What follows belongs to an exercise in optimizing a design on an open flow for small area and a short achievable clock period; a production flow would make more cautious choices.
The RTL was checked by simulation tests, not by an equivalence proof against the original design.
Some runs may be left out. An edit can pass the tests and still lose a function that they never use.
No activity file was given, so power comes from the tool's default toggle rates.

<file path="flow/run.sh">
#!/bin/bash
# synth_recipe.tcl (not shown) runs the flow's synth.tcl, then flattens the netlist and writes it again
# the make line also repeats each setting of config.mk as NAME=value (left out here)
make -C /OpenROAD-flow-scripts/flow DESIGN_CONFIG=/design/flow/config.mk WORK_HOME=/design/flow/orfs CLKGATE_MAP_FILE= SYNTH_SCRIPT=/design/flow/synth_recipe.tcl finish
</file>
<file path="flow/config.mk">
export PLATFORM = sky130hd
export DESIGN_NAME = rf_alu
export DESIGN_NICKNAME = rf_alu
export VERILOG_FILES = /design/flow/design.v
export SDC_FILE = /design/flow/constraint.sdc
export NUM_CORES = 4
export LEC_CHECK = 0
export CAP_MARGIN = 20
export CORE_MARGIN = 2
export CORE_UTILIZATION = 35
export SETUP_SLACK_MARGIN = 0.5
export SLEW_MARGIN = 20
</file>
<file path="flow/constraint.sdc">
create_clock -name core_clock -period 11.0 [get_ports {clk}]
set_input_delay 2.2000 -clock core_clock [delete_from_list [all_inputs] [get_ports {clk}]]
set_output_delay 2.2000 -clock core_clock [all_outputs]
set_load 0.01 [all_outputs]
</file>
<file path="flow/design.v">
`timescale 1ns / 1ps
module registerfile(
    input clk,
    input rst,
    input WriteEnable,
    input [4:0] rs1,
    input [4:0] rs2,
    input [4:0] rd,
    input [31:0] WriteData,
    output [31:0] readdata1,
    output [31:0] readdata2
);
reg [31:0] regs [31:0];
integer i;
always @(posedge clk or posedge rst)
begin
    if (rst)
    begin
        for (i = 0; i < 32; i = i + 1)
            regs[i] <= i;
        regs[0] <= 32'b0;
    end
    else
    begin
        if (WriteEnable && rd != 5'b00000)
            regs[rd] <= WriteData;
        regs[0] <= 32'b0;
    end
end
assign readdata1 = (rs1 == 5'b00000) ? 32'b0 : regs[rs1];
assign readdata2 = (rs2 == 5'b00000) ? 32'b0 : regs[rs2];
endmodule
module alu(
    input  [31:0] A,
    input  [31:0] B,
    input  [3:0]  ALUControl,
    output reg [31:0] ALUResult,
    output Zero
);
always @(*) begin
    case (ALUControl)
        4'b0000: ALUResult = A & B;               
        4'b0001: ALUResult = A | B;               
        4'b0010: ALUResult = A + B;               
        4'b0110: ALUResult = A - B;               
        4'b0011: ALUResult = A ^ B;               
        4'b0100: ALUResult = A << B[4:0];         
        4'b0101: ALUResult = A >> B[4:0];         
        4'b0111: ALUResult = (A == B) ? 32'd1 : 32'd0;  
        default: ALUResult = 32'd0;
    endcase
end
assign Zero = (ALUResult == 32'd0);
endmodule
`timescale 1ns / 1ps
module rf_alu(
    input         clk,
    input         rst,
    input         WriteEnable,
    input  [4:0]  rs1,
    input  [4:0]  rs2,
    input  [4:0]  rd,
    input  [31:0] WriteData,
    input  [3:0]  ALUControl,
    output [31:0] ReadData1,
    output [31:0] ReadData2,
    output [31:0] ALUResult,
    output        Zero
);
registerfile rfmod(
    .clk(clk),
    .rst(rst),
    .WriteEnable(WriteEnable),
    .rs1(rs1),
    .rs2(rs2),
    .rd(rd),
    .WriteData(WriteData),
    .readdata1(ReadData1),
    .readdata2(ReadData2)
);
alu alumod(
    .A(ReadData1),
    .B(ReadData2),
    .ALUControl(ALUControl),
    .ALUResult(ALUResult),
    .Zero(Zero)
);
endmodule
</file>
run_1/layer_met3.png
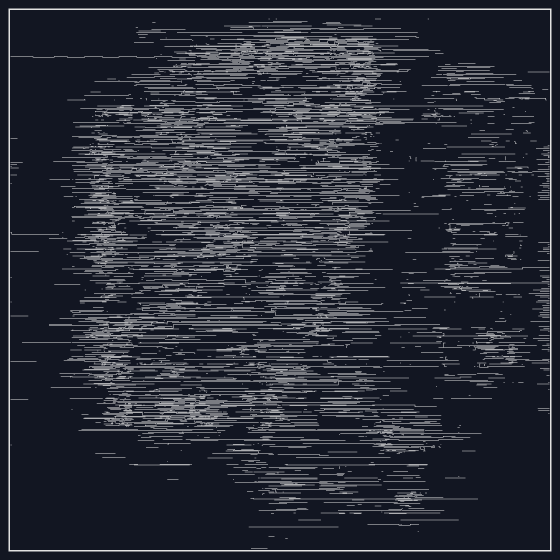
longest straight run: 219 um
share of all routed wire: 13%
wire length on this layer: 49.8 mm

run_1/io_fan.png
Bar = 100 um.
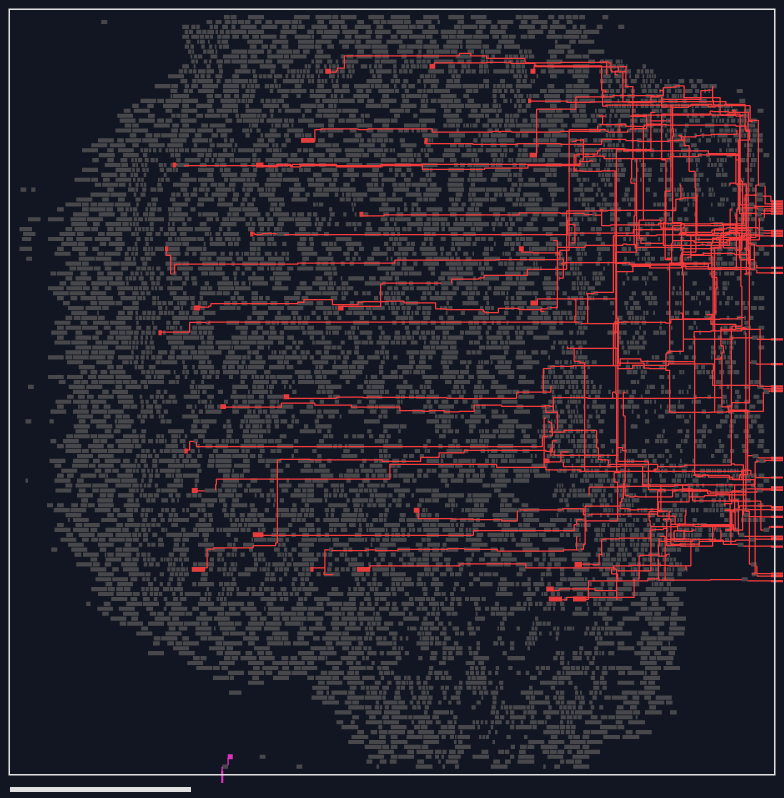
legend:
  magenta:
    port: rst
    bits: 1
    direction: input
    end_cells: 1
    buffers: 1
    wire: 7.70 um
  red:
    port: ReadData1
    bits: 32
    direction: output
    end_cells: 32
    buffers: 76
    wire: 12,600 um

==> flow_metrics.env, run 1 <==
export IMPL_hp_start="rfmod.regs[25][7]$_DFFE_PP0P_"
export IMPL_nets=6793
export IMPL_cp_arrival_ns=8.34
export IMPL_status="timing/DRC/antenna clean"
export IMPL_grt_max_degree=173
export IMPL_clkTransAtPathRegs_ns=0.07
export IMPL_port_buffers=150
export IMPL_grt_overflow_total=0
export IMPL_drive_gt1_share_pct=39.9
export IMPL_grt_use_total_pct=40.2
export IMPL_met3_usage_pct=14.0
export IMPL_period_share_pct=95.8
export IMPL_setup_violations=0
export IMPL_ys_flop_type="dfrtp_1"
export IMPL_synthesis_nets=6035
export IMPL_yosysWarnings=3
export IMPL_clock_root_buffer="clkbuf_16"
export IMPL_clock_latency_ns=0.77
export IMPL_wl_per_cell_um=40.9
export IMPL_yosys_area_top_type="dfrtp_1"
export IMPL_maxCapViolCount=0
export IMPL_drt_iter0_drc=10400
export IMPL_core_area_mm2=0.173
export IMPL_reg_top3="rfmod.regs: 992 flops"
export IMPL_globalRouteMet1Util_pct=49.7
export IMPL_min_to="rfmod.regs[25][7]$_DFFE_PP0P_"
export IMPL_place_area_mm2=0.0723
export IMPL_viasPerCell=6.97
export IMPL_relSlewSlack_pct=17.5
export IMPL_reg2reg_depth=1
export IMPL_die_x_um=421
export IMPL_fillers=16400
export IMPL_syn_area_per_cell_um2=10.4
export IMPL_p_leak_nw=34.7
export IMPL_start_util_pct=35.2
export IMPL_largest_reg_flops=992
export IMPL_synth_cell_types=106
export IMPL_top_register="rfmod.regs"
export IMPL_ir_worst_vdd_uv=129
export IMPL_worstReg2RegEnd="rfmod.regs[17][7]$_DFFE_PP0P_"
export IMPL_finClkSkew_ns=0
export IMPL_synth_edf_count=0
export IMPL_whs_path_depth=1
export IMPL_top_usage_layer="met2"
export IMPL_grt_first_pass_wirelength_mm=503
export IMPL_ctsLongestPathBuffers=3
export IMPL_yosysSeqAreaShare_pct=40.9
export IMPL_synth_seq_cells=992
export IMPL_final_cell_area_mm2=0.0779
export IMPL_hold_path_class="reg2reg"
export IMPL_fmax_ghz=0.0949
export IMPL_antenna_found_initial=32
export IMPL_syn_area_mm2=0.0610
export IMPL_worst_slew_pin_slew_ns=1.24
export IMPL_ant_nets=0
export IMPL_post_dp_hpwl_mm=253
export IMPL_hold_ws_ns=0.532
export IMPL_pin_count=151
export IMPL_cp_end_kind="output port"
export IMPL_path_max_fanout=10
export IMPL_drc_errors=0
export IMPL_die_h_um=421
export IMPL_cts_htree_levels=3
export IMPL_reg2reg_slack_ns=9.99
export IMPL_maxSlewViolCount=0
export IMPL_grt_setup_unrepaired="false"
export IMPL_syn_to_final_growth_pct=27.7
export IMPL_grt_pass1_vias=59800
export IMPL_synth_async_reset_ratio_pct=100
export IMPL_synth_top_area_share_pct=37.4
export IMPL_critPathKind="in2out"
export IMPL_row_count=153
export IMPL_postSynthCellCount=5883
export IMPL_cts_sinks=992
export IMPL_firstDrtPassIters=8
export IMPL_power_density_mw_per_mm2=176
export IMPL_grt_util_met2_pct=57.6
export IMPL_finalHoldViolCount=0
export IMPL_numCtsBuffers=107
export IMPL_design_die_area_mm2=0.178
export IMPL_cp_data_required_time_ns=8.80
export IMPL_synth_area_leaders="dfrtp_1, mux2_2, a22oi_1, dfstp_2, mux2i_1"
export IMPL_wl_mm=371
export IMPL_fin_crit_ns=10.54
export IMPL_cts_tree="yes"
export IMPL_rr_startpoint="rfmod.regs[17][7]$_DFFE_PP0P_"
export IMPL_vias=63200
export IMPL_fin_util_pct=44.9
run_1/wires.png
Two of the layers only.
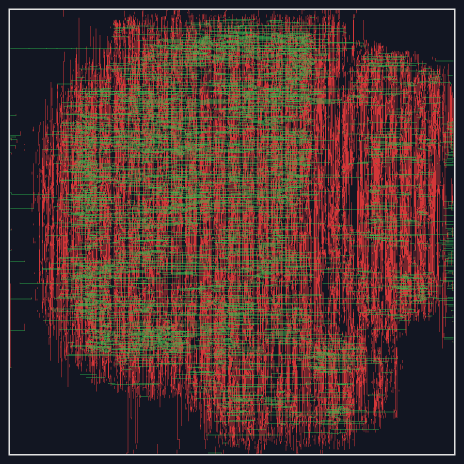
legend:
  red:
    layer: metal 2
    wire_length: 152 mm
  green:
    layer: metal 3
    wire_length: 49.8 mm

-- run 1: cells in the mapped netlist, types with 20 or more instances --
library cell	count
o32ai_1	21
buf_4	27
and3_1	265
a211oi_1	44
a22o_1	102
nor2_1	289
buf_6	20
nand3b_1	34
buf_1	53
nor4_1	33
nor2b_1	26
o22ai_1	29
a21oi_1	172
a32oi_1	21
dfstp_2	80
inv_1	99
nand4_1	128
nand2_1	231
buf_2	70
o21ai_0	95
a22oi_1	397
mux2i_1	182
dfrtp_1	912
nand3_1	288
clkbuf_1	408
ha_1	96
nand2b_1	27
o211ai_1	41
mux2_2	1009
a2111oi_0	103
nor3_1	80
a221oi_1	67
a222oi_1	27
-- run 1: through the flow --
stage | TNS, ns | instances | worst slack [ns]
2_1_floorplan | -4450.72 | 5883 | -4.80
3_3_place_gp | -1.98 | 8812 | -0.871
3_5_place_dp | -1.49 | 8812 | -0.759
4_1_cts | 0 | 9020 | 0.389
5_1_grt | 0 | 9055 | 0.444
6_report | 0 | 9074 | 0.461
-- run 1: worst max-delay path: stages --
cell	delay (ns)
buf_12	0.14
buf_4	0.14
buf_4	0.18
nand2_2	0.11
buf_8	0.16
buf_4	0.16
nor2_4	0.36
buf_4	0.30
buf_4	0.28
a22oi_1	0.15
and4_1	0.23
a21oi_1	0.64
ha_4	0.33
nand4_1	0.09
nor4_1	0.11
a21oi_1	0.24
o21ai_0	0.15
a311oi_1	0.24
buf_4	0.15
nand4_1	0.12
a2111oi_2	0.36
buf_4	0.16
or4b_1	0.44
nor4_2	0.29
buf_4	0.18
nand4b_1	0.11
nor2b_2	0.14
buf_2	0.14
-- run 1: kinds of logic (layout without fill, tap and decap cells) --
family                   count (synthesis)  count (layout)  synth area share, %
adder cells (fa/ha/maj)                 98              98                 2.04
flip-flops                             992             992                 40.9
AND/OR/NAND/NOR                       1553            1553                 13.6
XOR/XNOR                                26              26                0.373
AO/OA/AOI/OAI                         1327            1327                 16.3
other                                    0              20                    0
buffers and inverters                  682            1528                 4.75
multiplexers                          1205            1205                 22.0
-- run 1: worst max-delay path by stage --
stage,cells past startpoint,from,to,slack [ns]
6_report,28,rs1[4],Zero,0.46
5_1_grt,30,rs1[4],Zero,0.44
4_1_cts,31,rs2[2],Zero,0.39
3_5_place_dp,29,rs1[0],Zero,-0.76
3_3_place_gp,29,rs1[0],Zero,-0.87
2_1_floorplan,1,rst,rfmod.regs[10][0]$_DFFE_PP0P_,-4.80
-- run 1: power breakdown --
group / switching (W) / internal, W / total, W
registers: 0.000823 / 0.00441 / 0.00523
clock network: 0.00169 / 0.00215 / 0.00384
logic: 0.00256 / 0.00205 / 0.00461
-- run 1: placed cells by master (no fill, tap or decap), types with 23 or more instances in the layout --
cell	synthesis	final
buf_12	0	98
dfrtp_1	912	912
a21oi_1	172	155
mux2_2	1009	1009
nand3_1	288	287
nor4_1	33	23
a211oi_1	44	38
clkbuf_16	0	108
clkbuf_1	408	24
buf_4	27	942
o21ai_0	95	87
ha_1	96	79
nand2_1	231	220
o211ai_1	41	41
mux2i_1	182	178
nor3_1	80	68
o22ai_1	29	28
nand3b_1	34	34
a22o_1	102	87
a222oi_1	27	27
buf_6	20	34
nand4_1	128	128
a22oi_1	397	395
a221oi_1	67	62
inv_1	99	96
and3_1	265	264
nor2_1	289	232
nor2_4	0	43
a2111oi_0	103	66
clkdlybuf4s50_1	0	128
dfstp_2	80	80
-- run 1: layout make-up --
type                            instances  area [um2]  share of cell area [%]
Multi-Input combinational cell       4209       34900                    44.9
Sequential cell                       992       24900                    32.0
Timing Repair Buffer                 1227       11000                    14.1
Clock buffer                          146        2970                    3.82
Tap cell                             2325        2910                    3.74
Clock inverter                         51         666                   0.855
Inverter                              104         394                   0.506
Antenna cell                           20        50.0                  0.0643
-- run 1: routing by layer --
layer | share of wire [%] | vias up | routed length [um]
met5 | 0.047 | - | 175
li1 | - | 24000 | -
met3 | 13 | 1839 | 49800
met4 | 9.4 | 28 | 34800
met2 | 41 | 5752 | 152000
met1 | 36 | 31600 | 134000
-- run 1: what timing repair did --
item	4_1_cts	5_1_grt
gates cloned	2	1
setup endpoints to repair	15	16
buffers inserted	9	33
resized for setup	122	219
hold buffers	0	0
pin swaps	37	78
run_1/congestion.png
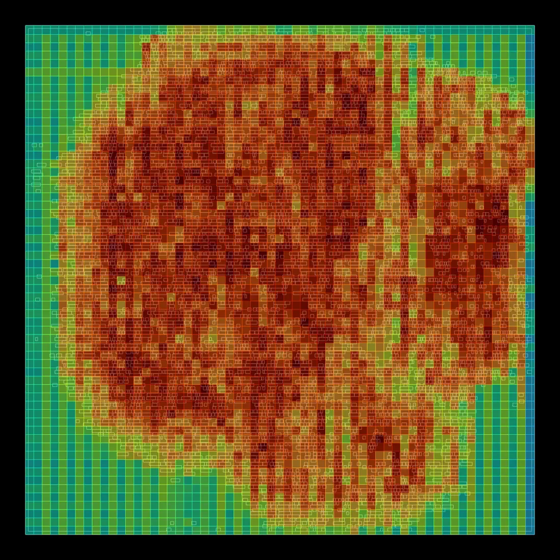

--- run 2 (changed files replaced; the others as in run 1) ---
==> flow/design.v <==
`timescale 1ns / 1ps
module registerfile(
    input clk,
    input rst,
    input WriteEnable,
    input [4:0] rs1,
    input [4:0] rs2,
    input [4:0] rd,
    input [31:0] WriteData,
    output [31:0] readdata1,
    output [31:0] readdata2
);
reg  [31:0] regs [1:31];
reg  [31:1] valid;
wire [31:1] wsel;
wire [991:0] flat;
genvar g;
generate
    for (g = 1; g < 32; g = g + 1) begin : row
        assign wsel[g] = WriteEnable && (rd == g);
        assign flat[32*g-1 -: 32] = regs[g];
        always @(posedge clk)
            if (wsel[g])
                regs[g] <= WriteData;
    end
endgenerate
always @(posedge clk or posedge rst)
    if (rst)
        valid <= 31'b0;
    else
        valid <= valid | wsel;
rf_rport port1(.rs(rs1), .valid(valid), .d(flat), .y(readdata1));
rf_rport port2(.rs(rs2), .valid(valid), .d(flat), .y(readdata2));
endmodule
module rf_rport(
    input  [4:0]   rs,
    input  [31:1]  valid,
    input  [991:0] d,
    output [31:0]  y
);
wire [3:0] lo = 4'b0001 << rs[1:0];
wire [7:0] hi = 8'b0000_0001 << rs[4:2];
wire [31:1] s, u;
genvar g;
generate
    for (g = 1; g < 32; g = g + 1) begin : dec
        assign s[g] = valid[g] & lo[g % 4] & hi[g / 4];
        assign u[g] = ~valid[g] & lo[g % 4] & hi[g / 4];
    end
endgenerate
generate
    for (g = 0; g < 32; g = g + 1) begin : rb
        wire [30:0] col;
        genvar r;
        for (r = 1; r < 32; r = r + 1) begin : c
            assign col[r-1] = d[32*(r-1) + g];
        end
        if (g < 5) begin : lo
            rf_mux31t #(.B(g)) m(.d(col), .s(s), .u(u), .y(y[g]));
        end else begin : hi
            rf_mux31 m(.d(col), .s(s), .y(y[g]));
        end
    end
endgenerate
endmodule
module rf_aoi222(input a1, input a2, input b1, input b2, input c1, input c2, output y);
assign y = ~((a1 & a2) | (b1 & b2) | (c1 & c2));
endmodule
module rf_nand2(input a, input b, output y);
assign y = ~(a & b);
endmodule
module rf_mux31(input [30:0] d, input [31:1] s, output y);
wire [10:0] n;
genvar k;
generate
    for (k = 0; k < 10; k = k + 1) begin : a
        rf_aoi222 u(.a1(d[3*k]), .a2(s[3*k+1]), .b1(d[3*k+1]), .b2(s[3*k+2]),
                    .c1(d[3*k+2]), .c2(s[3*k+3]), .y(n[k]));
    end
endgenerate
rf_nand2 u30(.a(d[30]), .b(s[31]), .y(n[10]));
rf_or11n o(.n(n), .y(y));
endmodule
module rf_mux31t #(parameter B = 0) (input [30:0] d, input [31:1] s, input [31:1] u, output y);
wire [10:0] n;
genvar k;
generate
    for (k = 0; k < 10; k = k + 1) begin : a
        rf_aoi222 u(.a1(d[3*k]), .a2(s[3*k+1]), .b1(d[3*k+1]), .b2(s[3*k+2]),
                    .c1(d[3*k+2]), .c2(s[3*k+3]), .y(n[k]));
    end
endgenerate
rf_nand2 u30(.a(d[30]), .b(s[31]), .y(n[10]));
wire [15:0] t;
generate
    for (k = 0; k < 16; k = k + 1) begin : ix
        localparam integer R = ((k >> B) << (B + 1)) | (1 << B) | (k & ((1 << B) - 1));
        assign t[k] = u[R];
    end
endgenerate
wire [3:0] m;
generate
    for (k = 0; k < 4; k = k + 1) begin : nr
        rf_nor4 v(.a(t[4*k+3:4*k]), .y(m[k]));
    end
endgenerate
rf_or15n o(.n({m, n}), .y(y));
endmodule
module rf_nor4(input [3:0] a, output y);
assign y = ~|a;
endmodule
module rf_or11n(input [10:0] n, output y);
wire a, b, c, cn, ab;
rf_nand4 u0(.a(n[3:0]), .y(a));
rf_nand4 u1(.a(n[7:4]), .y(b));
rf_nand3 u2(.a(n[10:8]), .y(c));
rf_nor2 u3(.a(a), .b(b), .y(ab));
rf_inv u4(.a(c), .y(cn));
rf_nand2 u5(.a(ab), .b(cn), .y(y));
endmodule
module rf_or15n(input [14:0] n, output y);
wire a, b, c, d, ab, cd;
rf_nand4 u0(.a(n[3:0]), .y(a));
rf_nand4 u1(.a(n[7:4]), .y(b));
rf_nand4 u2(.a(n[11:8]), .y(c));
rf_nand3 u3(.a(n[14:12]), .y(d));
rf_nor2 u4(.a(a), .b(b), .y(ab));
rf_nor2 u5(.a(c), .b(d), .y(cd));
rf_nand2 u6(.a(ab), .b(cd), .y(y));
endmodule
module rf_nand4(input [3:0] a, output y);
assign y = ~&a;
endmodule
module rf_nand3(input [2:0] a, output y);
assign y = ~&a;
endmodule
module rf_nor2(input a, input b, output y);
assign y = ~(a | b);
endmodule
module rf_inv(input a, output y);
assign y = ~a;
endmodule
module alu_add(input [31:0] a, input [31:0] b, input sub, output [31:0] s,
               output [31:0] p, output [31:0] g);
wire [31:0] p0, g0;
wire [31:0] bx = b ^ {32{sub}};
wire g0x;
assign p = p0;
assign g = {g0[31:1], g0x};
genvar i;
generate for (i = 0; i < 32; i = i + 1) begin : pg
    alu_x2 x(.a(a[i]), .b(bx[i]), .y(p0[i]));
    if (i == 0) begin : c
        alu_a2 n(.a(a[i]), .b(bx[i]), .y(g0x));
        alu_g0 m(.gx(g0x), .p(p0[0]), .sub(sub), .g(g0[0]));
    end else begin : c
        alu_a2 n(.a(a[i]), .b(bx[i]), .y(g0[i]));
    end
end endgenerate
wire [31:0] g1, p1;
alu_inv v1_0(.a(g0[0]), .y(g1[0]));
assign p1[0] = 1'b0;
alu_gcp c1_1(.g1(g0[1]), .p1(p0[1]), .g0(g0[0]), .g(g1[1]));
assign p1[1] = 1'b0;
alu_bcp c1_2(.g1(g0[2]), .p1(p0[2]), .g0(g0[1]), .p0(p0[1]), .g(g1[2]), .p(p1[2]));
alu_bcp c1_3(.g1(g0[3]), .p1(p0[3]), .g0(g0[2]), .p0(p0[2]), .g(g1[3]), .p(p1[3]));
alu_bcp c1_4(.g1(g0[4]), .p1(p0[4]), .g0(g0[3]), .p0(p0[3]), .g(g1[4]), .p(p1[4]));
alu_bcp c1_5(.g1(g0[5]), .p1(p0[5]), .g0(g0[4]), .p0(p0[4]), .g(g1[5]), .p(p1[5]));
alu_bcp c1_6(.g1(g0[6]), .p1(p0[6]), .g0(g0[5]), .p0(p0[5]), .g(g1[6]), .p(p1[6]));
alu_bcp c1_7(.g1(g0[7]), .p1(p0[7]), .g0(g0[6]), .p0(p0[6]), .g(g1[7]), .p(p1[7]));
alu_bcp c1_8(.g1(g0[8]), .p1(p0[8]), .g0(g0[7]), .p0(p0[7]), .g(g1[8]), .p(p1[8]));
alu_bcp c1_9(.g1(g0[9]), .p1(p0[9]), .g0(g0[8]), .p0(p0[8]), .g(g1[9]), .p(p1[9]));
alu_bcp c1_10(.g1(g0[10]), .p1(p0[10]), .g0(g0[9]), .p0(p0[9]), .g(g1[10]), .p(p1[10]));
alu_bcp c1_11(.g1(g0[11]), .p1(p0[11]), .g0(g0[10]), .p0(p0[10]), .g(g1[11]), .p(p1[11]));
alu_bcp c1_12(.g1(g0[12]), .p1(p0[12]), .g0(g0[11]), .p0(p0[11]), .g(g1[12]), .p(p1[12]));
alu_bcp c1_13(.g1(g0[13]), .p1(p0[13]), .g0(g0[12]), .p0(p0[12]), .g(g1[13]), .p(p1[13]));
alu_bcp c1_14(.g1(g0[14]), .p1(p0[14]), .g0(g0[13]), .p0(p0[13]), .g(g1[14]), .p(p1[14]));
alu_bcp c1_15(.g1(g0[15]), .p1(p0[15]), .g0(g0[14]), .p0(p0[14]), .g(g1[15]), .p(p1[15]));
alu_bcp c1_16(.g1(g0[16]), .p1(p0[16]), .g0(g0[15]), .p0(p0[15]), .g(g1[16]), .p(p1[16]));
alu_bcp c1_17(.g1(g0[17]), .p1(p0[17]), .g0(g0[16]), .p0(p0[16]), .g(g1[17]), .p(p1[17]));
alu_bcp c1_18(.g1(g0[18]), .p1(p0[18]), .g0(g0[17]), .p0(p0[17]), .g(g1[18]), .p(p1[18]));
alu_bcp c1_19(.g1(g0[19]), .p1(p0[19]), .g0(g0[18]), .p0(p0[18]), .g(g1[19]), .p(p1[19]));
alu_bcp c1_20(.g1(g0[20]), .p1(p0[20]), .g0(g0[19]), .p0(p0[19]), .g(g1[20]), .p(p1[20]));
alu_bcp c1_21(.g1(g0[21]), .p1(p0[21]), .g0(g0[20]), .p0(p0[20]), .g(g1[21]), .p(p1[21]));
alu_bcp c1_22(.g1(g0[22]), .p1(p0[22]), .g0(g0[21]), .p0(p0[21]), .g(g1[22]), .p(p1[22]));
alu_bcp c1_23(.g1(g0[23]), .p1(p0[23]), .g0(g0[22]), .p0(p0[22]), .g(g1[23]), .p(p1[23]));
alu_bcp c1_24(.g1(g0[24]), .p1(p0[24]), .g0(g0[23]), .p0(p0[23]), .g(g1[24]), .p(p1[24]));
alu_bcp c1_25(.g1(g0[25]), .p1(p0[25]), .g0(g0[24]), .p0(p0[24]), .g(g1[25]), .p(p1[25]));
alu_bcp c1_26(.g1(g0[26]), .p1(p0[26]), .g0(g0[25]), .p0(p0[25]), .g(g1[26]), .p(p1[26]));
alu_bcp c1_27(.g1(g0[27]), .p1(p0[27]), .g0(g0[26]), .p0(p0[26]), .g(g1[27]), .p(p1[27]));
alu_bcp c1_28(.g1(g0[28]), .p1(p0[28]), .g0(g0[27]), .p0(p0[27]), .g(g1[28]), .p(p1[28]));
alu_bcp c1_29(.g1(g0[29]), .p1(p0[29]), .g0(g0[28]), .p0(p0[28]), .g(g1[29]), .p(p1[29]));
alu_bcp c1_30(.g1(g0[30]), .p1(p0[30]), .g0(g0[29]), .p0(p0[29]), .g(g1[30]), .p(p1[30]));
alu_bcp c1_31(.g1(g0[31]), .p1(p0[31]), .g0(g0[30]), .p0(p0[30]), .g(g1[31]), .p(p1[31]));
wire [31:0] g2, p2;
alu_inv v2_0(.a(g1[0]), .y(g2[0]));
assign p2[0] = 1'b0;
alu_inv v2_1(.a(g1[1]), .y(g2[1]));
assign p2[1] = 1'b0;
alu_gcn c2_2(.g1(g1[2]), .p1(p1[2]), .g0(g1[0]), .g(g2[2]));
assign p2[2] = 1'b0;
alu_gcn c2_3(.g1(g1[3]), .p1(p1[3]), .g0(g1[1]), .g(g2[3]));
assign p2[3] = 1'b0;
alu_bcn c2_4(.g1(g1[4]), .p1(p1[4]), .g0(g1[2]), .p0(p1[2]), .g(g2[4]), .p(p2[4]));
alu_bcn c2_5(.g1(g1[5]), .p1(p1[5]), .g0(g1[3]), .p0(p1[3]), .g(g2[5]), .p(p2[5]));
alu_bcn c2_6(.g1(g1[6]), .p1(p1[6]), .g0(g1[4]), .p0(p1[4]), .g(g2[6]), .p(p2[6]));
alu_bcn c2_7(.g1(g1[7]), .p1(p1[7]), .g0(g1[5]), .p0(p1[5]), .g(g2[7]), .p(p2[7]));
alu_bcn c2_8(.g1(g1[8]), .p1(p1[8]), .g0(g1[6]), .p0(p1[6]), .g(g2[8]), .p(p2[8]));
alu_bcn c2_9(.g1(g1[9]), .p1(p1[9]), .g0(g1[7]), .p0(p1[7]), .g(g2[9]), .p(p2[9]));
alu_bcn c2_10(.g1(g1[10]), .p1(p1[10]), .g0(g1[8]), .p0(p1[8]), .g(g2[10]), .p(p2[10]));
alu_bcn c2_11(.g1(g1[11]), .p1(p1[11]), .g0(g1[9]), .p0(p1[9]), .g(g2[11]), .p(p2[11]));
alu_bcn c2_12(.g1(g1[12]), .p1(p1[12]), .g0(g1[10]), .p0(p1[10]), .g(g2[12]), .p(p2[12]));
alu_bcn c2_13(.g1(g1[13]), .p1(p1[13]), .g0(g1[11]), .p0(p1[11]), .g(g2[13]), .p(p2[13]));
alu_bcn c2_14(.g1(g1[14]), .p1(p1[14]), .g0(g1[12]), .p0(p1[12]), .g(g2[14]), .p(p2[14]));
alu_bcn c2_15(.g1(g1[15]), .p1(p1[15]), .g0(g1[13]), .p0(p1[13]), .g(g2[15]), .p(p2[15]));
alu_bcn c2_16(.g1(g1[16]), .p1(p1[16]), .g0(g1[14]), .p0(p1[14]), .g(g2[16]), .p(p2[16]));
alu_bcn c2_17(.g1(g1[17]), .p1(p1[17]), .g0(g1[15]), .p0(p1[15]), .g(g2[17]), .p(p2[17]));
alu_bcn c2_18(.g1(g1[18]), .p1(p1[18]), .g0(g1[16]), .p0(p1[16]), .g(g2[18]), .p(p2[18]));
alu_bcn c2_19(.g1(g1[19]), .p1(p1[19]), .g0(g1[17]), .p0(p1[17]), .g(g2[19]), .p(p2[19]));
alu_bcn c2_20(.g1(g1[20]), .p1(p1[20]), .g0(g1[18]), .p0(p1[18]), .g(g2[20]), .p(p2[20]));
alu_bcn c2_21(.g1(g1[21]), .p1(p1[21]), .g0(g1[19]), .p0(p1[19]), .g(g2[21]), .p(p2[21]));
alu_bcn c2_22(.g1(g1[22]), .p1(p1[22]), .g0(g1[20]), .p0(p1[20]), .g(g2[22]), .p(p2[22]));
alu_bcn c2_23(.g1(g1[23]), .p1(p1[23]), .g0(g1[21]), .p0(p1[21]), .g(g2[23]), .p(p2[23]));
alu_bcn c2_24(.g1(g1[24]), .p1(p1[24]), .g0(g1[22]), .p0(p1[22]), .g(g2[24]), .p(p2[24]));
alu_bcn c2_25(.g1(g1[25]), .p1(p1[25]), .g0(g1[23]), .p0(p1[23]), .g(g2[25]), .p(p2[25]));
alu_bcn c2_26(.g1(g1[26]), .p1(p1[26]), .g0(g1[24]), .p0(p1[24]), .g(g2[26]), .p(p2[26]));
alu_bcn c2_27(.g1(g1[27]), .p1(p1[27]), .g0(g1[25]), .p0(p1[25]), .g(g2[27]), .p(p2[27]));
alu_bcn c2_28(.g1(g1[28]), .p1(p1[28]), .g0(g1[26]), .p0(p1[26]), .g(g2[28]), .p(p2[28]));
alu_bcn c2_29(.g1(g1[29]), .p1(p1[29]), .g0(g1[27]), .p0(p1[27]), .g(g2[29]), .p(p2[29]));
alu_bcn c2_30(.g1(g1[30]), .p1(p1[30]), .g0(g1[28]), .p0(p1[28]), .g(g2[30]), .p(p2[30]));
alu_bcn c2_31(.g1(g1[31]), .p1(p1[31]), .g0(g1[29]), .p0(p1[29]), .g(g2[31]), .p(p2[31]));
wire [31:0] g3, p3;
alu_inv v3_0(.a(g2[0]), .y(g3[0]));
assign p3[0] = 1'b0;
alu_inv v3_1(.a(g2[1]), .y(g3[1]));
assign p3[1] = 1'b0;
alu_inv v3_2(.a(g2[2]), .y(g3[2]));
assign p3[2] = 1'b0;
alu_inv v3_3(.a(g2[3]), .y(g3[3]));
assign p3[3] = 1'b0;
alu_gcp c3_4(.g1(g2[4]), .p1(p2[4]), .g0(g2[0]), .g(g3[4]));
assign p3[4] = 1'b0;
alu_gcp c3_5(.g1(g2[5]), .p1(p2[5]), .g0(g2[1]), .g(g3[5]));
assign p3[5] = 1'b0;
alu_gcp c3_6(.g1(g2[6]), .p1(p2[6]), .g0(g2[2]), .g(g3[6]));
assign p3[6] = 1'b0;
alu_gcp c3_7(.g1(g2[7]), .p1(p2[7]), .g0(g2[3]), .g(g3[7]));
assign p3[7] = 1'b0;
alu_bcp c3_8(.g1(g2[8]), .p1(p2[8]), .g0(g2[4]), .p0(p2[4]), .g(g3[8]), .p(p3[8]));
alu_bcp c3_9(.g1(g2[9]), .p1(p2[9]), .g0(g2[5]), .p0(p2[5]), .g(g3[9]), .p(p3[9]));
alu_bcp c3_10(.g1(g2[10]), .p1(p2[10]), .g0(g2[6]), .p0(p2[6]), .g(g3[10]), .p(p3[10]));
alu_bcp c3_11(.g1(g2[11]), .p1(p2[11]), .g0(g2[7]), .p0(p2[7]), .g(g3[11]), .p(p3[11]));
alu_bcp c3_12(.g1(g2[12]), .p1(p2[12]), .g0(g2[8]), .p0(p2[8]), .g(g3[12]), .p(p3[12]));
alu_bcp c3_13(.g1(g2[13]), .p1(p2[13]), .g0(g2[9]), .p0(p2[9]), .g(g3[13]), .p(p3[13]));
alu_bcp c3_14(.g1(g2[14]), .p1(p2[14]), .g0(g2[10]), .p0(p2[10]), .g(g3[14]), .p(p3[14]));
alu_bcp c3_15(.g1(g2[15]), .p1(p2[15]), .g0(g2[11]), .p0(p2[11]), .g(g3[15]), .p(p3[15]));
alu_bcp c3_16(.g1(g2[16]), .p1(p2[16]), .g0(g2[12]), .p0(p2[12]), .g(g3[16]), .p(p3[16]));
alu_bcp c3_17(.g1(g2[17]), .p1(p2[17]), .g0(g2[13]), .p0(p2[13]), .g(g3[17]), .p(p3[17]));
alu_bcp c3_18(.g1(g2[18]), .p1(p2[18]), .g0(g2[14]), .p0(p2[14]), .g(g3[18]), .p(p3[18]));
alu_bcp c3_19(.g1(g2[19]), .p1(p2[19]), .g0(g2[15]), .p0(p2[15]), .g(g3[19]), .p(p3[19]));
alu_bcp c3_20(.g1(g2[20]), .p1(p2[20]), .g0(g2[16]), .p0(p2[16]), .g(g3[20]), .p(p3[20]));
alu_bcp c3_21(.g1(g2[21]), .p1(p2[21]), .g0(g2[17]), .p0(p2[17]), .g(g3[21]), .p(p3[21]));
alu_bcp c3_22(.g1(g2[22]), .p1(p2[22]), .g0(g2[18]), .p0(p2[18]), .g(g3[22]), .p(p3[22]));
alu_bcp c3_23(.g1(g2[23]), .p1(p2[23]), .g0(g2[19]), .p0(p2[19]), .g(g3[23]), .p(p3[23]));
alu_bcp c3_24(.g1(g2[24]), .p1(p2[24]), .g0(g2[20]), .p0(p2[20]), .g(g3[24]), .p(p3[24]));
alu_bcp c3_25(.g1(g2[25]), .p1(p2[25]), .g0(g2[21]), .p0(p2[21]), .g(g3[25]), .p(p3[25]));
alu_bcp c3_26(.g1(g2[26]), .p1(p2[26]), .g0(g2[22]), .p0(p2[22]), .g(g3[26]), .p(p3[26]));
alu_bcp c3_27(.g1(g2[27]), .p1(p2[27]), .g0(g2[23]), .p0(p2[23]), .g(g3[27]), .p(p3[27]));
alu_bcp c3_28(.g1(g2[28]), .p1(p2[28]), .g0(g2[24]), .p0(p2[24]), .g(g3[28]), .p(p3[28]));
alu_bcp c3_29(.g1(g2[29]), .p1(p2[29]), .g0(g2[25]), .p0(p2[25]), .g(g3[29]), .p(p3[29]));
alu_bcp c3_30(.g1(g2[30]), .p1(p2[30]), .g0(g2[26]), .p0(p2[26]), .g(g3[30]), .p(p3[30]));
alu_bcp c3_31(.g1(g2[31]), .p1(p2[31]), .g0(g2[27]), .p0(p2[27]), .g(g3[31]), .p(p3[31]));
wire [31:0] g4, p4;
alu_inv v4_0(.a(g3[0]), .y(g4[0]));
assign p4[0] = 1'b0;
alu_inv v4_1(.a(g3[1]), .y(g4[1]));
assign p4[1] = 1'b0;
alu_inv v4_2(.a(g3[2]), .y(g4[2]));
assign p4[2] = 1'b0;
alu_inv v4_3(.a(g3[3]), .y(g4[3]));
assign p4[3] = 1'b0;
alu_inv v4_4(.a(g3[4]), .y(g4[4]));
assign p4[4] = 1'b0;
alu_inv v4_5(.a(g3[5]), .y(g4[5]));
assign p4[5] = 1'b0;
alu_inv v4_6(.a(g3[6]), .y(g4[6]));
assign p4[6] = 1'b0;
alu_inv v4_7(.a(g3[7]), .y(g4[7]));
assign p4[7] = 1'b0;
alu_gcn c4_8(.g1(g3[8]), .p1(p3[8]), .g0(g3[0]), .g(g4[8]));
assign p4[8] = 1'b0;
alu_gcn c4_9(.g1(g3[9]), .p1(p3[9]), .g0(g3[1]), .g(g4[9]));
assign p4[9] = 1'b0;
alu_gcn c4_10(.g1(g3[10]), .p1(p3[10]), .g0(g3[2]), .g(g4[10]));
assign p4[10] = 1'b0;
alu_gcn c4_11(.g1(g3[11]), .p1(p3[11]), .g0(g3[3]), .g(g4[11]));
assign p4[11] = 1'b0;
alu_gcn c4_12(.g1(g3[12]), .p1(p3[12]), .g0(g3[4]), .g(g4[12]));
assign p4[12] = 1'b0;
alu_gcn c4_13(.g1(g3[13]), .p1(p3[13]), .g0(g3[5]), .g(g4[13]));
assign p4[13] = 1'b0;
alu_gcn c4_14(.g1(g3[14]), .p1(p3[14]), .g0(g3[6]), .g(g4[14]));
assign p4[14] = 1'b0;
alu_gcn c4_15(.g1(g3[15]), .p1(p3[15]), .g0(g3[7]), .g(g4[15]));
assign p4[15] = 1'b0;
alu_bcn c4_16(.g1(g3[16]), .p1(p3[16]), .g0(g3[8]), .p0(p3[8]), .g(g4[16]), .p(p4[16]));
alu_bcn c4_17(.g1(g3[17]), .p1(p3[17]), .g0(g3[9]), .p0(p3[9]), .g(g4[17]), .p(p4[17]));
alu_bcn c4_18(.g1(g3[18]), .p1(p3[18]), .g0(g3[10]), .p0(p3[10]), .g(g4[18]), .p(p4[18]));
alu_bcn c4_19(.g1(g3[19]), .p1(p3[19]), .g0(g3[11]), .p0(p3[11]), .g(g4[19]), .p(p4[19]));
alu_bcn c4_20(.g1(g3[20]), .p1(p3[20]), .g0(g3[12]), .p0(p3[12]), .g(g4[20]), .p(p4[20]));
alu_bcn c4_21(.g1(g3[21]), .p1(p3[21]), .g0(g3[13]), .p0(p3[13]), .g(g4[21]), .p(p4[21]));
alu_bcn c4_22(.g1(g3[22]), .p1(p3[22]), .g0(g3[14]), .p0(p3[14]), .g(g4[22]), .p(p4[22]));
alu_bcn c4_23(.g1(g3[23]), .p1(p3[23]), .g0(g3[15]), .p0(p3[15]), .g(g4[23]), .p(p4[23]));
alu_bcn c4_24(.g1(g3[24]), .p1(p3[24]), .g0(g3[16]), .p0(p3[16]), .g(g4[24]), .p(p4[24]));
alu_bcn c4_25(.g1(g3[25]), .p1(p3[25]), .g0(g3[17]), .p0(p3[17]), .g(g4[25]), .p(p4[25]));
alu_bcn c4_26(.g1(g3[26]), .p1(p3[26]), .g0(g3[18]), .p0(p3[18]), .g(g4[26]), .p(p4[26]));
alu_bcn c4_27(.g1(g3[27]), .p1(p3[27]), .g0(g3[19]), .p0(p3[19]), .g(g4[27]), .p(p4[27]));
alu_bcn c4_28(.g1(g3[28]), .p1(p3[28]), .g0(g3[20]), .p0(p3[20]), .g(g4[28]), .p(p4[28]));
alu_bcn c4_29(.g1(g3[29]), .p1(p3[29]), .g0(g3[21]), .p0(p3[21]), .g(g4[29]), .p(p4[29]));
alu_bcn c4_30(.g1(g3[30]), .p1(p3[30]), .g0(g3[22]), .p0(p3[22]), .g(g4[30]), .p(p4[30]));
alu_bcn c4_31(.g1(g3[31]), .p1(p3[31]), .g0(g3[23]), .p0(p3[23]), .g(g4[31]), .p(p4[31]));
wire [31:0] g5, p5;
assign p5[0] = 1'b0;
assign p5[1] = 1'b0;
assign p5[2] = 1'b0;
assign p5[3] = 1'b0;
assign p5[4] = 1'b0;
assign p5[5] = 1'b0;
assign p5[6] = 1'b0;
assign p5[7] = 1'b0;
assign p5[8] = 1'b0;
assign p5[9] = 1'b0;
assign p5[10] = 1'b0;
assign p5[11] = 1'b0;
assign p5[12] = 1'b0;
assign p5[13] = 1'b0;
assign p5[14] = 1'b0;
assign p5[15] = 1'b0;
alu_gcp c5_16(.g1(g4[16]), .p1(p4[16]), .g0(g4[0]), .g(g5[16]));
assign p5[16] = 1'b0;
alu_gcp c5_17(.g1(g4[17]), .p1(p4[17]), .g0(g4[1]), .g(g5[17]));
assign p5[17] = 1'b0;
alu_gcp c5_18(.g1(g4[18]), .p1(p4[18]), .g0(g4[2]), .g(g5[18]));
assign p5[18] = 1'b0;
alu_gcp c5_19(.g1(g4[19]), .p1(p4[19]), .g0(g4[3]), .g(g5[19]));
assign p5[19] = 1'b0;
alu_gcp c5_20(.g1(g4[20]), .p1(p4[20]), .g0(g4[4]), .g(g5[20]));
assign p5[20] = 1'b0;
alu_gcp c5_21(.g1(g4[21]), .p1(p4[21]), .g0(g4[5]), .g(g5[21]));
assign p5[21] = 1'b0;
alu_gcp c5_22(.g1(g4[22]), .p1(p4[22]), .g0(g4[6]), .g(g5[22]));
assign p5[22] = 1'b0;
alu_gcp c5_23(.g1(g4[23]), .p1(p4[23]), .g0(g4[7]), .g(g5[23]));
assign p5[23] = 1'b0;
alu_gcp c5_24(.g1(g4[24]), .p1(p4[24]), .g0(g4[8]), .g(g5[24]));
assign p5[24] = 1'b0;
alu_gcp c5_25(.g1(g4[25]), .p1(p4[25]), .g0(g4[9]), .g(g5[25]));
assign p5[25] = 1'b0;
alu_gcp c5_26(.g1(g4[26]), .p1(p4[26]), .g0(g4[10]), .g(g5[26]));
assign p5[26] = 1'b0;
alu_gcp c5_27(.g1(g4[27]), .p1(p4[27]), .g0(g4[11]), .g(g5[27]));
assign p5[27] = 1'b0;
alu_gcp c5_28(.g1(g4[28]), .p1(p4[28]), .g0(g4[12]), .g(g5[28]));
assign p5[28] = 1'b0;
alu_gcp c5_29(.g1(g4[29]), .p1(p4[29]), .g0(g4[13]), .g(g5[29]));
assign p5[29] = 1'b0;
alu_gcp c5_30(.g1(g4[30]), .p1(p4[30]), .g0(g4[14]), .g(g5[30]));
assign p5[30] = 1'b0;
alu_gcp c5_31(.g1(g4[31]), .p1(p4[31]), .g0(g4[15]), .g(g5[31]));
assign p5[31] = 1'b0;
assign s[0] = p0[0] ^ sub;
assign s[1] = p0[1] ^ g4[0];
assign s[2] = p0[2] ^ g4[1];
assign s[3] = p0[3] ^ g4[2];
assign s[4] = p0[4] ^ g4[3];
assign s[5] = p0[5] ^ g4[4];
assign s[6] = p0[6] ^ g4[5];
assign s[7] = p0[7] ^ g4[6];
assign s[8] = p0[8] ^ g4[7];
assign s[9] = p0[9] ^ g4[8];
assign s[10] = p0[10] ^ g4[9];
assign s[11] = p0[11] ^ g4[10];
assign s[12] = p0[12] ^ g4[11];
assign s[13] = p0[13] ^ g4[12];
assign s[14] = p0[14] ^ g4[13];
assign s[15] = p0[15] ^ g4[14];
assign s[16] = p0[16] ^ g4[15];
assign s[17] = ~(p0[17] ^ g5[16]);
assign s[18] = ~(p0[18] ^ g5[17]);
assign s[19] = ~(p0[19] ^ g5[18]);
assign s[20] = ~(p0[20] ^ g5[19]);
assign s[21] = ~(p0[21] ^ g5[20]);
assign s[22] = ~(p0[22] ^ g5[21]);
assign s[23] = ~(p0[23] ^ g5[22]);
assign s[24] = ~(p0[24] ^ g5[23]);
assign s[25] = ~(p0[25] ^ g5[24]);
assign s[26] = ~(p0[26] ^ g5[25]);
assign s[27] = ~(p0[27] ^ g5[26]);
assign s[28] = ~(p0[28] ^ g5[27]);
assign s[29] = ~(p0[29] ^ g5[28]);
assign s[30] = ~(p0[30] ^ g5[29]);
assign s[31] = ~(p0[31] ^ g5[30]);
endmodule
module alu_x2(input a, input b, output y);
assign y = a ^ b;
endmodule
module alu_a2(input a, input b, output y);
assign y = a & b;
endmodule
module alu_g0(input gx, input p, input sub, output g);
assign g = gx | (p & sub);
endmodule
module alu_bcp(input g1, input p1, input g0, input p0, output g, output p);
assign g = ~(g1 | (p1 & g0));
assign p = ~(p1 & p0);
endmodule
module alu_gcp(input g1, input p1, input g0, output g);
assign g = ~(g1 | (p1 & g0));
endmodule
module alu_bcn(input g1, input p1, input g0, input p0, output g, output p);
assign g = ~(g1 & (p1 | g0));
assign p = ~(p1 | p0);
endmodule
module alu_gcn(input g1, input p1, input g0, output g);
assign g = ~(g1 & (p1 | g0));
endmodule
module alu_inv(input a, output y);
assign y = ~a;
endmodule
module alu_ao4(input [3:0] d, input [3:0] s, output y);
assign y = |(d & s);
endmodule
module alu_mx2(input a, input b, input s, output y);
assign y = s ? b : a;
endmodule
module alu_shl(input [31:0] x, input [4:0] sh, output [31:0] y);
wire [3:0] s1 = 4'b0001 << sh[1:0];
wire [3:0] s2 = 4'b0001 << sh[3:2];
wire [31:0] t1, t2;
genvar i;
generate for (i = 0; i < 32; i = i + 1) begin : st
    if (i >= 3) begin : a
        alu_ao4 a(.d({x[i-3], x[i-2], x[i-1], x[i]}), .s(s1), .y(t1[i]));
    end else if (i == 2) begin : a
        assign t1[i] = (x[2] & s1[0]) | (x[1] & s1[1]) | (x[0] & s1[2]);
    end else if (i == 1) begin : a
        assign t1[i] = (x[1] & s1[0]) | (x[0] & s1[1]);
    end else begin : a
        assign t1[i] = x[0] & s1[0];
    end
    if (i >= 12) begin : b
        alu_ao4 b(.d({t1[i-12], t1[i-8], t1[i-4], t1[i]}), .s(s2), .y(t2[i]));
    end else if (i >= 8) begin : b
        assign t2[i] = (t1[i] & s2[0]) | (t1[i-4] & s2[1]) | (t1[i-8] & s2[2]);
    end else if (i >= 4) begin : b
        assign t2[i] = (t1[i] & s2[0]) | (t1[i-4] & s2[1]);
    end else begin : b
        assign t2[i] = t1[i] & s2[0];
    end
    if (i >= 16) begin : c
        alu_mx2 c(.a(t2[i]), .b(t2[i-16]), .s(sh[4]), .y(y[i]));
    end else begin : c
        assign y[i] = t2[i] & ~sh[4];
    end
end endgenerate
endmodule
module alu_res(input sum, input sl, input sr, input lg,
               input s_add, input s_sll, input s_srl, output y);
assign y = (sum & s_add) | (sl & s_sll) | (sr & s_srl) | lg;
endmodule
module alu(
    input  [31:0] A,
    input  [31:0] B,
    input  [3:0]  ALUControl,
    output [31:0] ALUResult,
    output Zero
);
wire [3:0] c = ALUControl;
wire s_and = (c == 4'b0000);
wire s_or  = (c == 4'b0001);
wire s_add = (c == 4'b0010) | (c == 4'b0110);
wire s_xor = (c == 4'b0011);
wire s_sll = (c == 4'b0100);
wire s_srl = (c == 4'b0101);
wire s_eq  = (c == 4'b0111);
wire sub   = c[2];
wire [31:0] sum, p, g;
alu_add add(.a(A), .b(B), .sub(sub), .s(sum), .p(p), .g(g));
function [31:0] rev(input [31:0] x);
    integer k;
    for (k = 0; k < 32; k = k + 1) rev[k] = x[31-k];
endfunction
wire [31:0] shin = c[0] ? rev(A) : A;
wire [31:0] shl;
alu_shl sh(.x(shin), .sh(B[4:0]), .y(shl));
wire [31:0] shr = rev(shl);
wire [31:0] o  = p | g;
wire        eq = &p;
wire [31:0] lg = (g & {32{s_and}}) | (o & {32{s_or}}) | (p & {32{s_xor}})
               | {31'd0, eq & s_eq};
genvar i;
generate for (i = 0; i < 32; i = i + 1) begin : rb
    alu_res r(.sum(sum[i]), .sl(shl[i]), .sr(shr[i]), .lg(lg[i]),
              .s_add(s_add), .s_sll(s_sll), .s_srl(s_srl), .y(ALUResult[i]));
end endgenerate
wire add_zero = ~|(p ^ {o[30:0], 1'b0});
wire [31:0] nz;
genvar k;
generate for (k = 0; k < 32; k = k + 1) begin : pz
    assign nz[k] = |shin[k:0];
end endgenerate
wire [31:0] zs = 32'd1 << B[4:0];
wire sh_zero  = ~|(zs & rev(nz));
assign Zero = (s_and & ~|g) | (s_or & ~|o) | ((c == 4'b0010) & add_zero)
            | ((c == 4'b0110) & eq) | (s_xor & ~|p) | ((s_sll | s_srl) & sh_zero)
            | (s_eq & ~eq) | ~(s_and | s_or | s_add | s_xor | s_sll | s_srl | s_eq);
endmodule
`timescale 1ns / 1ps
module rf_alu(
    input         clk,
    input         rst,
    input         WriteEnable,
    input  [4:0]  rs1,
    input  [4:0]  rs2,
    input  [4:0]  rd,
    input  [31:0] WriteData,
    input  [3:0]  ALUControl,
    output [31:0] ReadData1,
    output [31:0] ReadData2,
    output [31:0] ALUResult,
    output        Zero
);
registerfile rfmod(
    .clk(clk),
    .rst(rst),
    .WriteEnable(WriteEnable),
    .rs1(rs1),
    .rs2(rs2),
    .rd(rd),
    .WriteData(WriteData),
    .readdata1(ReadData1),
    .readdata2(ReadData2)
);
alu alumod(
    .A(ReadData1),
    .B(ReadData2),
    .ALUControl(ALUControl),
    .ALUResult(ALUResult),
    .Zero(Zero)
);
endmodule
==> flow/config.mk <==
export PLATFORM = sky130hd
export DESIGN_NAME = rf_alu
export DESIGN_NICKNAME = rf_alu
export VERILOG_FILES = /design/flow/design.v
export SDC_FILE = /design/flow/constraint.sdc
export NUM_CORES = 4
export LEC_CHECK = 0
export CAP_MARGIN = 20
export CORE_MARGIN = 2
export CORE_UTILIZATION = 50
export CTS_BUF_LIST = sky130_fd_sc_hd__clkbuf_8
export SETUP_SLACK_MARGIN = 3
export SLEW_MARGIN = 20
export SYNTH_HIERARCHICAL = 1
export SYNTH_MINIMUM_KEEP_SIZE = 0
run_2/congestion.png
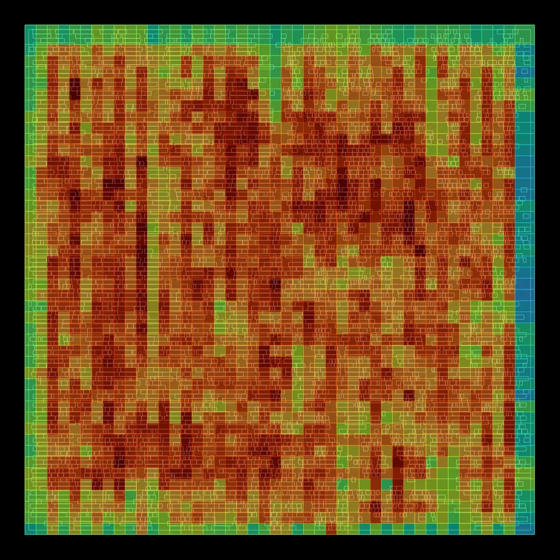
Util after Layout: 63.5%
WL/cell: 38.6 um

==> flow_metrics.env, run 2 <==
export IMPL_core_area_mm2=0.0964
export IMPL_synth_commonest_cells="edfxtp_1, a222oi_1, nand2_1, nor2_1, nand4_1"
export IMPL_ant_nets=0
export IMPL_synthesis_nets=3556
export IMPL_cts_sinks=1023
export IMPL_largest_reg_flops=992
export IMPL_whs_path_depth=1
export IMPL_path_max_fanout=11
export IMPL_vias=43700
export IMPL_finalHoldViolCount=0
export IMPL_viasPerCell=7.73
export IMPL_yosysMostFrequentCell="edfxtp_1"
export IMPL_path_buf_inv=6
export IMPL_maxSlewViolCount=0
export IMPL_firstDrtPassIters=14
export IMPL_ys_flop_type="edfxtp_1"
export IMPL_top_register="rfmod.regs"
export IMPL_setup_tns_ns=0
export IMPL_cp_top_family="simple AND/OR/NAND/NOR gates"
export IMPL_cp_cell_sequence="buf_6, and3b_2, and3_4, buf_12, buf_16, a222oi_1, nand4_1, nor2_4, nand2_2, xor2_2, xor2_1, buf_4, nand4_1, nor4_2, nand2_1, xnor2_1, a311o_1, a31oi_2, buf_4, o31ai_2, buf_2"
export IMPL_die_x_um=316
export IMPL_nets=4292
export IMPL_die_h_um=316
export IMPL_status="timing/DRC/antenna clean"
export IMPL_p_leak_nw=20.9
export IMPL_cp_data_required_time_ns=8.80
export IMPL_hold_path_class="reg2reg"
export IMPL_synth_top_area_share_pct=61.3
export IMPL_critPathSlowestCell="a222oi_1"
export IMPL_fmax_ghz=0.112
export IMPL_rr_startpoint="rfmod.valid[7]$_DFF_PP0_"
export IMPL_reg2reg_depth=1
export IMPL_ir_worst_vdd_uv=147
export IMPL_grt_use_total_pct=42.4
export IMPL_synth_async_reset_ratio_pct=3.03
export IMPL_synth_area_leaders="edfxtp_1, a222oi_1, nand2_1, a22oi_1, nand4_1"
export IMPL_syn_to_final_growth_pct=26.1
export IMPL_hp_start="rfmod.valid[30]$_DFF_PP0_"
export IMPL_worstReg2RegEnd="rfmod.valid[7]$_DFF_PP0_"
export IMPL_grt_pass1_vias=41200
export IMPL_setup_violations=0
export IMPL_power_density_mw_per_mm2=171
export IMPL_drc_errors=0
export IMPL_cts_tree="yes"
export IMPL_reg2reg_slack_ns=9.79
export IMPL_grt_overflow_total=0
export IMPL_pin_count=151
export IMPL_ctsLongestPathBuffers=3
export IMPL_maxCapViolCount=0
export IMPL_cp_end_kind="output port"
export IMPL_clkTransAtPathRegs_ns=0.06
export IMPL_drt_iter0_drc=10500
export IMPL_worst_slew_pin_slew_ns=1.12
export IMPL_synth_cell_types=85
export IMPL_period_share_pct=81.0
export IMPL_final_cell_mix="edfxtp_1, a222oi_1, buf_4"
export IMPL_synth_seq_cells=1023
export IMPL_syn_area_mm2=0.0486
export IMPL_clock_root_buffer="clkbuf_8"
run_2/flops_by_reg.png
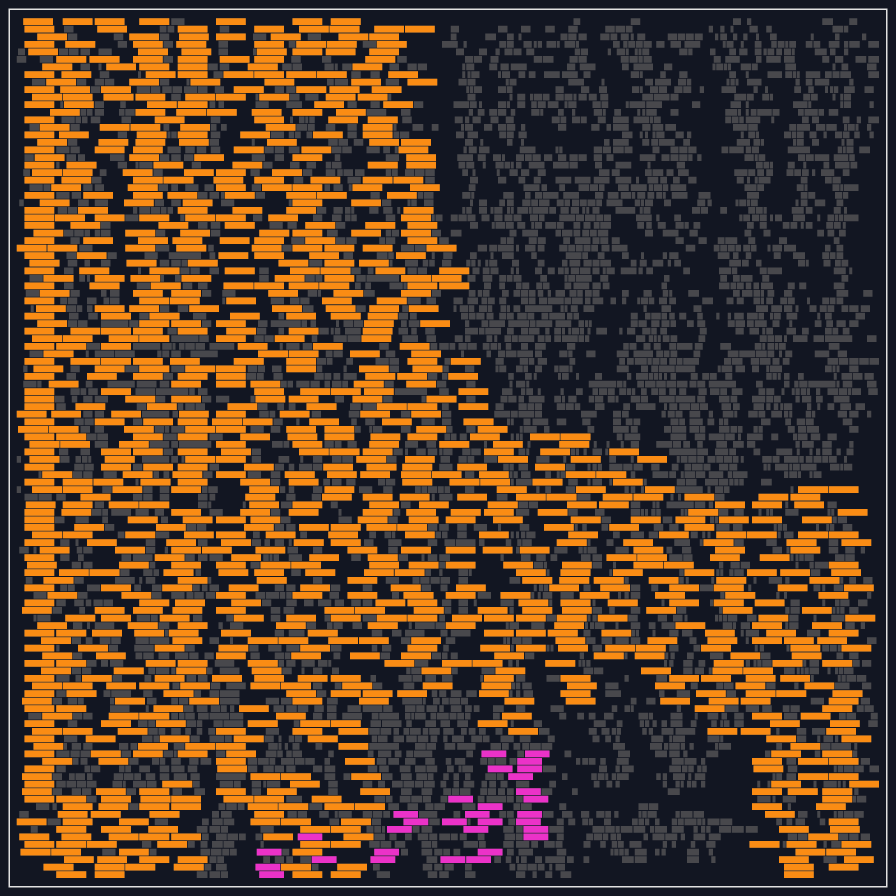
legend:
  magenta:
    name_in_the_netlist: rfmod.valid
    sequential_cells: 31
    where: bottom center
  orange:
    name_in_the_netlist: rfmod.regs
    sequential_cells: 992
    where: spread over the die

-- run 2: repair_timing --
action / CTS / global route
setup endpoints to repair: 81 / 35
gates resized for setup: 676 / 148
gates cloned: 21 / 1
buffers inserted: 149 / 38
pin swaps: 260 / 135
hold buffers: 0 / 0
-- run 2: worst max path at each step --
stage | to | slack, ns | cells past startpoint
detailed placement | ALUResult[12] | 0.25 | 21
finish | Zero | 2.09 | 21
global route | ALUResult[21] | 2.06 | 28
floorplan | Zero | 3.00 | 17
global placement | ALUResult[12] | 0.19 | 21
CTS | Zero | 2.29 | 22
-- run 2: report_power, final --
part           switching, W  total (W)  internal (W)
clock               0.00157    0.00309       0.00152
combinational       0.00180    0.00293       0.00113
sequential         0.000116    0.00446       0.00435
-- run 2: final cells by class --
cell class,count,area (um2)
Inverter,86,327
Multi-Input combinational cell,2313,19600
Fill cell,7288,35200
Antenna cell,6,15.0
Timing Repair inverter,2,15.0
Sequential cell,1023,30600
Timing Repair Buffer,646,6070
Clock buffer,169,2330
Tap cell,1276,1600
Clock inverter,128,731
-- run 2: per-stage QoR --
stage	total power [W]	area (um2)	setup WS (ns)	hold slack (ns)	cells
2_1_floorplan	0.00568	48600	3.00	0.496	3502
3_3_place_gp	0.00677	53800	0.195	0.621	5135
3_5_place_dp	0.00677	53800	0.248	0.625	5135
4_1_cts	0.0102	60200	2.29	0.660	5602
5_1_grt	0.0108	61200	2.06	0.702	5645
6_report	0.0105	61200	2.09	0.671	5649
-- run 2: modules after synthesis (local to each module, per instance), a selection --
module    flip-flops and latches  cell area, um2
alu                            0            2260
alu_a2                         0            6.26
alu_add                        0             872
alu_ao4                        0            18.8
alu_bcp                        0            12.5
alu_gcn                        0            5.00
alu_gcp                        0            8.76
alu_inv                        0            3.75
alu_mx2                        0            15.0
alu_res                        0            16.3
alu_shl                        0             443
alu_x2                         0            8.76
rf_inv                         0            3.75
rf_nand2                       0            3.75
rf_nand3                       0            5.00
rf_rport                       0             607
-- run 2: logic make-up (layout without fill, tap and decap cells) --
family          Yosys count  in the layout  synth area share [%]
other cells               0              6                     0
simple gates           1064           1070                  11.8
mux                      58             58                  1.47
flops                  1023           1023                  62.9
compound gates         1077           1077                  20.1
buf+inv                 172           1031                  1.81
xor+xnor                108            108                  1.95
-- run 2: routing by layer --
metal	part of all wire (%)	track usage, %	up-vias	wire length (um)
met5	0.0046	0	-	10
met4	7.5	24.7	2	16400
met3	14	12.2	946	31200
met2	44	65.7	4169	95800
met1	34	53.4	21500	74500
li1	-	-	17100	-
run_2/sizes.png
Bar = 100 um.
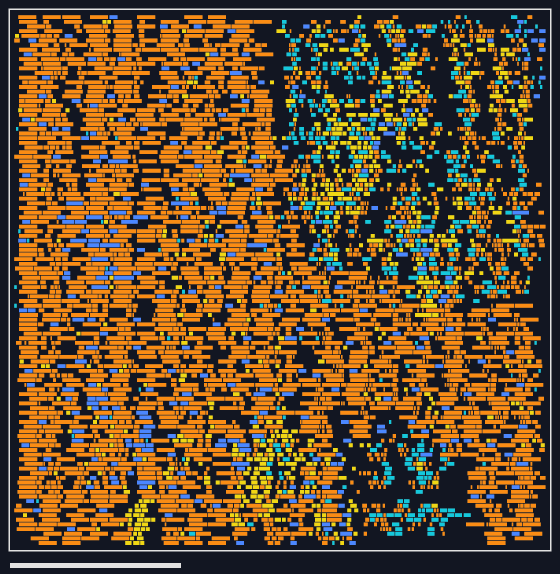

==> run 3: changes to the inputs <==
--- a/flow/config.mk
+++ b/flow/config.mk
@@ -9,7 +9,7 @@
 export CORE_MARGIN = 2
 export CORE_UTILIZATION = 50
 export CTS_BUF_LIST = sky130_fd_sc_hd__clkbuf_8
-export SETUP_SLACK_MARGIN = 3
+export SETUP_SLACK_MARGIN = 2.2
 export SLEW_MARGIN = 20
 export SYNTH_HIERARCHICAL = 1
 export SYNTH_MINIMUM_KEEP_SIZE = 0
run_3/sizes.png
Bar = 100 um.
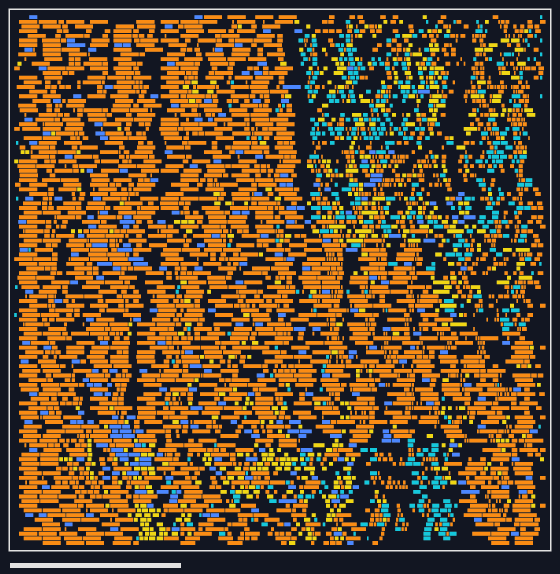
legend:
  blue:
    size: _6 and larger
    cells: 274
    share: 6.4%
    most_used: clkbuf_8
  yellow:
    size: _3 and _4 cells
    cells: 543
    share: 13%
    most_used: buf_4
  orange:
    size: _0 and _1 cells
    cells: 2,985
    share: 70%
    most_used: edfxtp_1
  cyan:
    size: _2 cells
    cells: 466
    share: 11%
    most_used: a21oi_2

run_3/congestion.png
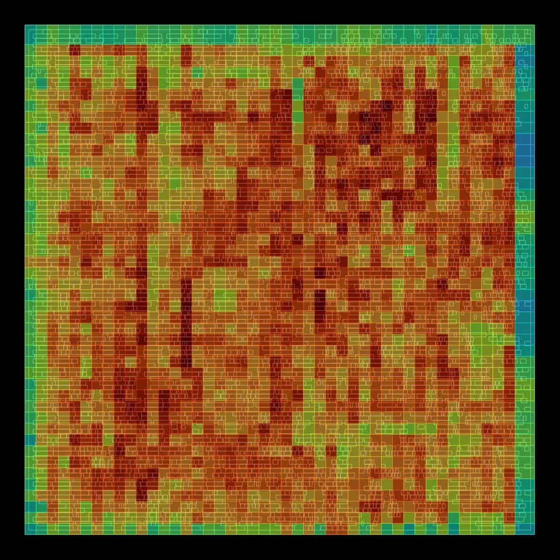
WL/cell: 38.0 um
Total Routing Usage GR: 40.7%
GR peak layer: met2
M2 GR Usage: 61.7%
met3 Usage GRT: 11.8%

==> flow_metrics.env, run 3 <==
export IMPL_synth_edf_count=992
export IMPL_synth_top_area_share_pct=61.3
export IMPL_gp_congestion=1.03
export IMPL_grt_overflow_total=0
export IMPL_cp_start_kind="input pin"
export IMPL_core_area_mm2=0.0964
export IMPL_design_die_area_mm2=0.0996
export IMPL_hold_ws_ns=0.667
export IMPL_grt_setup_unrepaired="true"
export IMPL_period_share_pct=81.2
export IMPL_hold_buffers=0
export IMPL_finalHoldViolCount=0
export IMPL_ant_nets=0
export IMPL_clock_latency_ns=0.86
export IMPL_critPathKind="in2out"
export IMPL_fillers=7509
export IMPL_fmax_ghz=0.112
export IMPL_cp_end_kind="output port"
export IMPL_ys_flop_type="edfxtp_1"
export IMPL_p_leak_nw=20.4
export IMPL_setup_violations=0
export IMPL_relSlewSlack_pct=23.4
export IMPL_synth_seq_cells=1023
export IMPL_antenna_found_initial=8
export IMPL_cp_data_required_time_ns=8.80
export IMPL_yosysMostFrequentCell="edfxtp_1"
export IMPL_row_count=114
export IMPL_yosysWarnings=9
export IMPL_numCtsBuffers=163
export IMPL_power_density_mw_per_mm2=170
export IMPL_syn_area_mm2=0.0486
export IMPL_pin_count=151
export IMPL_place_area_mm2=0.0537
export IMPL_grt_pass1_vias=40300
export IMPL_vias=42800
export IMPL_cts_htree_levels=4
export IMPL_maxSlewViolCount=0
export IMPL_drive_gt1_share_pct=30.1
export IMPL_start_util_pct=50.4
export IMPL_maxCapViolCount=0
export IMPL_synth_async_reset_ratio_pct=3.03
export IMPL_yosysSeqAreaShare_pct=62.9
export IMPL_nets=4199
export IMPL_cts_tree="yes"
export IMPL_status="timing/DRC/antenna clean"
export IMPL_largest_reg_flops=992
export IMPL_hold_path_class="reg2reg"
export IMPL_cp_arrival_ns=6.73
export IMPL_cts_sinks=1023
export IMPL_grt_first_pass_wirelength_mm=290
export IMPL_grt_max_degree=40
export IMPL_top_register="rfmod.regs"
export IMPL_setup_tns_ns=0
export IMPL_syn_to_final_growth_pct=23.6
export IMPL_path_max_fanout=12
export IMPL_synth_area_leaders="edfxtp_1, a222oi_1, nand2_1, a22oi_1, nand4_1"
export IMPL_clock_root_buffer="clkbuf_8"
export IMPL_reg_top3="rfmod.regs: 992 flops, rfmod.valid: 31 flops"
export IMPL_firstDrtPassIters=17
export IMPL_syn_area_per_cell_um2=13.9
export IMPL_synthesis_nets=3556
export IMPL_ctsLongestPathBuffers=3
export IMPL_final_common_cell="edfxtp_1"
export IMPL_ir_worst_vdd_uv=136
export IMPL_wl_mm=211
export IMPL_fin_util_pct=62.2
export IMPL_port_buffers=150
export IMPL_drt_iter0_drc=10600
export IMPL_final_cell_area_mm2=0.0600
export IMPL_viasPerCell=7.72
export IMPL_synth_commonest_cells="edfxtp_1, a222oi_1, nand2_1, nor2_1, nand4_1"
export IMPL_worst_slew_pin_slew_ns=1.15
export IMPL_postSynthCellCount=3502
export IMPL_final_cell_mix="edfxtp_1, a222oi_1, buf_4"
export IMPL_clkTransAtPathRegs_ns=0.05
export IMPL_drc_errors=0
export IMPL_synth_cell_types=85
export IMPL_die_x_um=316
export IMPL_fin_crit_ns=8.93
export IMPL_die_h_um=316
export IMPL_finClkSkew_ns=0
export IMPL_yosys_area_top_type="edfxtp_1"
export IMPL_post_dp_hpwl_mm=139
-- run 3: cell counts after synthesis --
No cell type changed its count.
-- run 3: through the flow --
| step | setup WS, ns | cells | power [W] |
|---|---|---|---|
| 3_3_place_gp | 0.479 | 5133 | 0.00673 |
| 4_1_cts | 2.05 | 5471 | 0.00987 |
| 3_5_place_dp | 0.443 | 5134 | 0.00673 |
| 2_1_floorplan | 2.44 | 3502 | 0.00568 |
| 6_report | 2.07 | 5546 | 0.0102 |
| 5_1_grt | 2.08 | 5545 | 0.0105 |
-- run 3: layout make-up --
cell class                 count  area [um2]  share of cell area (%)
sequential                  1023       30600                    50.9
multi-input combinational   2310       19500                    32.4
timing repair buffer         558        5090                    8.49
clock buffer                 164        2260                    3.76
tap                         1276        1600                    2.66
clock inverter               124         682                    1.14
inverter                      86         327                   0.544
timing repair inverter         3        20.0                  0.0334
antenna                        2        5.00                 0.00834
-- run 3: timing repair --
action | 4_1_cts | 5_1_grt
buffers inserted | 44 | 65
resized for setup | 435 | 322
pin swaps | 126 | 209
setup endpoints to repair | 33 | 33
gates cloned | 5 | 8
-- run 3: kinds of logic (layout without fill, tap and decap cells) --
| kind of cell | Yosys count | after routing | share of synthesized area [%] |
|---|---|---|---|
| other cells | 0 | 2 | 0 |
| xor+xnor | 108 | 108 | 1.95 |
| compound gates | 1077 | 1077 | 20.1 |
| mux | 58 | 58 | 1.47 |
| simple gates | 1064 | 1067 | 11.8 |
| buf+inv | 172 | 935 | 1.81 |
| flops | 1023 | 1023 | 62.9 |
-- run 3: worst max-delay path: stages --
cell and delay (ns):
buf_4 0.15, nor3b_1 0.14, buf_4 0.17, and3_4 0.23, buf_4 0.18, clkbuf_16 0.18, a222oi_1 0.37, nand4_1 0.27
nor2_1 0.54, nand2_1 0.25, xor2_1 0.26, xor2_1 0.17, buf_4 0.20, nand4_1 0.11, nor4_1 0.17, nand2_1 0.12
xnor2_1 0.14, a311o_1 0.28, a31oi_1 0.17, buf_4 0.18, o31ai_4 0.07, buf_2 0.17
-- run 3: per-module statistics from Yosys (local to each module, per instance), excerpt --
module	flops+latches	cells	times used
alu_add	0	100	1
rf_rport	0	98	2
alu_ao4	0	3	49
alu_mx2	0	1	16
alu_bcn	0	2	42
rf_aoi222	0	1	640
alu_x2	0	1	32
alu_gcp	0	1	20
alu_g0	0	1	1
rf_nand3	0	1	64
rf_inv	0	1	54
alu_inv	0	1	15
rf_nand2	0	1	128
rf_nor2	0	1	74
-- run 3: power breakdown --
group	total, W	switching [W]	internal (W)
clock	0.00300	0.00151	0.00149
combinational	0.00273	0.00173	0.00100
sequential	0.00446	0.000110	0.00435
-- run 3: worst paths after layout --
| kind | slack [ns] | endpoint | from | cells past startpoint |
|---|---|---|---|---|
| worst max-delay path | 2.07 | Zero | rs2[1] | 22 |
| min in group asynchronous | 1.79 | rfmod.valid[14]$_DFF_PP0_ | rst | 2 |
| worst max register to register | 10.01 | rfmod.valid[1]$_DFF_PP0_ | rfmod.valid[1]$_DFF_PP0_ | 1 |
| worst min register to register | 0.67 | rfmod.valid[30]$_DFF_PP0_ | rfmod.valid[30]$_DFF_PP0_ | 1 |
| max in group asynchronous | 8.73 | rfmod.valid[25]$_DFF_PP0_ | rst | 2 |
| worst min-delay path | 0.67 | rfmod.valid[30]$_DFF_PP0_ | rfmod.valid[30]$_DFF_PP0_ | 1 |
-- run 3: per-layer routing --
layer / wire length, um / track usage (%) / vias to the layer above / part of all wire, %
met2: 93400 / 61.7 / 3995 / 44
met5: 0 / 0 / - / 0
met4: 14100 / 21.9 / 0 / 6.7
li1: - / - / 16900 / -
met1: 73700 / 53.1 / 21200 / 35
met3: 29700 / 11.8 / 797 / 14
run_3/flops_by_reg.png
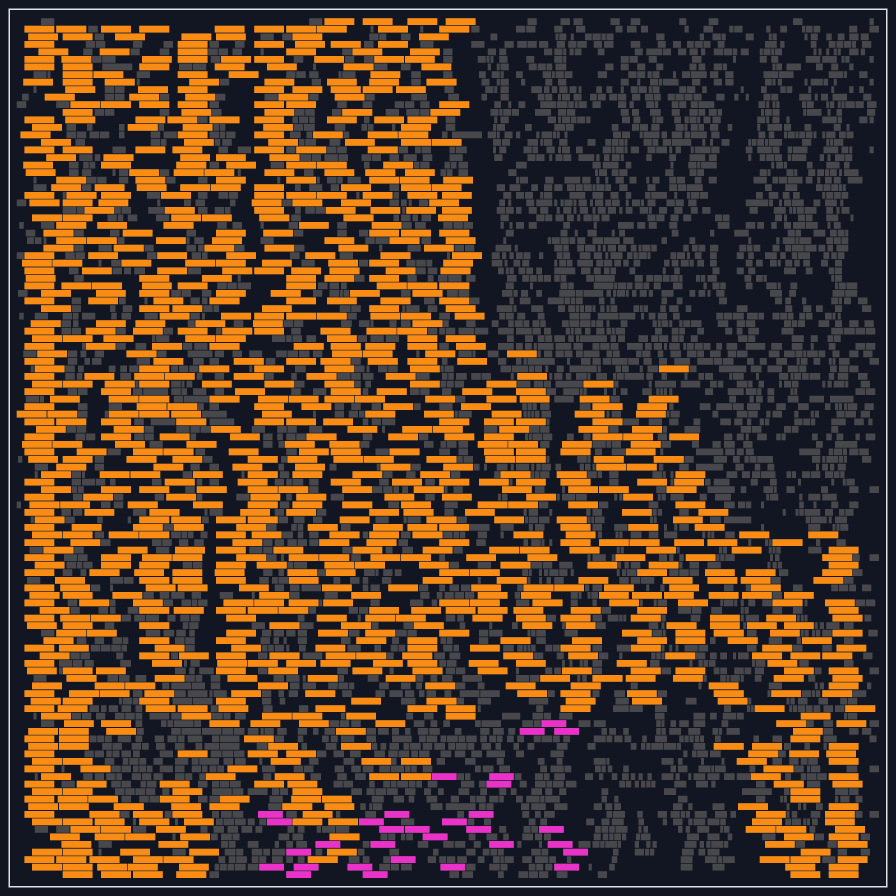

==> run 4: changes to the inputs <==
--- a/flow/config.mk
+++ b/flow/config.mk
@@ -7,7 +7,7 @@
 export LEC_CHECK = 0
 export CAP_MARGIN = 20
 export CORE_MARGIN = 2
-export CORE_UTILIZATION = 50
+export CORE_UTILIZATION = 56
 export CTS_BUF_LIST = sky130_fd_sc_hd__clkbuf_8
 export SETUP_SLACK_MARGIN = 2.2
 export SLEW_MARGIN = 20
run_4/flops_by_reg.png
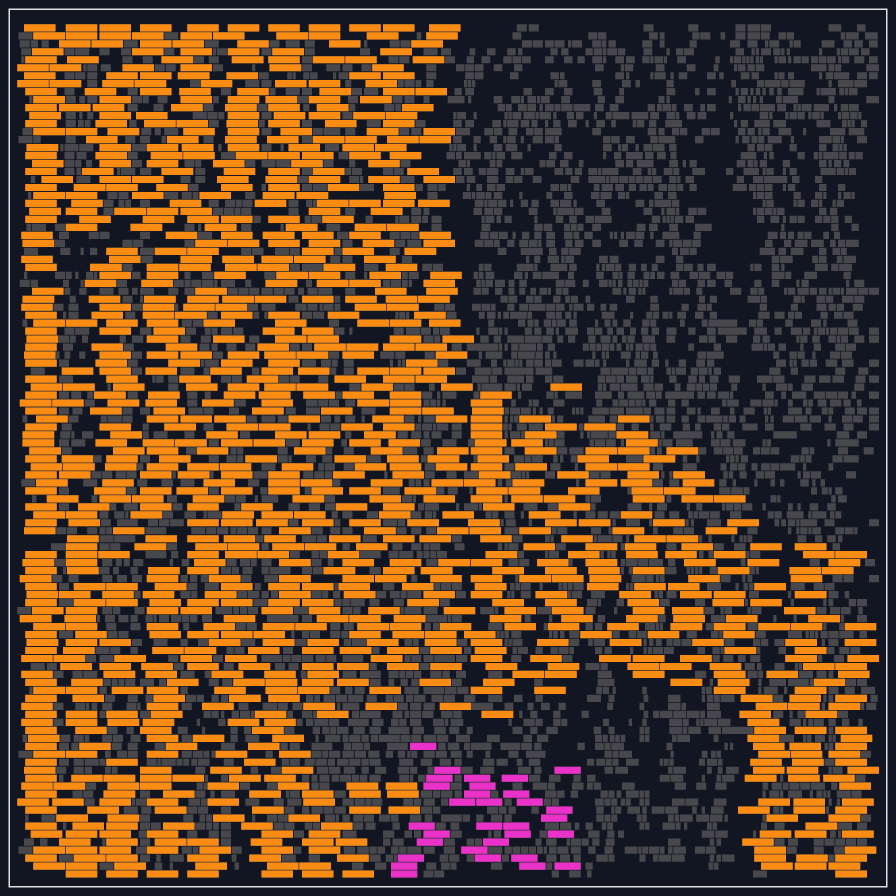
legend:
  orange:
    name_in_the_netlist: rfmod.regs
    sequential_cells: 992
    where: spread over the die
  magenta:
    name_in_the_netlist: rfmod.valid
    sequential_cells: 31
    where: bottom center

==> flow_metrics.env, run 4 <==
export IMPL_status="timing/DRC/antenna clean"
export IMPL_die_h_um=298
export IMPL_synth_simple_area_share_pct=11.8
export IMPL_port_buffers=150
export IMPL_syn_to_final_growth_pct=21.3
export IMPL_synth_top_area_share_pct=61.3
export IMPL_ctsLongestPathBuffers=3
export IMPL_critPathMaxStageDelay_ns=0.49
export IMPL_path_max_fanout=8
export IMPL_drt_iter0_drc=10800
export IMPL_synth_xor_area_share_pct=1.95
export IMPL_viasPerCell=7.97
export IMPL_drive_gt1_share_pct=28.1
export IMPL_vias=42800
export IMPL_cp_cell_sequence="clkbuf_4, and3b_2, and3_4, buf_4, a222oi_1, nand4_1, nor2_1, nand2_1, buf_4, and2_1, a21oi_2, o21ai_2, a21oi_2, inv_1, buf_4, xor2_1, a21oi_1, nand2_1, clkdlybuf4s50_1"
export IMPL_cts_sinks=1023
export IMPL_final_cell_mix="edfxtp_1, a222oi_1, buf_4"
export IMPL_cp_top_family="simple AND/OR/NAND/NOR gates"
export IMPL_hold_buffers=0
export IMPL_critPathKind="in2out"
export IMPL_drc_errors=0
export IMPL_synth_cell_types=85
export IMPL_critPathSlowestCell="clkdlybuf4s50_1"
export IMPL_cts_htree_levels=4
export IMPL_synth_area_mux_share_pct=1.47
export IMPL_worst_slew_pin_slew_ns=1.20
export IMPL_clock_root_buffer="clkbuf_8"
export IMPL_setup_tns_ns=0
export IMPL_cp_start_kind="input pin"
export IMPL_nets=4155
export IMPL_row_count=107
export IMPL_die_x_um=298
export IMPL_yosysSeqAreaShare_pct=62.9
export IMPL_synth_fa_ha_area_share_pct=0
export IMPL_postSynthCellCount=3502
export IMPL_start_util_pct=56.8
export IMPL_grt_pass1_vias=40900
export IMPL_pin_count=151
export IMPL_syn_area_per_cell_um2=13.9
export IMPL_antenna_found_initial=11
export IMPL_grt_max_degree=43
export IMPL_rr_startpoint="rfmod.valid[15]$_DFF_PP0_"
export IMPL_final_common_cell="edfxtp_1"
export IMPL_grt_setup_unrepaired="true"
export IMPL_cp_end_kind="output port"
export IMPL_clock_latency_ns=0.84
export IMPL_period_share_pct=82.2
export IMPL_synth_seq_cells=1023
export IMPL_finalHoldViolCount=0
export IMPL_reg_top3="rfmod.regs: 992 flops, rfmod.valid: 31 flops"
export IMPL_cts_tree="yes"
export IMPL_synth_area_leaders="edfxtp_1, a222oi_1, nand2_1, a22oi_1, nand4_1"
export IMPL_wl_mm=205
export IMPL_design_die_area_mm2=0.0891
export IMPL_path_buf_inv=6
export IMPL_crit_start="rs1[4]"
export IMPL_setup_violations=0
run_4/congestion.png
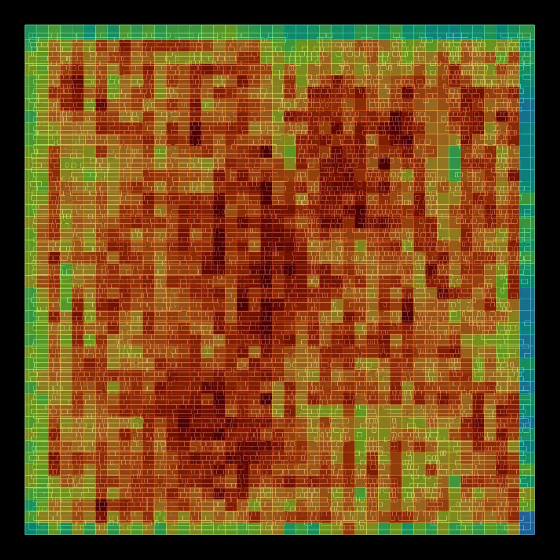
WL/cell: 38.1 um
Total Routing Usage GR: 44.5%
met1 usage in global routing: 56.9%

[run 4: changes by cell type in the layout (fill, tap and decap cells not counted), moves of 12 or more]
cell / delta
nand2_1: +14
and3_4: +14
buf_6: -29
nor2_1: +18
and3_1: -12
nand2_4: -15
clkbuf_2: -13
[run 4: cell type report]
| cell class | instances | area (um2) |
|---|---|---|
| Sequential cell | 1023 | 30600 |
| Clock inverter | 124 | 706 |
| Fill cell | 5919 | 26700 |
| Clock buffer | 164 | 2260 |
| Timing Repair inverter | 1 | 7.51 |
| Multi-Input combinational cell | 2312 | 19100 |
| Timing Repair Buffer | 516 | 4520 |
| Inverter | 86 | 327 |
| Antenna cell | 5 | 12.5 |
| Tap cell | 1144 | 1430 |
[run 4: cells by family after synthesis]
logic type / after synthesis
buffers and inverters: 172
AND/OR/NAND/NOR: 1064
multiplexers: 58
AO/OA/AOI/OAI: 1077
XOR/XNOR: 108
flip-flops: 1023
[run 4: final timing paths]
check | end | slack, ns | depth (start not counted)
min in group asynchronous | rfmod.valid[26]$_DFF_PP0_ | 1.77 | 2
min reg2reg | rfmod.valid[30]$_DFF_PP0_ | 0.67 | 1
min | rfmod.valid[30]$_DFF_PP0_ | 0.67 | 1
max reg2reg | rfmod.valid[15]$_DFF_PP0_ | 10.02 | 1
max | ALUResult[8] | 1.96 | 19
max in group asynchronous | rfmod.valid[8]$_DFF_PP0_ | 8.80 | 2
[run 4: Yosys stat by module (local to each module, per instance), excerpt]
| module | flip-flops and latches | cell area [um2] |
|---|---|---|
| alu_g0 | 0 | 7.51 |
| alu_shl | 0 | 443 |
| alu_gcp | 0 | 8.76 |
| alu_gcn | 0 | 5.00 |
| alu_ao4 | 0 | 18.8 |
| rf_inv | 0 | 3.75 |
| rf_nor4 | 0 | 12.5 |
| alu_add | 0 | 872 |
| alu_inv | 0 | 3.75 |
| alu_res | 0 | 16.3 |
| registerfile | 1023 | 31100 |
| rf_aoi222 | 0 | 10.0 |
[run 4: what timing repair did]
| action | CTS | global route |
|---|---|---|
| buffers inserted | 61 | 38 |
| setup endpoints to repair | 33 | 33 |
| gates cloned | 3 | 3 |
| pin swaps | 123 | 101 |
| gates resized for setup | 414 | 157 |
[run 4: power breakdown]
part / switching [W] / internal [W]
Combinational: 0.00167 / 0.000939
Sequential: 0.000107 / 0.00435
Clock: 0.00155 / 0.00146
Total: 0.00333 / 0.00675
[run 4: per-layer routing]
layer  wire, um  up-vias  track usage (%)
met1      66900    20600             56.9
li1           -    16800                -
met4      14600       10             24.4
met3      35700      948             17.2
met2      87600     4487             65.3
met5         58        -                0
[run 4: through the flow]
stage,setup WS [ns],cell area (um2),cells,hold WS (ns),utilization (%)
after global placement,0.154,53400,4977,0.646,62.4
final,1.96,58900,5375,0.670,68.8
after CTS,2.09,58000,5329,0.641,67.8
after detailed placement,0.317,53400,4977,0.628,62.4
after global routing,1.91,58900,5371,0.682,68.8
after floorplan,2.44,48600,3502,0.497,-
run_4/sizes.png
Bar = 100 um.
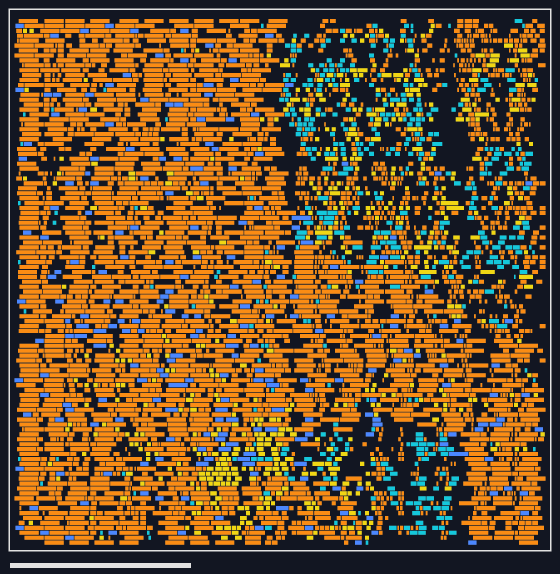

==> run 5: changes to the inputs <==
--- a/flow/config.mk
+++ b/flow/config.mk
@@ -9,6 +9,8 @@
 export CORE_MARGIN = 2
 export CORE_UTILIZATION = 56
 export CTS_BUF_LIST = sky130_fd_sc_hd__clkbuf_8
+export CTS_CLUSTER_DIAMETER = 60
+export CTS_CLUSTER_SIZE = 13
 export SETUP_SLACK_MARGIN = 2.2
 export SLEW_MARGIN = 20
 export SYNTH_HIERARCHICAL = 1
run_5/sizes.png
Bar = 100 um.
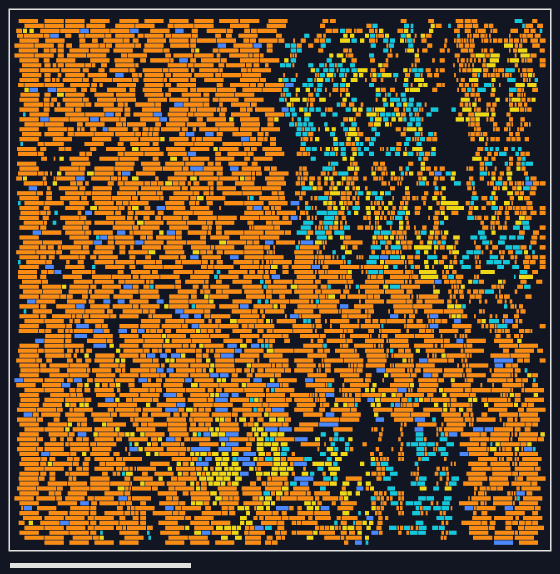
legend:
  blue:
    size: _6 and larger
    cells: 164
    share: 4.0%
    most_used: clkbuf_8
  cyan:
    size: _2 cells
    cells: 410
    share: 10%
    most_used: a21oi_2
  yellow:
    size: _3 and _4 cells
    cells: 500
    share: 12%
    most_used: buf_4
  orange:
    size: _0 and _1 cells
    cells: 2,982
    share: 74%
    most_used: edfxtp_1

run_5/flops_by_reg.png
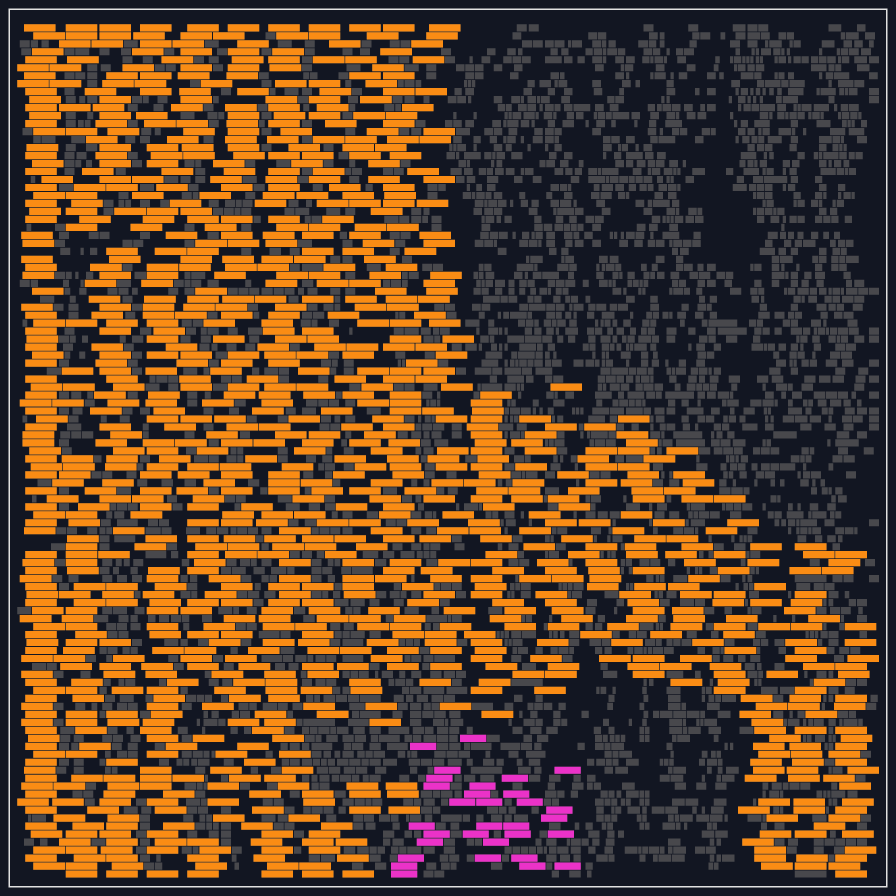
legend:
  orange:
    name_in_the_netlist: rfmod.regs
    sequential_cells: 992
    where: spread over the die
  magenta:
    name_in_the_netlist: rfmod.valid
    sequential_cells: 31
    where: bottom center

==> flow_metrics.env, run 5 <==
export IMPL_status="timing/DRC/antenna clean"
export IMPL_reg2reg_depth=1
export IMPL_cp_cell_sequence="buf_4, nor3b_2, and3_4, buf_4, a222oi_1, nand4_1, nor2_4, nand2_2, xor2_1, xor2_1, nand4_1, nor4_2, nand2_1, xnor2_1, a311o_1, a31oi_2, buf_4, o31ai_2, buf_2"
export IMPL_yosysMostFrequentCell="edfxtp_1"
export IMPL_vias=42200
export IMPL_path_buf_inv=4
export IMPL_cts_htree_levels=3
export IMPL_nets=4082
export IMPL_cp_data_required_time_ns=8.80
export IMPL_hold_path_class="reg2reg"
export IMPL_firstDrtPassIters=14
export IMPL_viasPerCell=8.11
export IMPL_critPathMaxStageDelay_ns=0.44
export IMPL_ys_flop_type="edfxtp_1"
export IMPL_ant_nets=0
export IMPL_yosys_area_top_type="edfxtp_1"
export IMPL_clkTransAtPathRegs_ns=0.09
export IMPL_synth_top_area_share_pct=61.3
export IMPL_cp_start_kind="input pin"
export IMPL_largest_reg_flops=992
export IMPL_finalHoldViolCount=0
export IMPL_ir_worst_vdd_uv=186
export IMPL_syn_to_final_growth_pct=18.2
export IMPL_wl_mm=202
export IMPL_cp_depth=19
export IMPL_clock_root_buffer="clkbuf_8"
export IMPL_critPathKind="in2out"
export IMPL_syn_area_per_cell_um2=13.9
export IMPL_swShare_pct=33.0
export IMPL_grt_setup_unrepaired="true"
export IMPL_crit_start="rs2[0]"
export IMPL_combPwrFrac_pct=28.0
export IMPL_hold_ws_ns=0.669
export IMPL_cp_end_kind="output port"
export IMPL_p_leak_nw=19.1
export IMPL_start_util_pct=56.8
export IMPL_synth_seq_cells=1023
export IMPL_final_cell_mix="edfxtp_1, a222oi_1, buf_4"
export IMPL_sequentialPowerShare_pct=48.0
export IMPL_cts_sinks=1023
export IMPL_top_register="rfmod.regs"
export IMPL_grt_max_degree=43
export IMPL_yosysWarnings=9
export IMPL_cp_common_cell="buf_4"
export IMPL_gp_congestion=1.03
export IMPL_fin_util_pct=67.1
export IMPL_clock_latency_ns=0.73
export IMPL_row_count=107
export IMPL_drc_errors=0
export IMPL_worst_slew_pin_slew_ns=1.17
export IMPL_grt_use_total_pct=43.8
export IMPL_syn_area_mm2=0.0486
export IMPL_maxSlewViolCount=0
export IMPL_cts_tree="yes"
export IMPL_drt_iter0_drc=10600
export IMPL_die_h_um=298
export IMPL_p_switching_w=0.00305
export IMPL_postSynthCellCount=3502
export IMPL_power_share_clock_pct=24.1
export IMPL_cp_top_family="simple AND/OR/NAND/NOR gates"
export IMPL_top_usage_layer="met2"
export IMPL_grt_first_pass_wirelength_mm=282
export IMPL_worstReg2RegEnd="rfmod.valid[9]$_DFF_PP0_"
## run 5: cell count changes in the layout (fill, tap and decap cells not counted), sizes merged, moves of 3 or more
cell         previous run  this run
buf                   393       388
bufinv                  2         5
clkbuf                168       102
clkinv                 55         9
dlygate4sd2            13         9
inv                   150        98
## run 5: final cells by class
class                           count  area (um2)  area share, %
Tap cell                         1144        1430           2.49
Antenna cell                        5        12.5         0.0218
Clock buffer                       97        1340           2.33
Sequential cell                  1023       30600           53.3
Timing Repair inverter              1        7.51         0.0131
Multi-Input combinational cell   2311       18900           32.9
Inverter                           86         327          0.569
Clock inverter                     27         335          0.584
Timing Repair Buffer              511        4490           7.83
## run 5: routing by layer
layer  vias up  part of all wire (%)
li1      16500                     -
met3       863                    17
met1     20400                    33
met2      4382                    43
met4         6                   6.6
met5         -                 0.013
## run 5: worst min path at each step
stage	startpoint	end	slack, ns	cells after the start
2_1_floorplan	rfmod.valid[11]$_DFF_PP0_	rfmod.valid[11]$_DFF_PP0_	0.50	1
3_3_place_gp	rfmod.valid[30]$_DFF_PP0_	rfmod.valid[30]$_DFF_PP0_	0.65	1
3_5_place_dp	rfmod.valid[30]$_DFF_PP0_	rfmod.valid[30]$_DFF_PP0_	0.63	1
4_1_cts	rfmod.valid[30]$_DFF_PP0_	rfmod.valid[30]$_DFF_PP0_	0.65	1
5_1_grt	rfmod.valid[31]$_DFF_PP0_	rfmod.valid[31]$_DFF_PP0_	0.69	1
6_report	rfmod.valid[29]$_DFF_PP0_	rfmod.valid[29]$_DFF_PP0_	0.67	1
## run 5: modules after synthesis (local to each module, per instance), excerpt
module	flops+latches	times used	cell area, um2	cells
alu_add	0	1	872	100
rf_nor4	0	40	12.5	1
alu_shl	0	1	443	69
alu_mx2	0	16	15.0	1
alu	0	1	2260	329
rf_nor2	0	74	3.75	1
alu_gcp	0	20	8.76	1
alu_x2	0	32	8.76	1
rf_nand2	0	128	3.75	1
alu_bcp	0	52	12.5	2
alu_ao4	0	49	18.8	3
rf_rport	0	2	607	98
rf_aoi222	0	640	10.0	1
## run 5: cell families (layout without fill, tap and decap cells)
kind of cell	count (synthesis)	in the layout	synth area share (%)
compound gates	1077	1077	20.1
simple gates	1064	1068	11.8
flops	1023	1023	62.9
buf+inv	172	722	1.81
xor+xnor	108	108	1.95
mux	58	58	1.47
other cells	0	5	0
## run 5: power groups by stage
stage | logic, W | registers (W) | clock network (W)
detailed placement | 0.00218 | 0.00452 | 0
global route | 0.00268 | 0.00444 | 0.00236
CTS | 0.00239 | 0.00443 | 0.00222
global placement | 0.00217 | 0.00452 | 0
finish | 0.00259 | 0.00444 | 0.00223
floorplan | 0.00121 | 0.00447 | 0
## run 5: timing repair
item	in CTS	in global routing
endpoints found under the setup margin	33	33
gates resized for setup	408	127
setup buffers	54	39
gates cloned	2	4
pin swaps	127	68
## run 5: stage by stage
step | setup slack [ns] | instances | power, W | instance area [um2]
after global placement | 0.154 | 4977 | 0.00669 | 53400
after floorplan | 2.44 | 3502 | 0.00568 | 48600
after global routing | 1.96 | 5201 | 0.00949 | 57400
after CTS | 2.10 | 5157 | 0.00904 | 56600
final | 1.98 | 5205 | 0.00926 | 57400
after detailed placement | 0.317 | 4977 | 0.00669 | 53400
run_5/io_fan.png
Bar = 100 um.
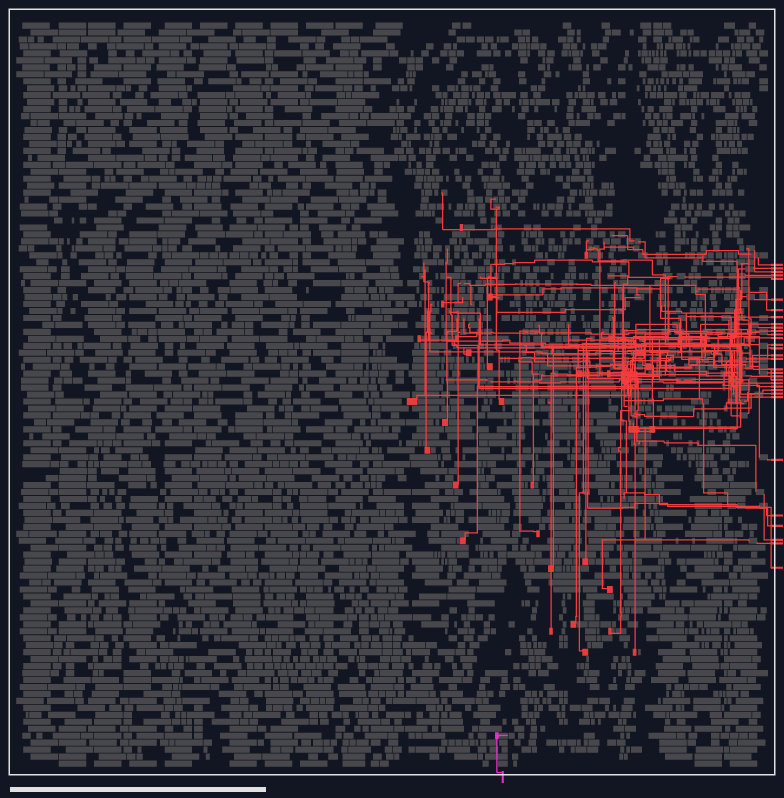

==> run 6: changes to the inputs <==
--- a/flow/design.v
+++ b/flow/design.v
@@ -494,16 +494,18 @@
 wire [31:0] shl;
 alu_shl sh(.x(shin), .sh(B[4:0]), .y(shl));
 wire [31:0] shr = rev(shl);
-wire [31:0] o  = p | g;
-wire        eq = &p;
-wire [31:0] lg = (g & {32{s_and}}) | (o & {32{s_or}}) | (p & {32{s_xor}})
+wire [31:0] x  = A ^ B;
+wire [31:0] o  = A | B;
+wire [31:0] an = A & B;
+wire        eq = ~|x;
+wire [31:0] lg = (an & {32{s_and}}) | (o & {32{s_or}}) | (x & {32{s_xor}})
                | {31'd0, eq & s_eq};
 genvar i;
 generate for (i = 0; i < 32; i = i + 1) begin : rb
     alu_res r(.sum(sum[i]), .sl(shl[i]), .sr(shr[i]), .lg(lg[i]),
               .s_add(s_add), .s_sll(s_sll), .s_srl(s_srl), .y(ALUResult[i]));
 end endgenerate
-wire add_zero = ~|(p ^ {o[30:0], 1'b0});
+wire add_zero = ~|(x ^ {o[30:0], 1'b0});
 wire [31:0] nz;
 genvar k;
 generate for (k = 0; k < 32; k = k + 1) begin : pz
@@ -511,8 +513,8 @@
 end endgenerate
 wire [31:0] zs = 32'd1 << B[4:0];
 wire sh_zero  = ~|(zs & rev(nz));
-assign Zero = (s_and & ~|g) | (s_or & ~|o) | ((c == 4'b0010) & add_zero)
-            | ((c == 4'b0110) & eq) | (s_xor & ~|p) | ((s_sll | s_srl) & sh_zero)
+assign Zero = (s_and & ~|an) | (s_or & ~|o) | ((c == 4'b0010) & add_zero)
+            | ((c == 4'b0110) & eq) | (s_xor & eq) | ((s_sll | s_srl) & sh_zero)
             | (s_eq & ~eq) | ~(s_and | s_or | s_add | s_xor | s_sll | s_srl | s_eq);
 endmodule
 `timescale 1ns / 1ps
--- a/flow/config.mk
+++ b/flow/config.mk
@@ -7,10 +7,8 @@
 export LEC_CHECK = 0
 export CAP_MARGIN = 20
 export CORE_MARGIN = 2
-export CORE_UTILIZATION = 56
+export CORE_UTILIZATION = 50
 export CTS_BUF_LIST = sky130_fd_sc_hd__clkbuf_8
-export CTS_CLUSTER_DIAMETER = 60
-export CTS_CLUSTER_SIZE = 13
 export SETUP_SLACK_MARGIN = 2.2
 export SLEW_MARGIN = 20
 export SYNTH_HIERARCHICAL = 1
run_6/io_fan.png
Bar = 100 um.
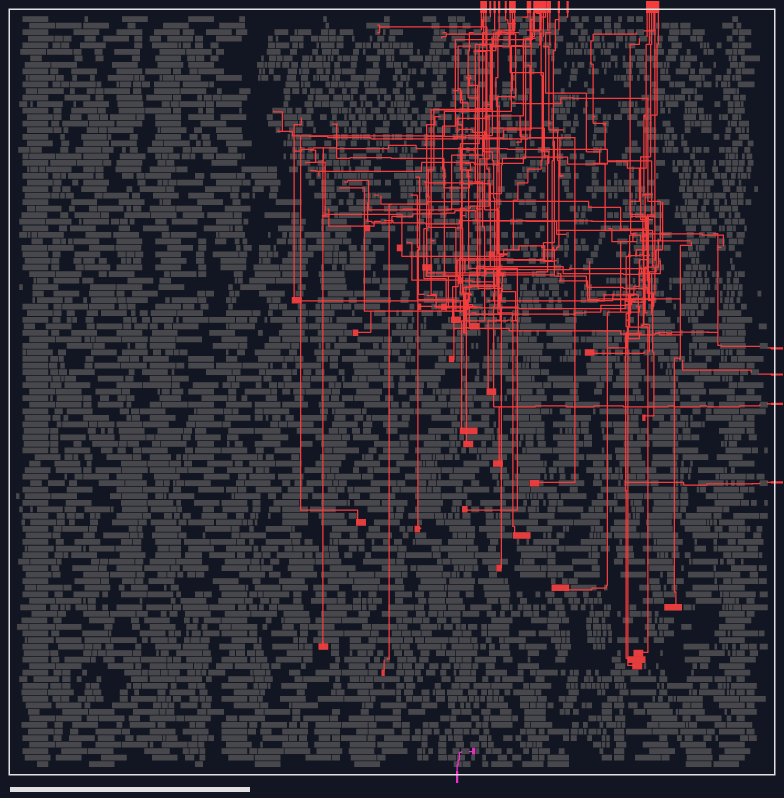
IO Port Bufs: 150
num ports: 151

==> flow_metrics.env, run 6 <==
export IMPL_status="timing/DRC/antenna clean"
export IMPL_fmax_ghz=0.113
export IMPL_postSynthCellCount=3613
export IMPL_fin_util_pct=61.9
export IMPL_critPathKind="in2out"
export IMPL_wl_per_cell_um=39.7
export IMPL_viasPerCell=7.73
export IMPL_p_switching_w=0.00349
export IMPL_grt_first_pass_wirelength_mm=302
export IMPL_row_count=115
export IMPL_synthesis_nets=3731
export IMPL_power_share_clock_pct=29.2
export IMPL_yosysWarnings=9
export IMPL_hp_start="rfmod.valid[1]$_DFF_PP0_"
export IMPL_fin_crit_ns=8.88
export IMPL_ant_nets=0
export IMPL_post_dp_hpwl_mm=147
export IMPL_design_die_area_mm2=0.101
export IMPL_syn_area_mm2=0.0493
export IMPL_final_cell_mix="edfxtp_1, a222oi_1, buf_4"
export IMPL_cp_arrival_ns=6.68
export IMPL_core_area_mm2=0.0980
export IMPL_grt_setup_unrepaired="true"
export IMPL_final_cells=5600
export IMPL_cts_htree_levels=4
export IMPL_cp_data_required_time_ns=8.80
export IMPL_worst_slew_pin_slew_ns=1.06
export IMPL_swShare_pct=34.1
export IMPL_start_util_pct=50.3
export IMPL_finClkSkew_ns=0
export IMPL_grt_use_total_pct=41.9
export IMPL_cts_tree="yes"
export IMPL_firstDrtPassIters=14
export IMPL_nets=4303
export IMPL_gp_congestion=1.09
export IMPL_ir_worst_vdd_uv=154
export IMPL_reg_top3="rfmod.regs: 992 flops, rfmod.valid: 31 flops"
export IMPL_p_leak_nw=20.6
export IMPL_drt_iter0_drc=10800
export IMPL_reg2reg_slack_ns=10.03
export IMPL_grt_max_degree=71
export IMPL_die_h_um=318
export IMPL_largest_reg_flops=992
export IMPL_worstReg2RegEnd="rfmod.valid[19]$_DFF_PP0_"
export IMPL_clock_root_buffer="clkbuf_8"
export IMPL_final_common_cell="edfxtp_1"
export IMPL_top_register="rfmod.regs"
export IMPL_sequentialPowerShare_pct=43.5
export IMPL_cp_end_kind="output port"
export IMPL_syn_to_final_growth_pct=23.0
export IMPL_setup_tns_ns=0
export IMPL_finalHoldViolCount=0
export IMPL_grt_pass1_vias=40700
export IMPL_antenna_found_initial=12
export IMPL_die_x_um=318
export IMPL_maxCapViolCount=0
export IMPL_cp_cell_sequence="buf_4, and2_1, and3_4, buf_12, a222oi_1, nand4_1, nor2_4, nand2_4, xor2_2, xor2_2, nand2_2, nor2_2, nand2_1, nor2_2, a21oi_4, xnor2_2, a21oi_4, nand2_1, dlygate4sd2_1"
export IMPL_clkTransAtPathRegs_ns=0.07
export IMPL_clock_latency_ns=0.85
export IMPL_cp_start_kind="input pin"
export IMPL_setup_violations=0
export IMPL_combPwrFrac_pct=27.3
export IMPL_p_int_w=0.00674
export IMPL_cts_sinks=1023
export IMPL_drc_errors=0
export IMPL_ctsLongestPathBuffers=3
export IMPL_hold_ws_ns=0.698
export IMPL_multiInputGateArea_mm2=0.0205
export IMPL_syn_area_per_cell_um2=13.6
export IMPL_maxSlewViolCount=0
export IMPL_drive_gt1_share_pct=27.3
export IMPL_hold_path_class="reg2reg"
export IMPL_critPathSlowestCell="nand4_1"
export IMPL_fillers=7627
export IMPL_numCtsBuffers=163
run_6/layer_met3.png
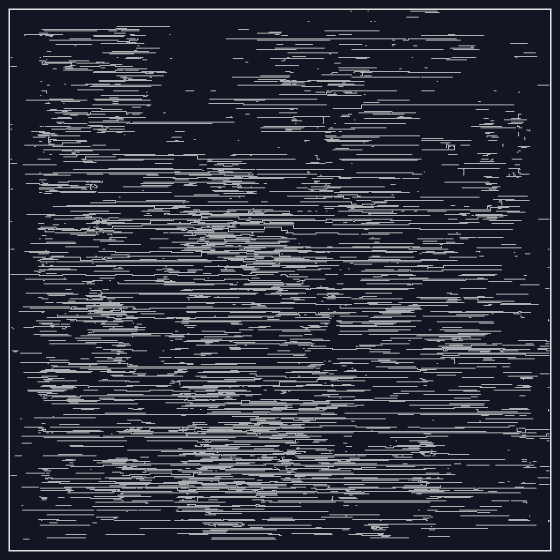
DRT Wirelength: 222 mm
via count: 43,300
met3 Usage GRT: 12.9%

run 6: final cells by class:
cell class / instances / share of cell area (%)
Tap cell: 1287 / 2.66
Timing Repair inverter: 1 / 0.0124
Clock buffer: 165 / 3.75
Antenna cell: 7 / 0.0289
Sequential cell: 1023 / 50.4
Inverter: 142 / 0.896
Timing Repair Buffer: 463 / 7.34
Clock inverter: 121 / 1.06
Multi-Input combinational cell: 2391 / 33.9
run 6: critical path, delay by kind of cell:
family / cells / cell delay [ns]
simple gates: 10 / 2.30
compound gates: 3 / 0.75
xor+xnor: 3 / 0.75
buf+inv: 3 / 0.62
run 6: power groups by stage:
| stage | clock network, W | registers [W] | logic [W] |
|---|---|---|---|
| after global placement | 0 | 0.00451 | 0.00226 |
| after global routing | 0.00318 | 0.00444 | 0.00287 |
| after detailed placement | 0 | 0.00451 | 0.00225 |
| final | 0.00299 | 0.00445 | 0.00280 |
| after CTS | 0.00300 | 0.00444 | 0.00253 |
| after floorplan | 0 | 0.00447 | 0.00122 |
run 6: layer usage:
layer / share of wire [%] / wire, um / global-route usage (%) / up-vias
met5: 0.012 / 27 / 0 / -
met4: 6.1 / 13600 / 21.0 / 4
met3: 15 / 33200 / 12.9 / 697
met2: 43 / 96200 / 61.9 / 3979
met1: 36 / 79400 / 56.1 / 21600
li1: - / - / - / 17000
run 6: worst max path at each step:
stage	cells after the start	slack (ns)	startpoint	endpoint
floorplan	18	2.56	rs2[0]	ALUResult[25]
global placement	17	0.11	rs1[3]	Zero
detailed placement	17	0.03	rs1[3]	Zero
CTS	19	2.12	rs1[1]	Zero
global route	18	2.12	rs1[2]	Zero
finish	19	2.12	rs2[0]	ALUResult[26]
run 6: repair_timing:
| item | 4_1_cts | 5_1_grt |
|---|---|---|
| pin swaps | 146 | 156 |
| resized for setup | 504 | 206 |
| buffers inserted | 55 | 31 |
| setup endpoints to repair | 35 | 33 |
| cloned | 4 | 10 |
run 6: metrics by stage:
step	total power (W)	setup WS [ns]	cell area [um2]
CTS	0.00997	2.12	59300
global placement	0.00677	0.111	54200
floorplan	0.00568	2.56	49300
finish	0.0102	2.12	60600
detailed placement	0.00677	0.0329	54300
global route	0.0105	2.12	60600
run_6/sizes.png
Bar = 100 um.
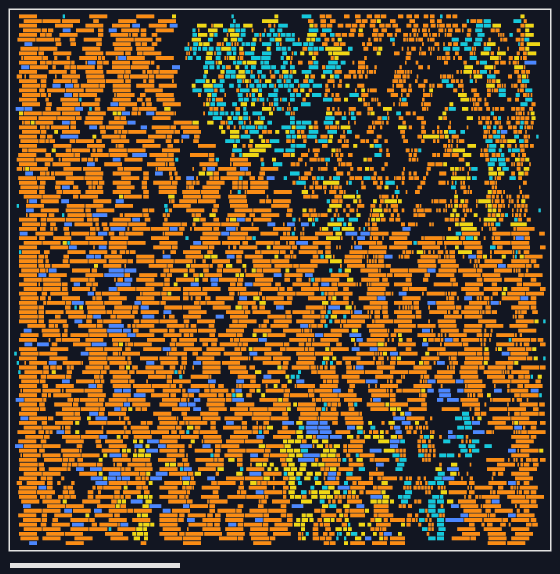

==> run 7: changes to the inputs <==
--- a/flow/design.v
+++ b/flow/design.v
@@ -433,20 +433,27 @@
 module alu_mx2(input a, input b, input s, output y);
 assign y = s ? b : a;
 endmodule
-module alu_shl(input [31:0] x, input [4:0] sh, output [31:0] y);
+module alu_ao8(input [7:0] d, input [7:0] s, output y);
+assign y = |(d & s);
+endmodule
+module alu_shl(input [31:0] x, input rv, input [4:0] sh, output [31:0] y);
 wire [3:0] s1 = 4'b0001 << sh[1:0];
+wire [3:0] sf = s1 & {4{~rv}};
+wire [3:0] sr = s1 & {4{rv}};
 wire [3:0] s2 = 4'b0001 << sh[3:2];
 wire [31:0] t1, t2;
 genvar i;
 generate for (i = 0; i < 32; i = i + 1) begin : st
     if (i >= 3) begin : a
-        alu_ao4 a(.d({x[i-3], x[i-2], x[i-1], x[i]}), .s(s1), .y(t1[i]));
+        alu_ao8 a(.d({x[i-3], x[i-2], x[i-1], x[i], x[34-i], x[33-i], x[32-i], x[31-i]}),
+                  .s({sf, sr}), .y(t1[i]));
     end else if (i == 2) begin : a
-        assign t1[i] = (x[2] & s1[0]) | (x[1] & s1[1]) | (x[0] & s1[2]);
+        assign t1[i] = (x[2] & sf[0]) | (x[1] & sf[1]) | (x[0] & sf[2])
+                     | (x[29] & sr[0]) | (x[30] & sr[1]) | (x[31] & sr[2]);
     end else if (i == 1) begin : a
-        assign t1[i] = (x[1] & s1[0]) | (x[0] & s1[1]);
+        assign t1[i] = (x[1] & sf[0]) | (x[0] & sf[1]) | (x[30] & sr[0]) | (x[31] & sr[1]);
     end else begin : a
-        assign t1[i] = x[0] & s1[0];
+        assign t1[i] = (x[0] & sf[0]) | (x[31] & sr[0]);
     end
     if (i >= 12) begin : b
         alu_ao4 b(.d({t1[i-12], t1[i-8], t1[i-4], t1[i]}), .s(s2), .y(t2[i]));
@@ -492,20 +499,18 @@
 endfunction
 wire [31:0] shin = c[0] ? rev(A) : A;
 wire [31:0] shl;
-alu_shl sh(.x(shin), .sh(B[4:0]), .y(shl));
+alu_shl sh(.x(A), .rv(c[0]), .sh(B[4:0]), .y(shl));
 wire [31:0] shr = rev(shl);
-wire [31:0] x  = A ^ B;
-wire [31:0] o  = A | B;
-wire [31:0] an = A & B;
-wire        eq = ~|x;
-wire [31:0] lg = (an & {32{s_and}}) | (o & {32{s_or}}) | (x & {32{s_xor}})
+wire [31:0] o  = p | g;
+wire        eq = &p;
+wire [31:0] lg = (g & {32{s_and}}) | (o & {32{s_or}}) | (p & {32{s_xor}})
                | {31'd0, eq & s_eq};
 genvar i;
 generate for (i = 0; i < 32; i = i + 1) begin : rb
     alu_res r(.sum(sum[i]), .sl(shl[i]), .sr(shr[i]), .lg(lg[i]),
               .s_add(s_add), .s_sll(s_sll), .s_srl(s_srl), .y(ALUResult[i]));
 end endgenerate
-wire add_zero = ~|(x ^ {o[30:0], 1'b0});
+wire add_zero = ~|(p ^ {o[30:0], 1'b0});
 wire [31:0] nz;
 genvar k;
 generate for (k = 0; k < 32; k = k + 1) begin : pz
@@ -513,8 +518,8 @@
 end endgenerate
 wire [31:0] zs = 32'd1 << B[4:0];
 wire sh_zero  = ~|(zs & rev(nz));
-assign Zero = (s_and & ~|an) | (s_or & ~|o) | ((c == 4'b0010) & add_zero)
-            | ((c == 4'b0110) & eq) | (s_xor & eq) | ((s_sll | s_srl) & sh_zero)
+assign Zero = (s_and & ~|g) | (s_or & ~|o) | ((c == 4'b0010) & add_zero)
+            | ((c == 4'b0110) & eq) | (s_xor & ~|p) | ((s_sll | s_srl) & sh_zero)
             | (s_eq & ~eq) | ~(s_and | s_or | s_add | s_xor | s_sll | s_srl | s_eq);
 endmodule
 `timescale 1ns / 1ps
--- a/flow/config.mk
+++ b/flow/config.mk
@@ -9,7 +9,7 @@
 export CORE_MARGIN = 2
 export CORE_UTILIZATION = 50
 export CTS_BUF_LIST = sky130_fd_sc_hd__clkbuf_8
-export SETUP_SLACK_MARGIN = 2.2
+export SETUP_SLACK_MARGIN = 3
 export SLEW_MARGIN = 20
 export SYNTH_HIERARCHICAL = 1
 export SYNTH_MINIMUM_KEEP_SIZE = 0
run_7/sizes.png
Bar = 100 um.
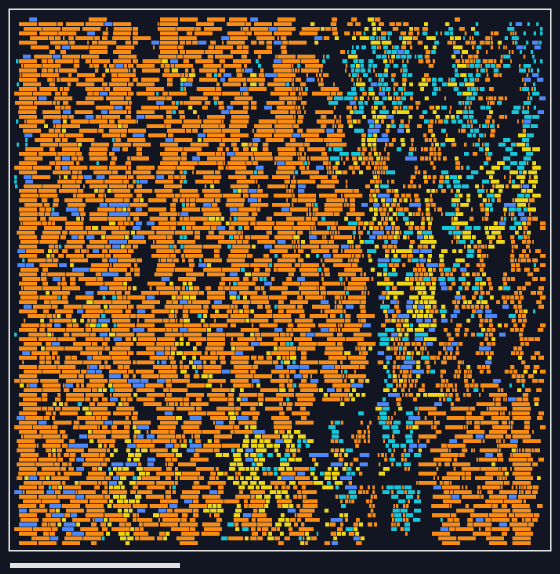
legend:
  cyan:
    size: _2 cells
    cells: 490
    share: 11%
    most_used: a21oi_2
  orange:
    size: _0 and _1 cells
    cells: 3,021
    share: 68%
    most_used: edfxtp_1
  yellow:
    size: _3 and _4 cells
    cells: 640
    share: 14%
    most_used: buf_4
  blue:
    size: _6 and larger
    cells: 308
    share: 6.9%
    most_used: clkbuf_8

==> flow_metrics.env, run 7 <==
export IMPL_cts_tree="yes"
export IMPL_syn_to_final_growth_pct=26.0
export IMPL_viasPerCell=7.90
export IMPL_multiInputGateArea_mm2=0.0202
export IMPL_synth_top_area_share_pct=60.8
export IMPL_cp_start_kind="input pin"
export IMPL_final_common_cell="edfxtp_1"
export IMPL_fin_crit_ns=9.24
export IMPL_postSynthCellCount=3561
export IMPL_wl_per_cell_um=39.8
export IMPL_relSlewSlack_pct=22.9
export IMPL_top_register="rfmod.regs"
export IMPL_path_max_fanout=5
export IMPL_ant_nets=0
export IMPL_cp_end_kind="output port"
export IMPL_pre_cts_slack_ns=0.408
export IMPL_drt_iter0_drc=11400
export IMPL_syn_area_mm2=0.0490
export IMPL_vias=45400
export IMPL_pin_count=151
export IMPL_final_cell_mix="edfxtp_1, a222oi_1, buf_4"
export IMPL_critPathMaxStageDelay_ns=0.79
export IMPL_worst_slew_pin_slew_ns=1.15
export IMPL_grt_max_degree=42
export IMPL_maxSlewViolCount=0
export IMPL_status="timing/DRC/antenna clean"
export IMPL_fillers=7268
export IMPL_largest_reg_flops=992
export IMPL_path_buf_inv=7
export IMPL_synth_seq_cells=1023
export IMPL_ctsLongestPathBuffers=3
export IMPL_rr_startpoint="rfmod.valid[8]$_DFF_PP0_"
export IMPL_drc_errors=0
export IMPL_critPathKind="in2out"
export IMPL_drive_gt1_share_pct=32.2
export IMPL_cp_cell_sequence="buf_12, nor3b_4, and3_4, buf_4, buf_12, a222oi_1, nand4_1, nor2_4, nand2_4, buf_6, or3_4, a222oi_1, buf_4, buf_6, nand4b_1, o31ai_1, nand4_1, o31ai_4, buf_2"
export IMPL_ys_flop_type="edfxtp_1"
export IMPL_synth_cell_types=76
export IMPL_gp_congestion=1.01
export IMPL_firstDrtPassIters=17
export IMPL_synthesis_nets=3615
export IMPL_setup_tns_ns=0
export IMPL_grt_overflow_total=0
export IMPL_wl_mm=229
export IMPL_synth_edf_count=992
export IMPL_fin_util_pct=63.8
export IMPL_synth_commonest_cells="edfxtp_1, a222oi_1, nand2_1, nor2_1, a22oi_1"
export IMPL_antenna_found_initial=18
export IMPL_core_area_mm2=0.0969
export IMPL_cp_data_required_time_ns=8.80
export IMPL_nets=4387
export IMPL_yosys_area_top_type="edfxtp_1"
export IMPL_die_x_um=317
export IMPL_synth_async_reset_ratio_pct=3.03
export IMPL_die_h_um=317
export IMPL_cts_htree_levels=4
export IMPL_critPathSlowestCell="a222oi_1"
export IMPL_numCtsBuffers=161
export IMPL_finalHoldViolCount=0
export IMPL_yosysMostFrequentCell="edfxtp_1"
export IMPL_clock_latency_ns=0.85
export IMPL_final_cell_area_mm2=0.0618
export IMPL_row_count=114
export IMPL_hold_path_class="reg2reg"
export IMPL_hp_start="rfmod.valid[28]$_DFF_PP0_"
export IMPL_fmax_ghz=0.108
export IMPL_design_die_area_mm2=0.101
export IMPL_grt_use_total_pct=44.6
export IMPL_yosysWarnings=9
export IMPL_cts_sinks=1023
export IMPL_reg2reg_slack_ns=9.80
export IMPL_clkTransAtPathRegs_ns=0.05
export IMPL_reg_top3="rfmod.regs: 992 flops, rfmod.valid: 31 flops"
export IMPL_finClkSkew_ns=0
export IMPL_cp_arrival_ns=7.04
export IMPL_setup_violations=0
export IMPL_maxCapViolCount=0
export IMPL_synth_area_leaders="edfxtp_1, a222oi_1, a22oi_1, nand4_1, nand2_1"
export IMPL_p_leak_nw=21.0
export IMPL_cp_top_family="simple AND/OR/NAND/NOR gates"
export IMPL_hold_buffers=0
export IMPL_clock_root_buffer="clkbuf_8"
export IMPL_place_area_mm2=0.0541
export IMPL_start_util_pct=50.6
run_7/flops_by_reg.png
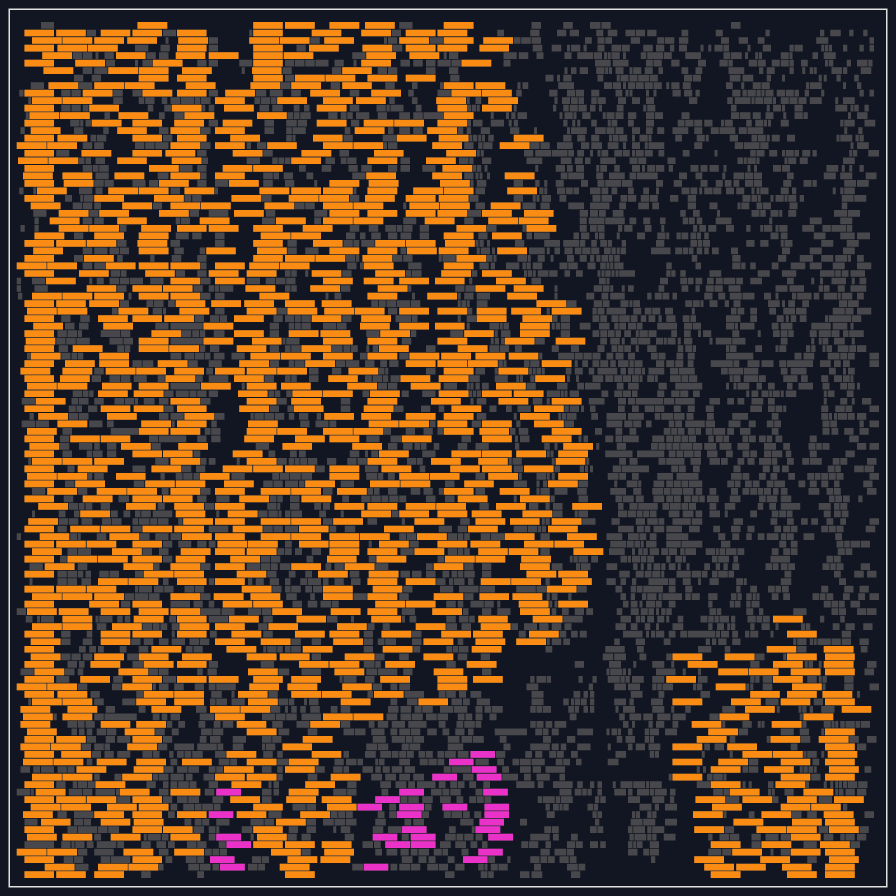
legend:
  magenta:
    name_in_the_netlist: rfmod.valid
    sequential_cells: 31
    where: bottom center
  orange:
    name_in_the_netlist: rfmod.regs
    sequential_cells: 992

run 7: Yosys stat by module (local to each module, per instance), excerpt:
module / times used / cells / flops+latches / cell area [um2]
rf_rport: 2 / 98 / 0 / 607
rf_aoi222: 640 / 1 / 0 / 10.0
rf_nor2: 74 / 1 / 0 / 3.75
rf_nand4: 138 / 1 / 0 / 6.26
rf_nor4: 40 / 1 / 0 / 12.5
alu_add: 1 / 100 / 0 / 872
alu_shl: 1 / 85 / 0 / 552
alu_inv: 15 / 1 / 0 / 3.75
alu_res: 32 / 3 / 0 / 16.3
alu_bcp: 52 / 2 / 0 / 12.5
alu_bcn: 42 / 2 / 0 / 12.5
alu_ao8: 29 / 5 / 0 / 36.3
alu_mx2: 16 / 1 / 0 / 15.0
run 7: layout make-up:
cell class | count | share of cell area (%)
sequential | 1023 | 49.5
multi-input combinational | 2398 | 32.7
timing repair buffer | 669 | 9.92
clock buffer | 163 | 3.63
tap | 1276 | 2.59
clock inverter | 126 | 1.11
inverter | 80 | 0.506
antenna | 7 | 0.0284
run 7: power breakdown:
part	switching, W	internal (W)	leakage (nW)
clock	0.00155	0.00145	1.66
combinational	0.00184	0.00111	10.0
sequential	0.000148	0.00435	9.29
total	0.00354	0.00691	21.0
run 7: stage by stage:
step,total power [W],hold WS [ns],std cells
2_1_floorplan,0.00571,0.496,3561
3_3_place_gp,0.00678,0.644,5168
3_5_place_dp,0.00679,0.661,5169
4_1_cts,0.0103,0.678,5709
5_1_grt,0.0107,0.695,5736
6_report,0.0105,0.695,5742
run 7: timing repair:
item                                    CTS  global route
resized for setup                       743            64
cloned                                   35             0
endpoints found under the setup margin   84            33
endpoints found under the hold margin     0             0
setup buffers                           216            26
pin swaps                               318            70
run 7: final timing paths:
check / to / cells after the start
setup reg to reg: rfmod.valid[8]$_DFF_PP0_ / 1
max in group asynchronous: rfmod.valid[9]$_DFF_PP0_ / 2
hold / removal: rfmod.valid[28]$_DFF_PP0_ / 1
min in group asynchronous: rfmod.valid[6]$_DFF_PP0_ / 2
setup / recovery: Zero / 19
hold reg to reg: rfmod.valid[28]$_DFF_PP0_ / 1
run 7: kinds of logic after synthesis:
kind of cell,after synthesis,share of synthesized area (%)
buffers and inverters,168,1.76
AOI/OAI and AO/OA,1140,20.9
xor gates and xnor gates,108,1.93
and+or+nand+nor,1084,12.0
muxes,38,1.01
DFF,1023,62.4
run 7: metal layers:
layer,GRT usage (%),wire (um),vias to the layer above
met2,69.1,102000,4385
met5,0,153,-
met1,54.0,75700,22300
li1,-,-,17600
met3,13.2,32300,1074
met4,30.0,18900,22

==> notes/layouts.md <==
Pictures saved along the way, in no particular order.

Track usage over the die.
Plate I
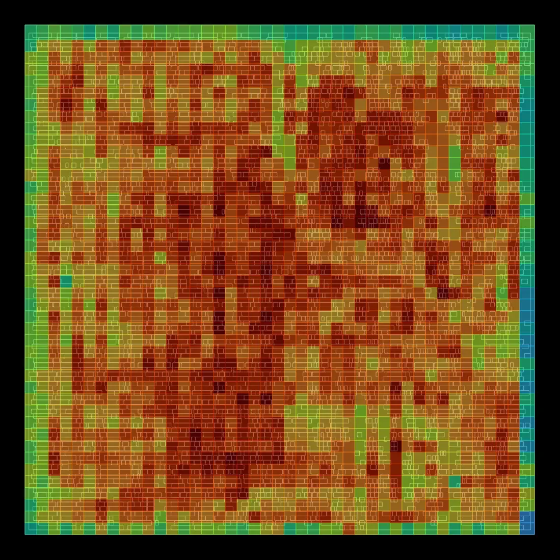
Plate II
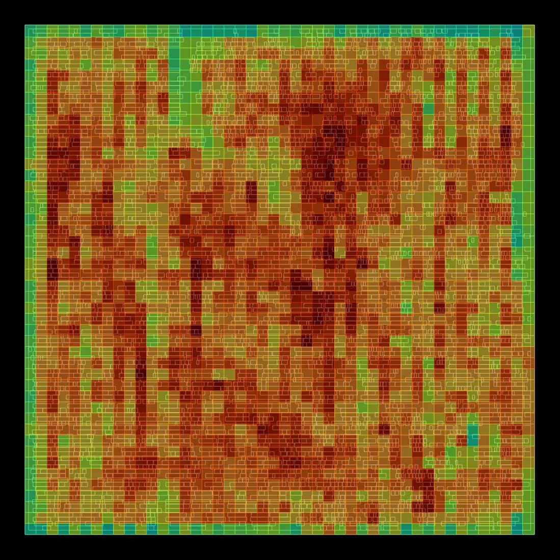
Plate III
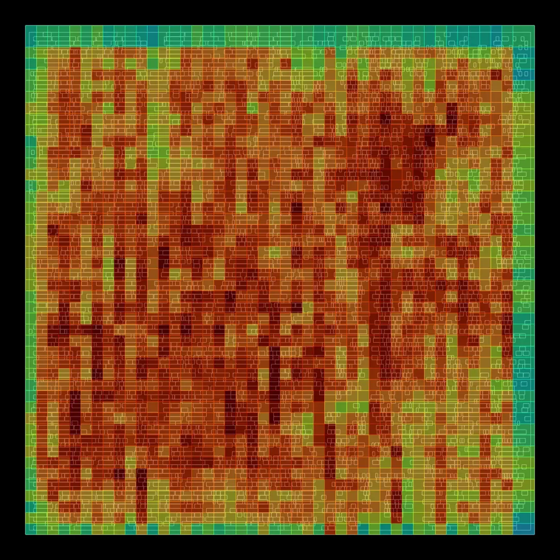
Plate I comes from run 5.
Plate II comes from run 6.
Plate III comes from run 7.

separate check: timing with driven ports:
The flow's constraints put no driver on any port. The routed layouts listed below were extracted and timed again, unchanged, in two steps. Step 1 sets driving cells, clkbuf_16 on the clock port and buf_2 on the other inputs (assumed; they add their load-dependent delay and slew). Step 2, shift: input delay + t, output delay - t, t = (earliest + latest rising clock arrival at the registers) / 2. This alone moves slack from input paths to output paths. a / b / c = ideal ports / drivers / drivers and shift; a / b = the first two.
| run | t, ns | slack for setup (ns) | worst setup path after step 2 | pins driven straight from the clock port |
|---|---|---|---|---|
| run 1 | 0.851 | 0.461 / 0.398 / 0.398 | input to output | 1 |
| run 2 | 0.926 | 2.094 / 2.042 / 2.042 | input to output | 1 |
| run 3 | 0.918 | 2.070 / 2.022 / 2.022 | input to output | 1 |
| run 4 | 0.906 | 1.960 / 1.911 / 1.911 | input to output | 1 |
| run 5 | 0.832 | 1.979 / 1.947 / 1.947 | input to output | 1 |
| run 6 | 0.913 | 2.118 / 2.028 / 2.028 | input to output | 1 |
| run 7 | 0.923 | 1.762 / 1.708 / 1.708 | input to output | 1 |
After both steps every run listed still meets setup and hold. The setup slack of run 6, which loses most, moves by -0.090 ns with the drivers and by -0.090 ns with both steps.
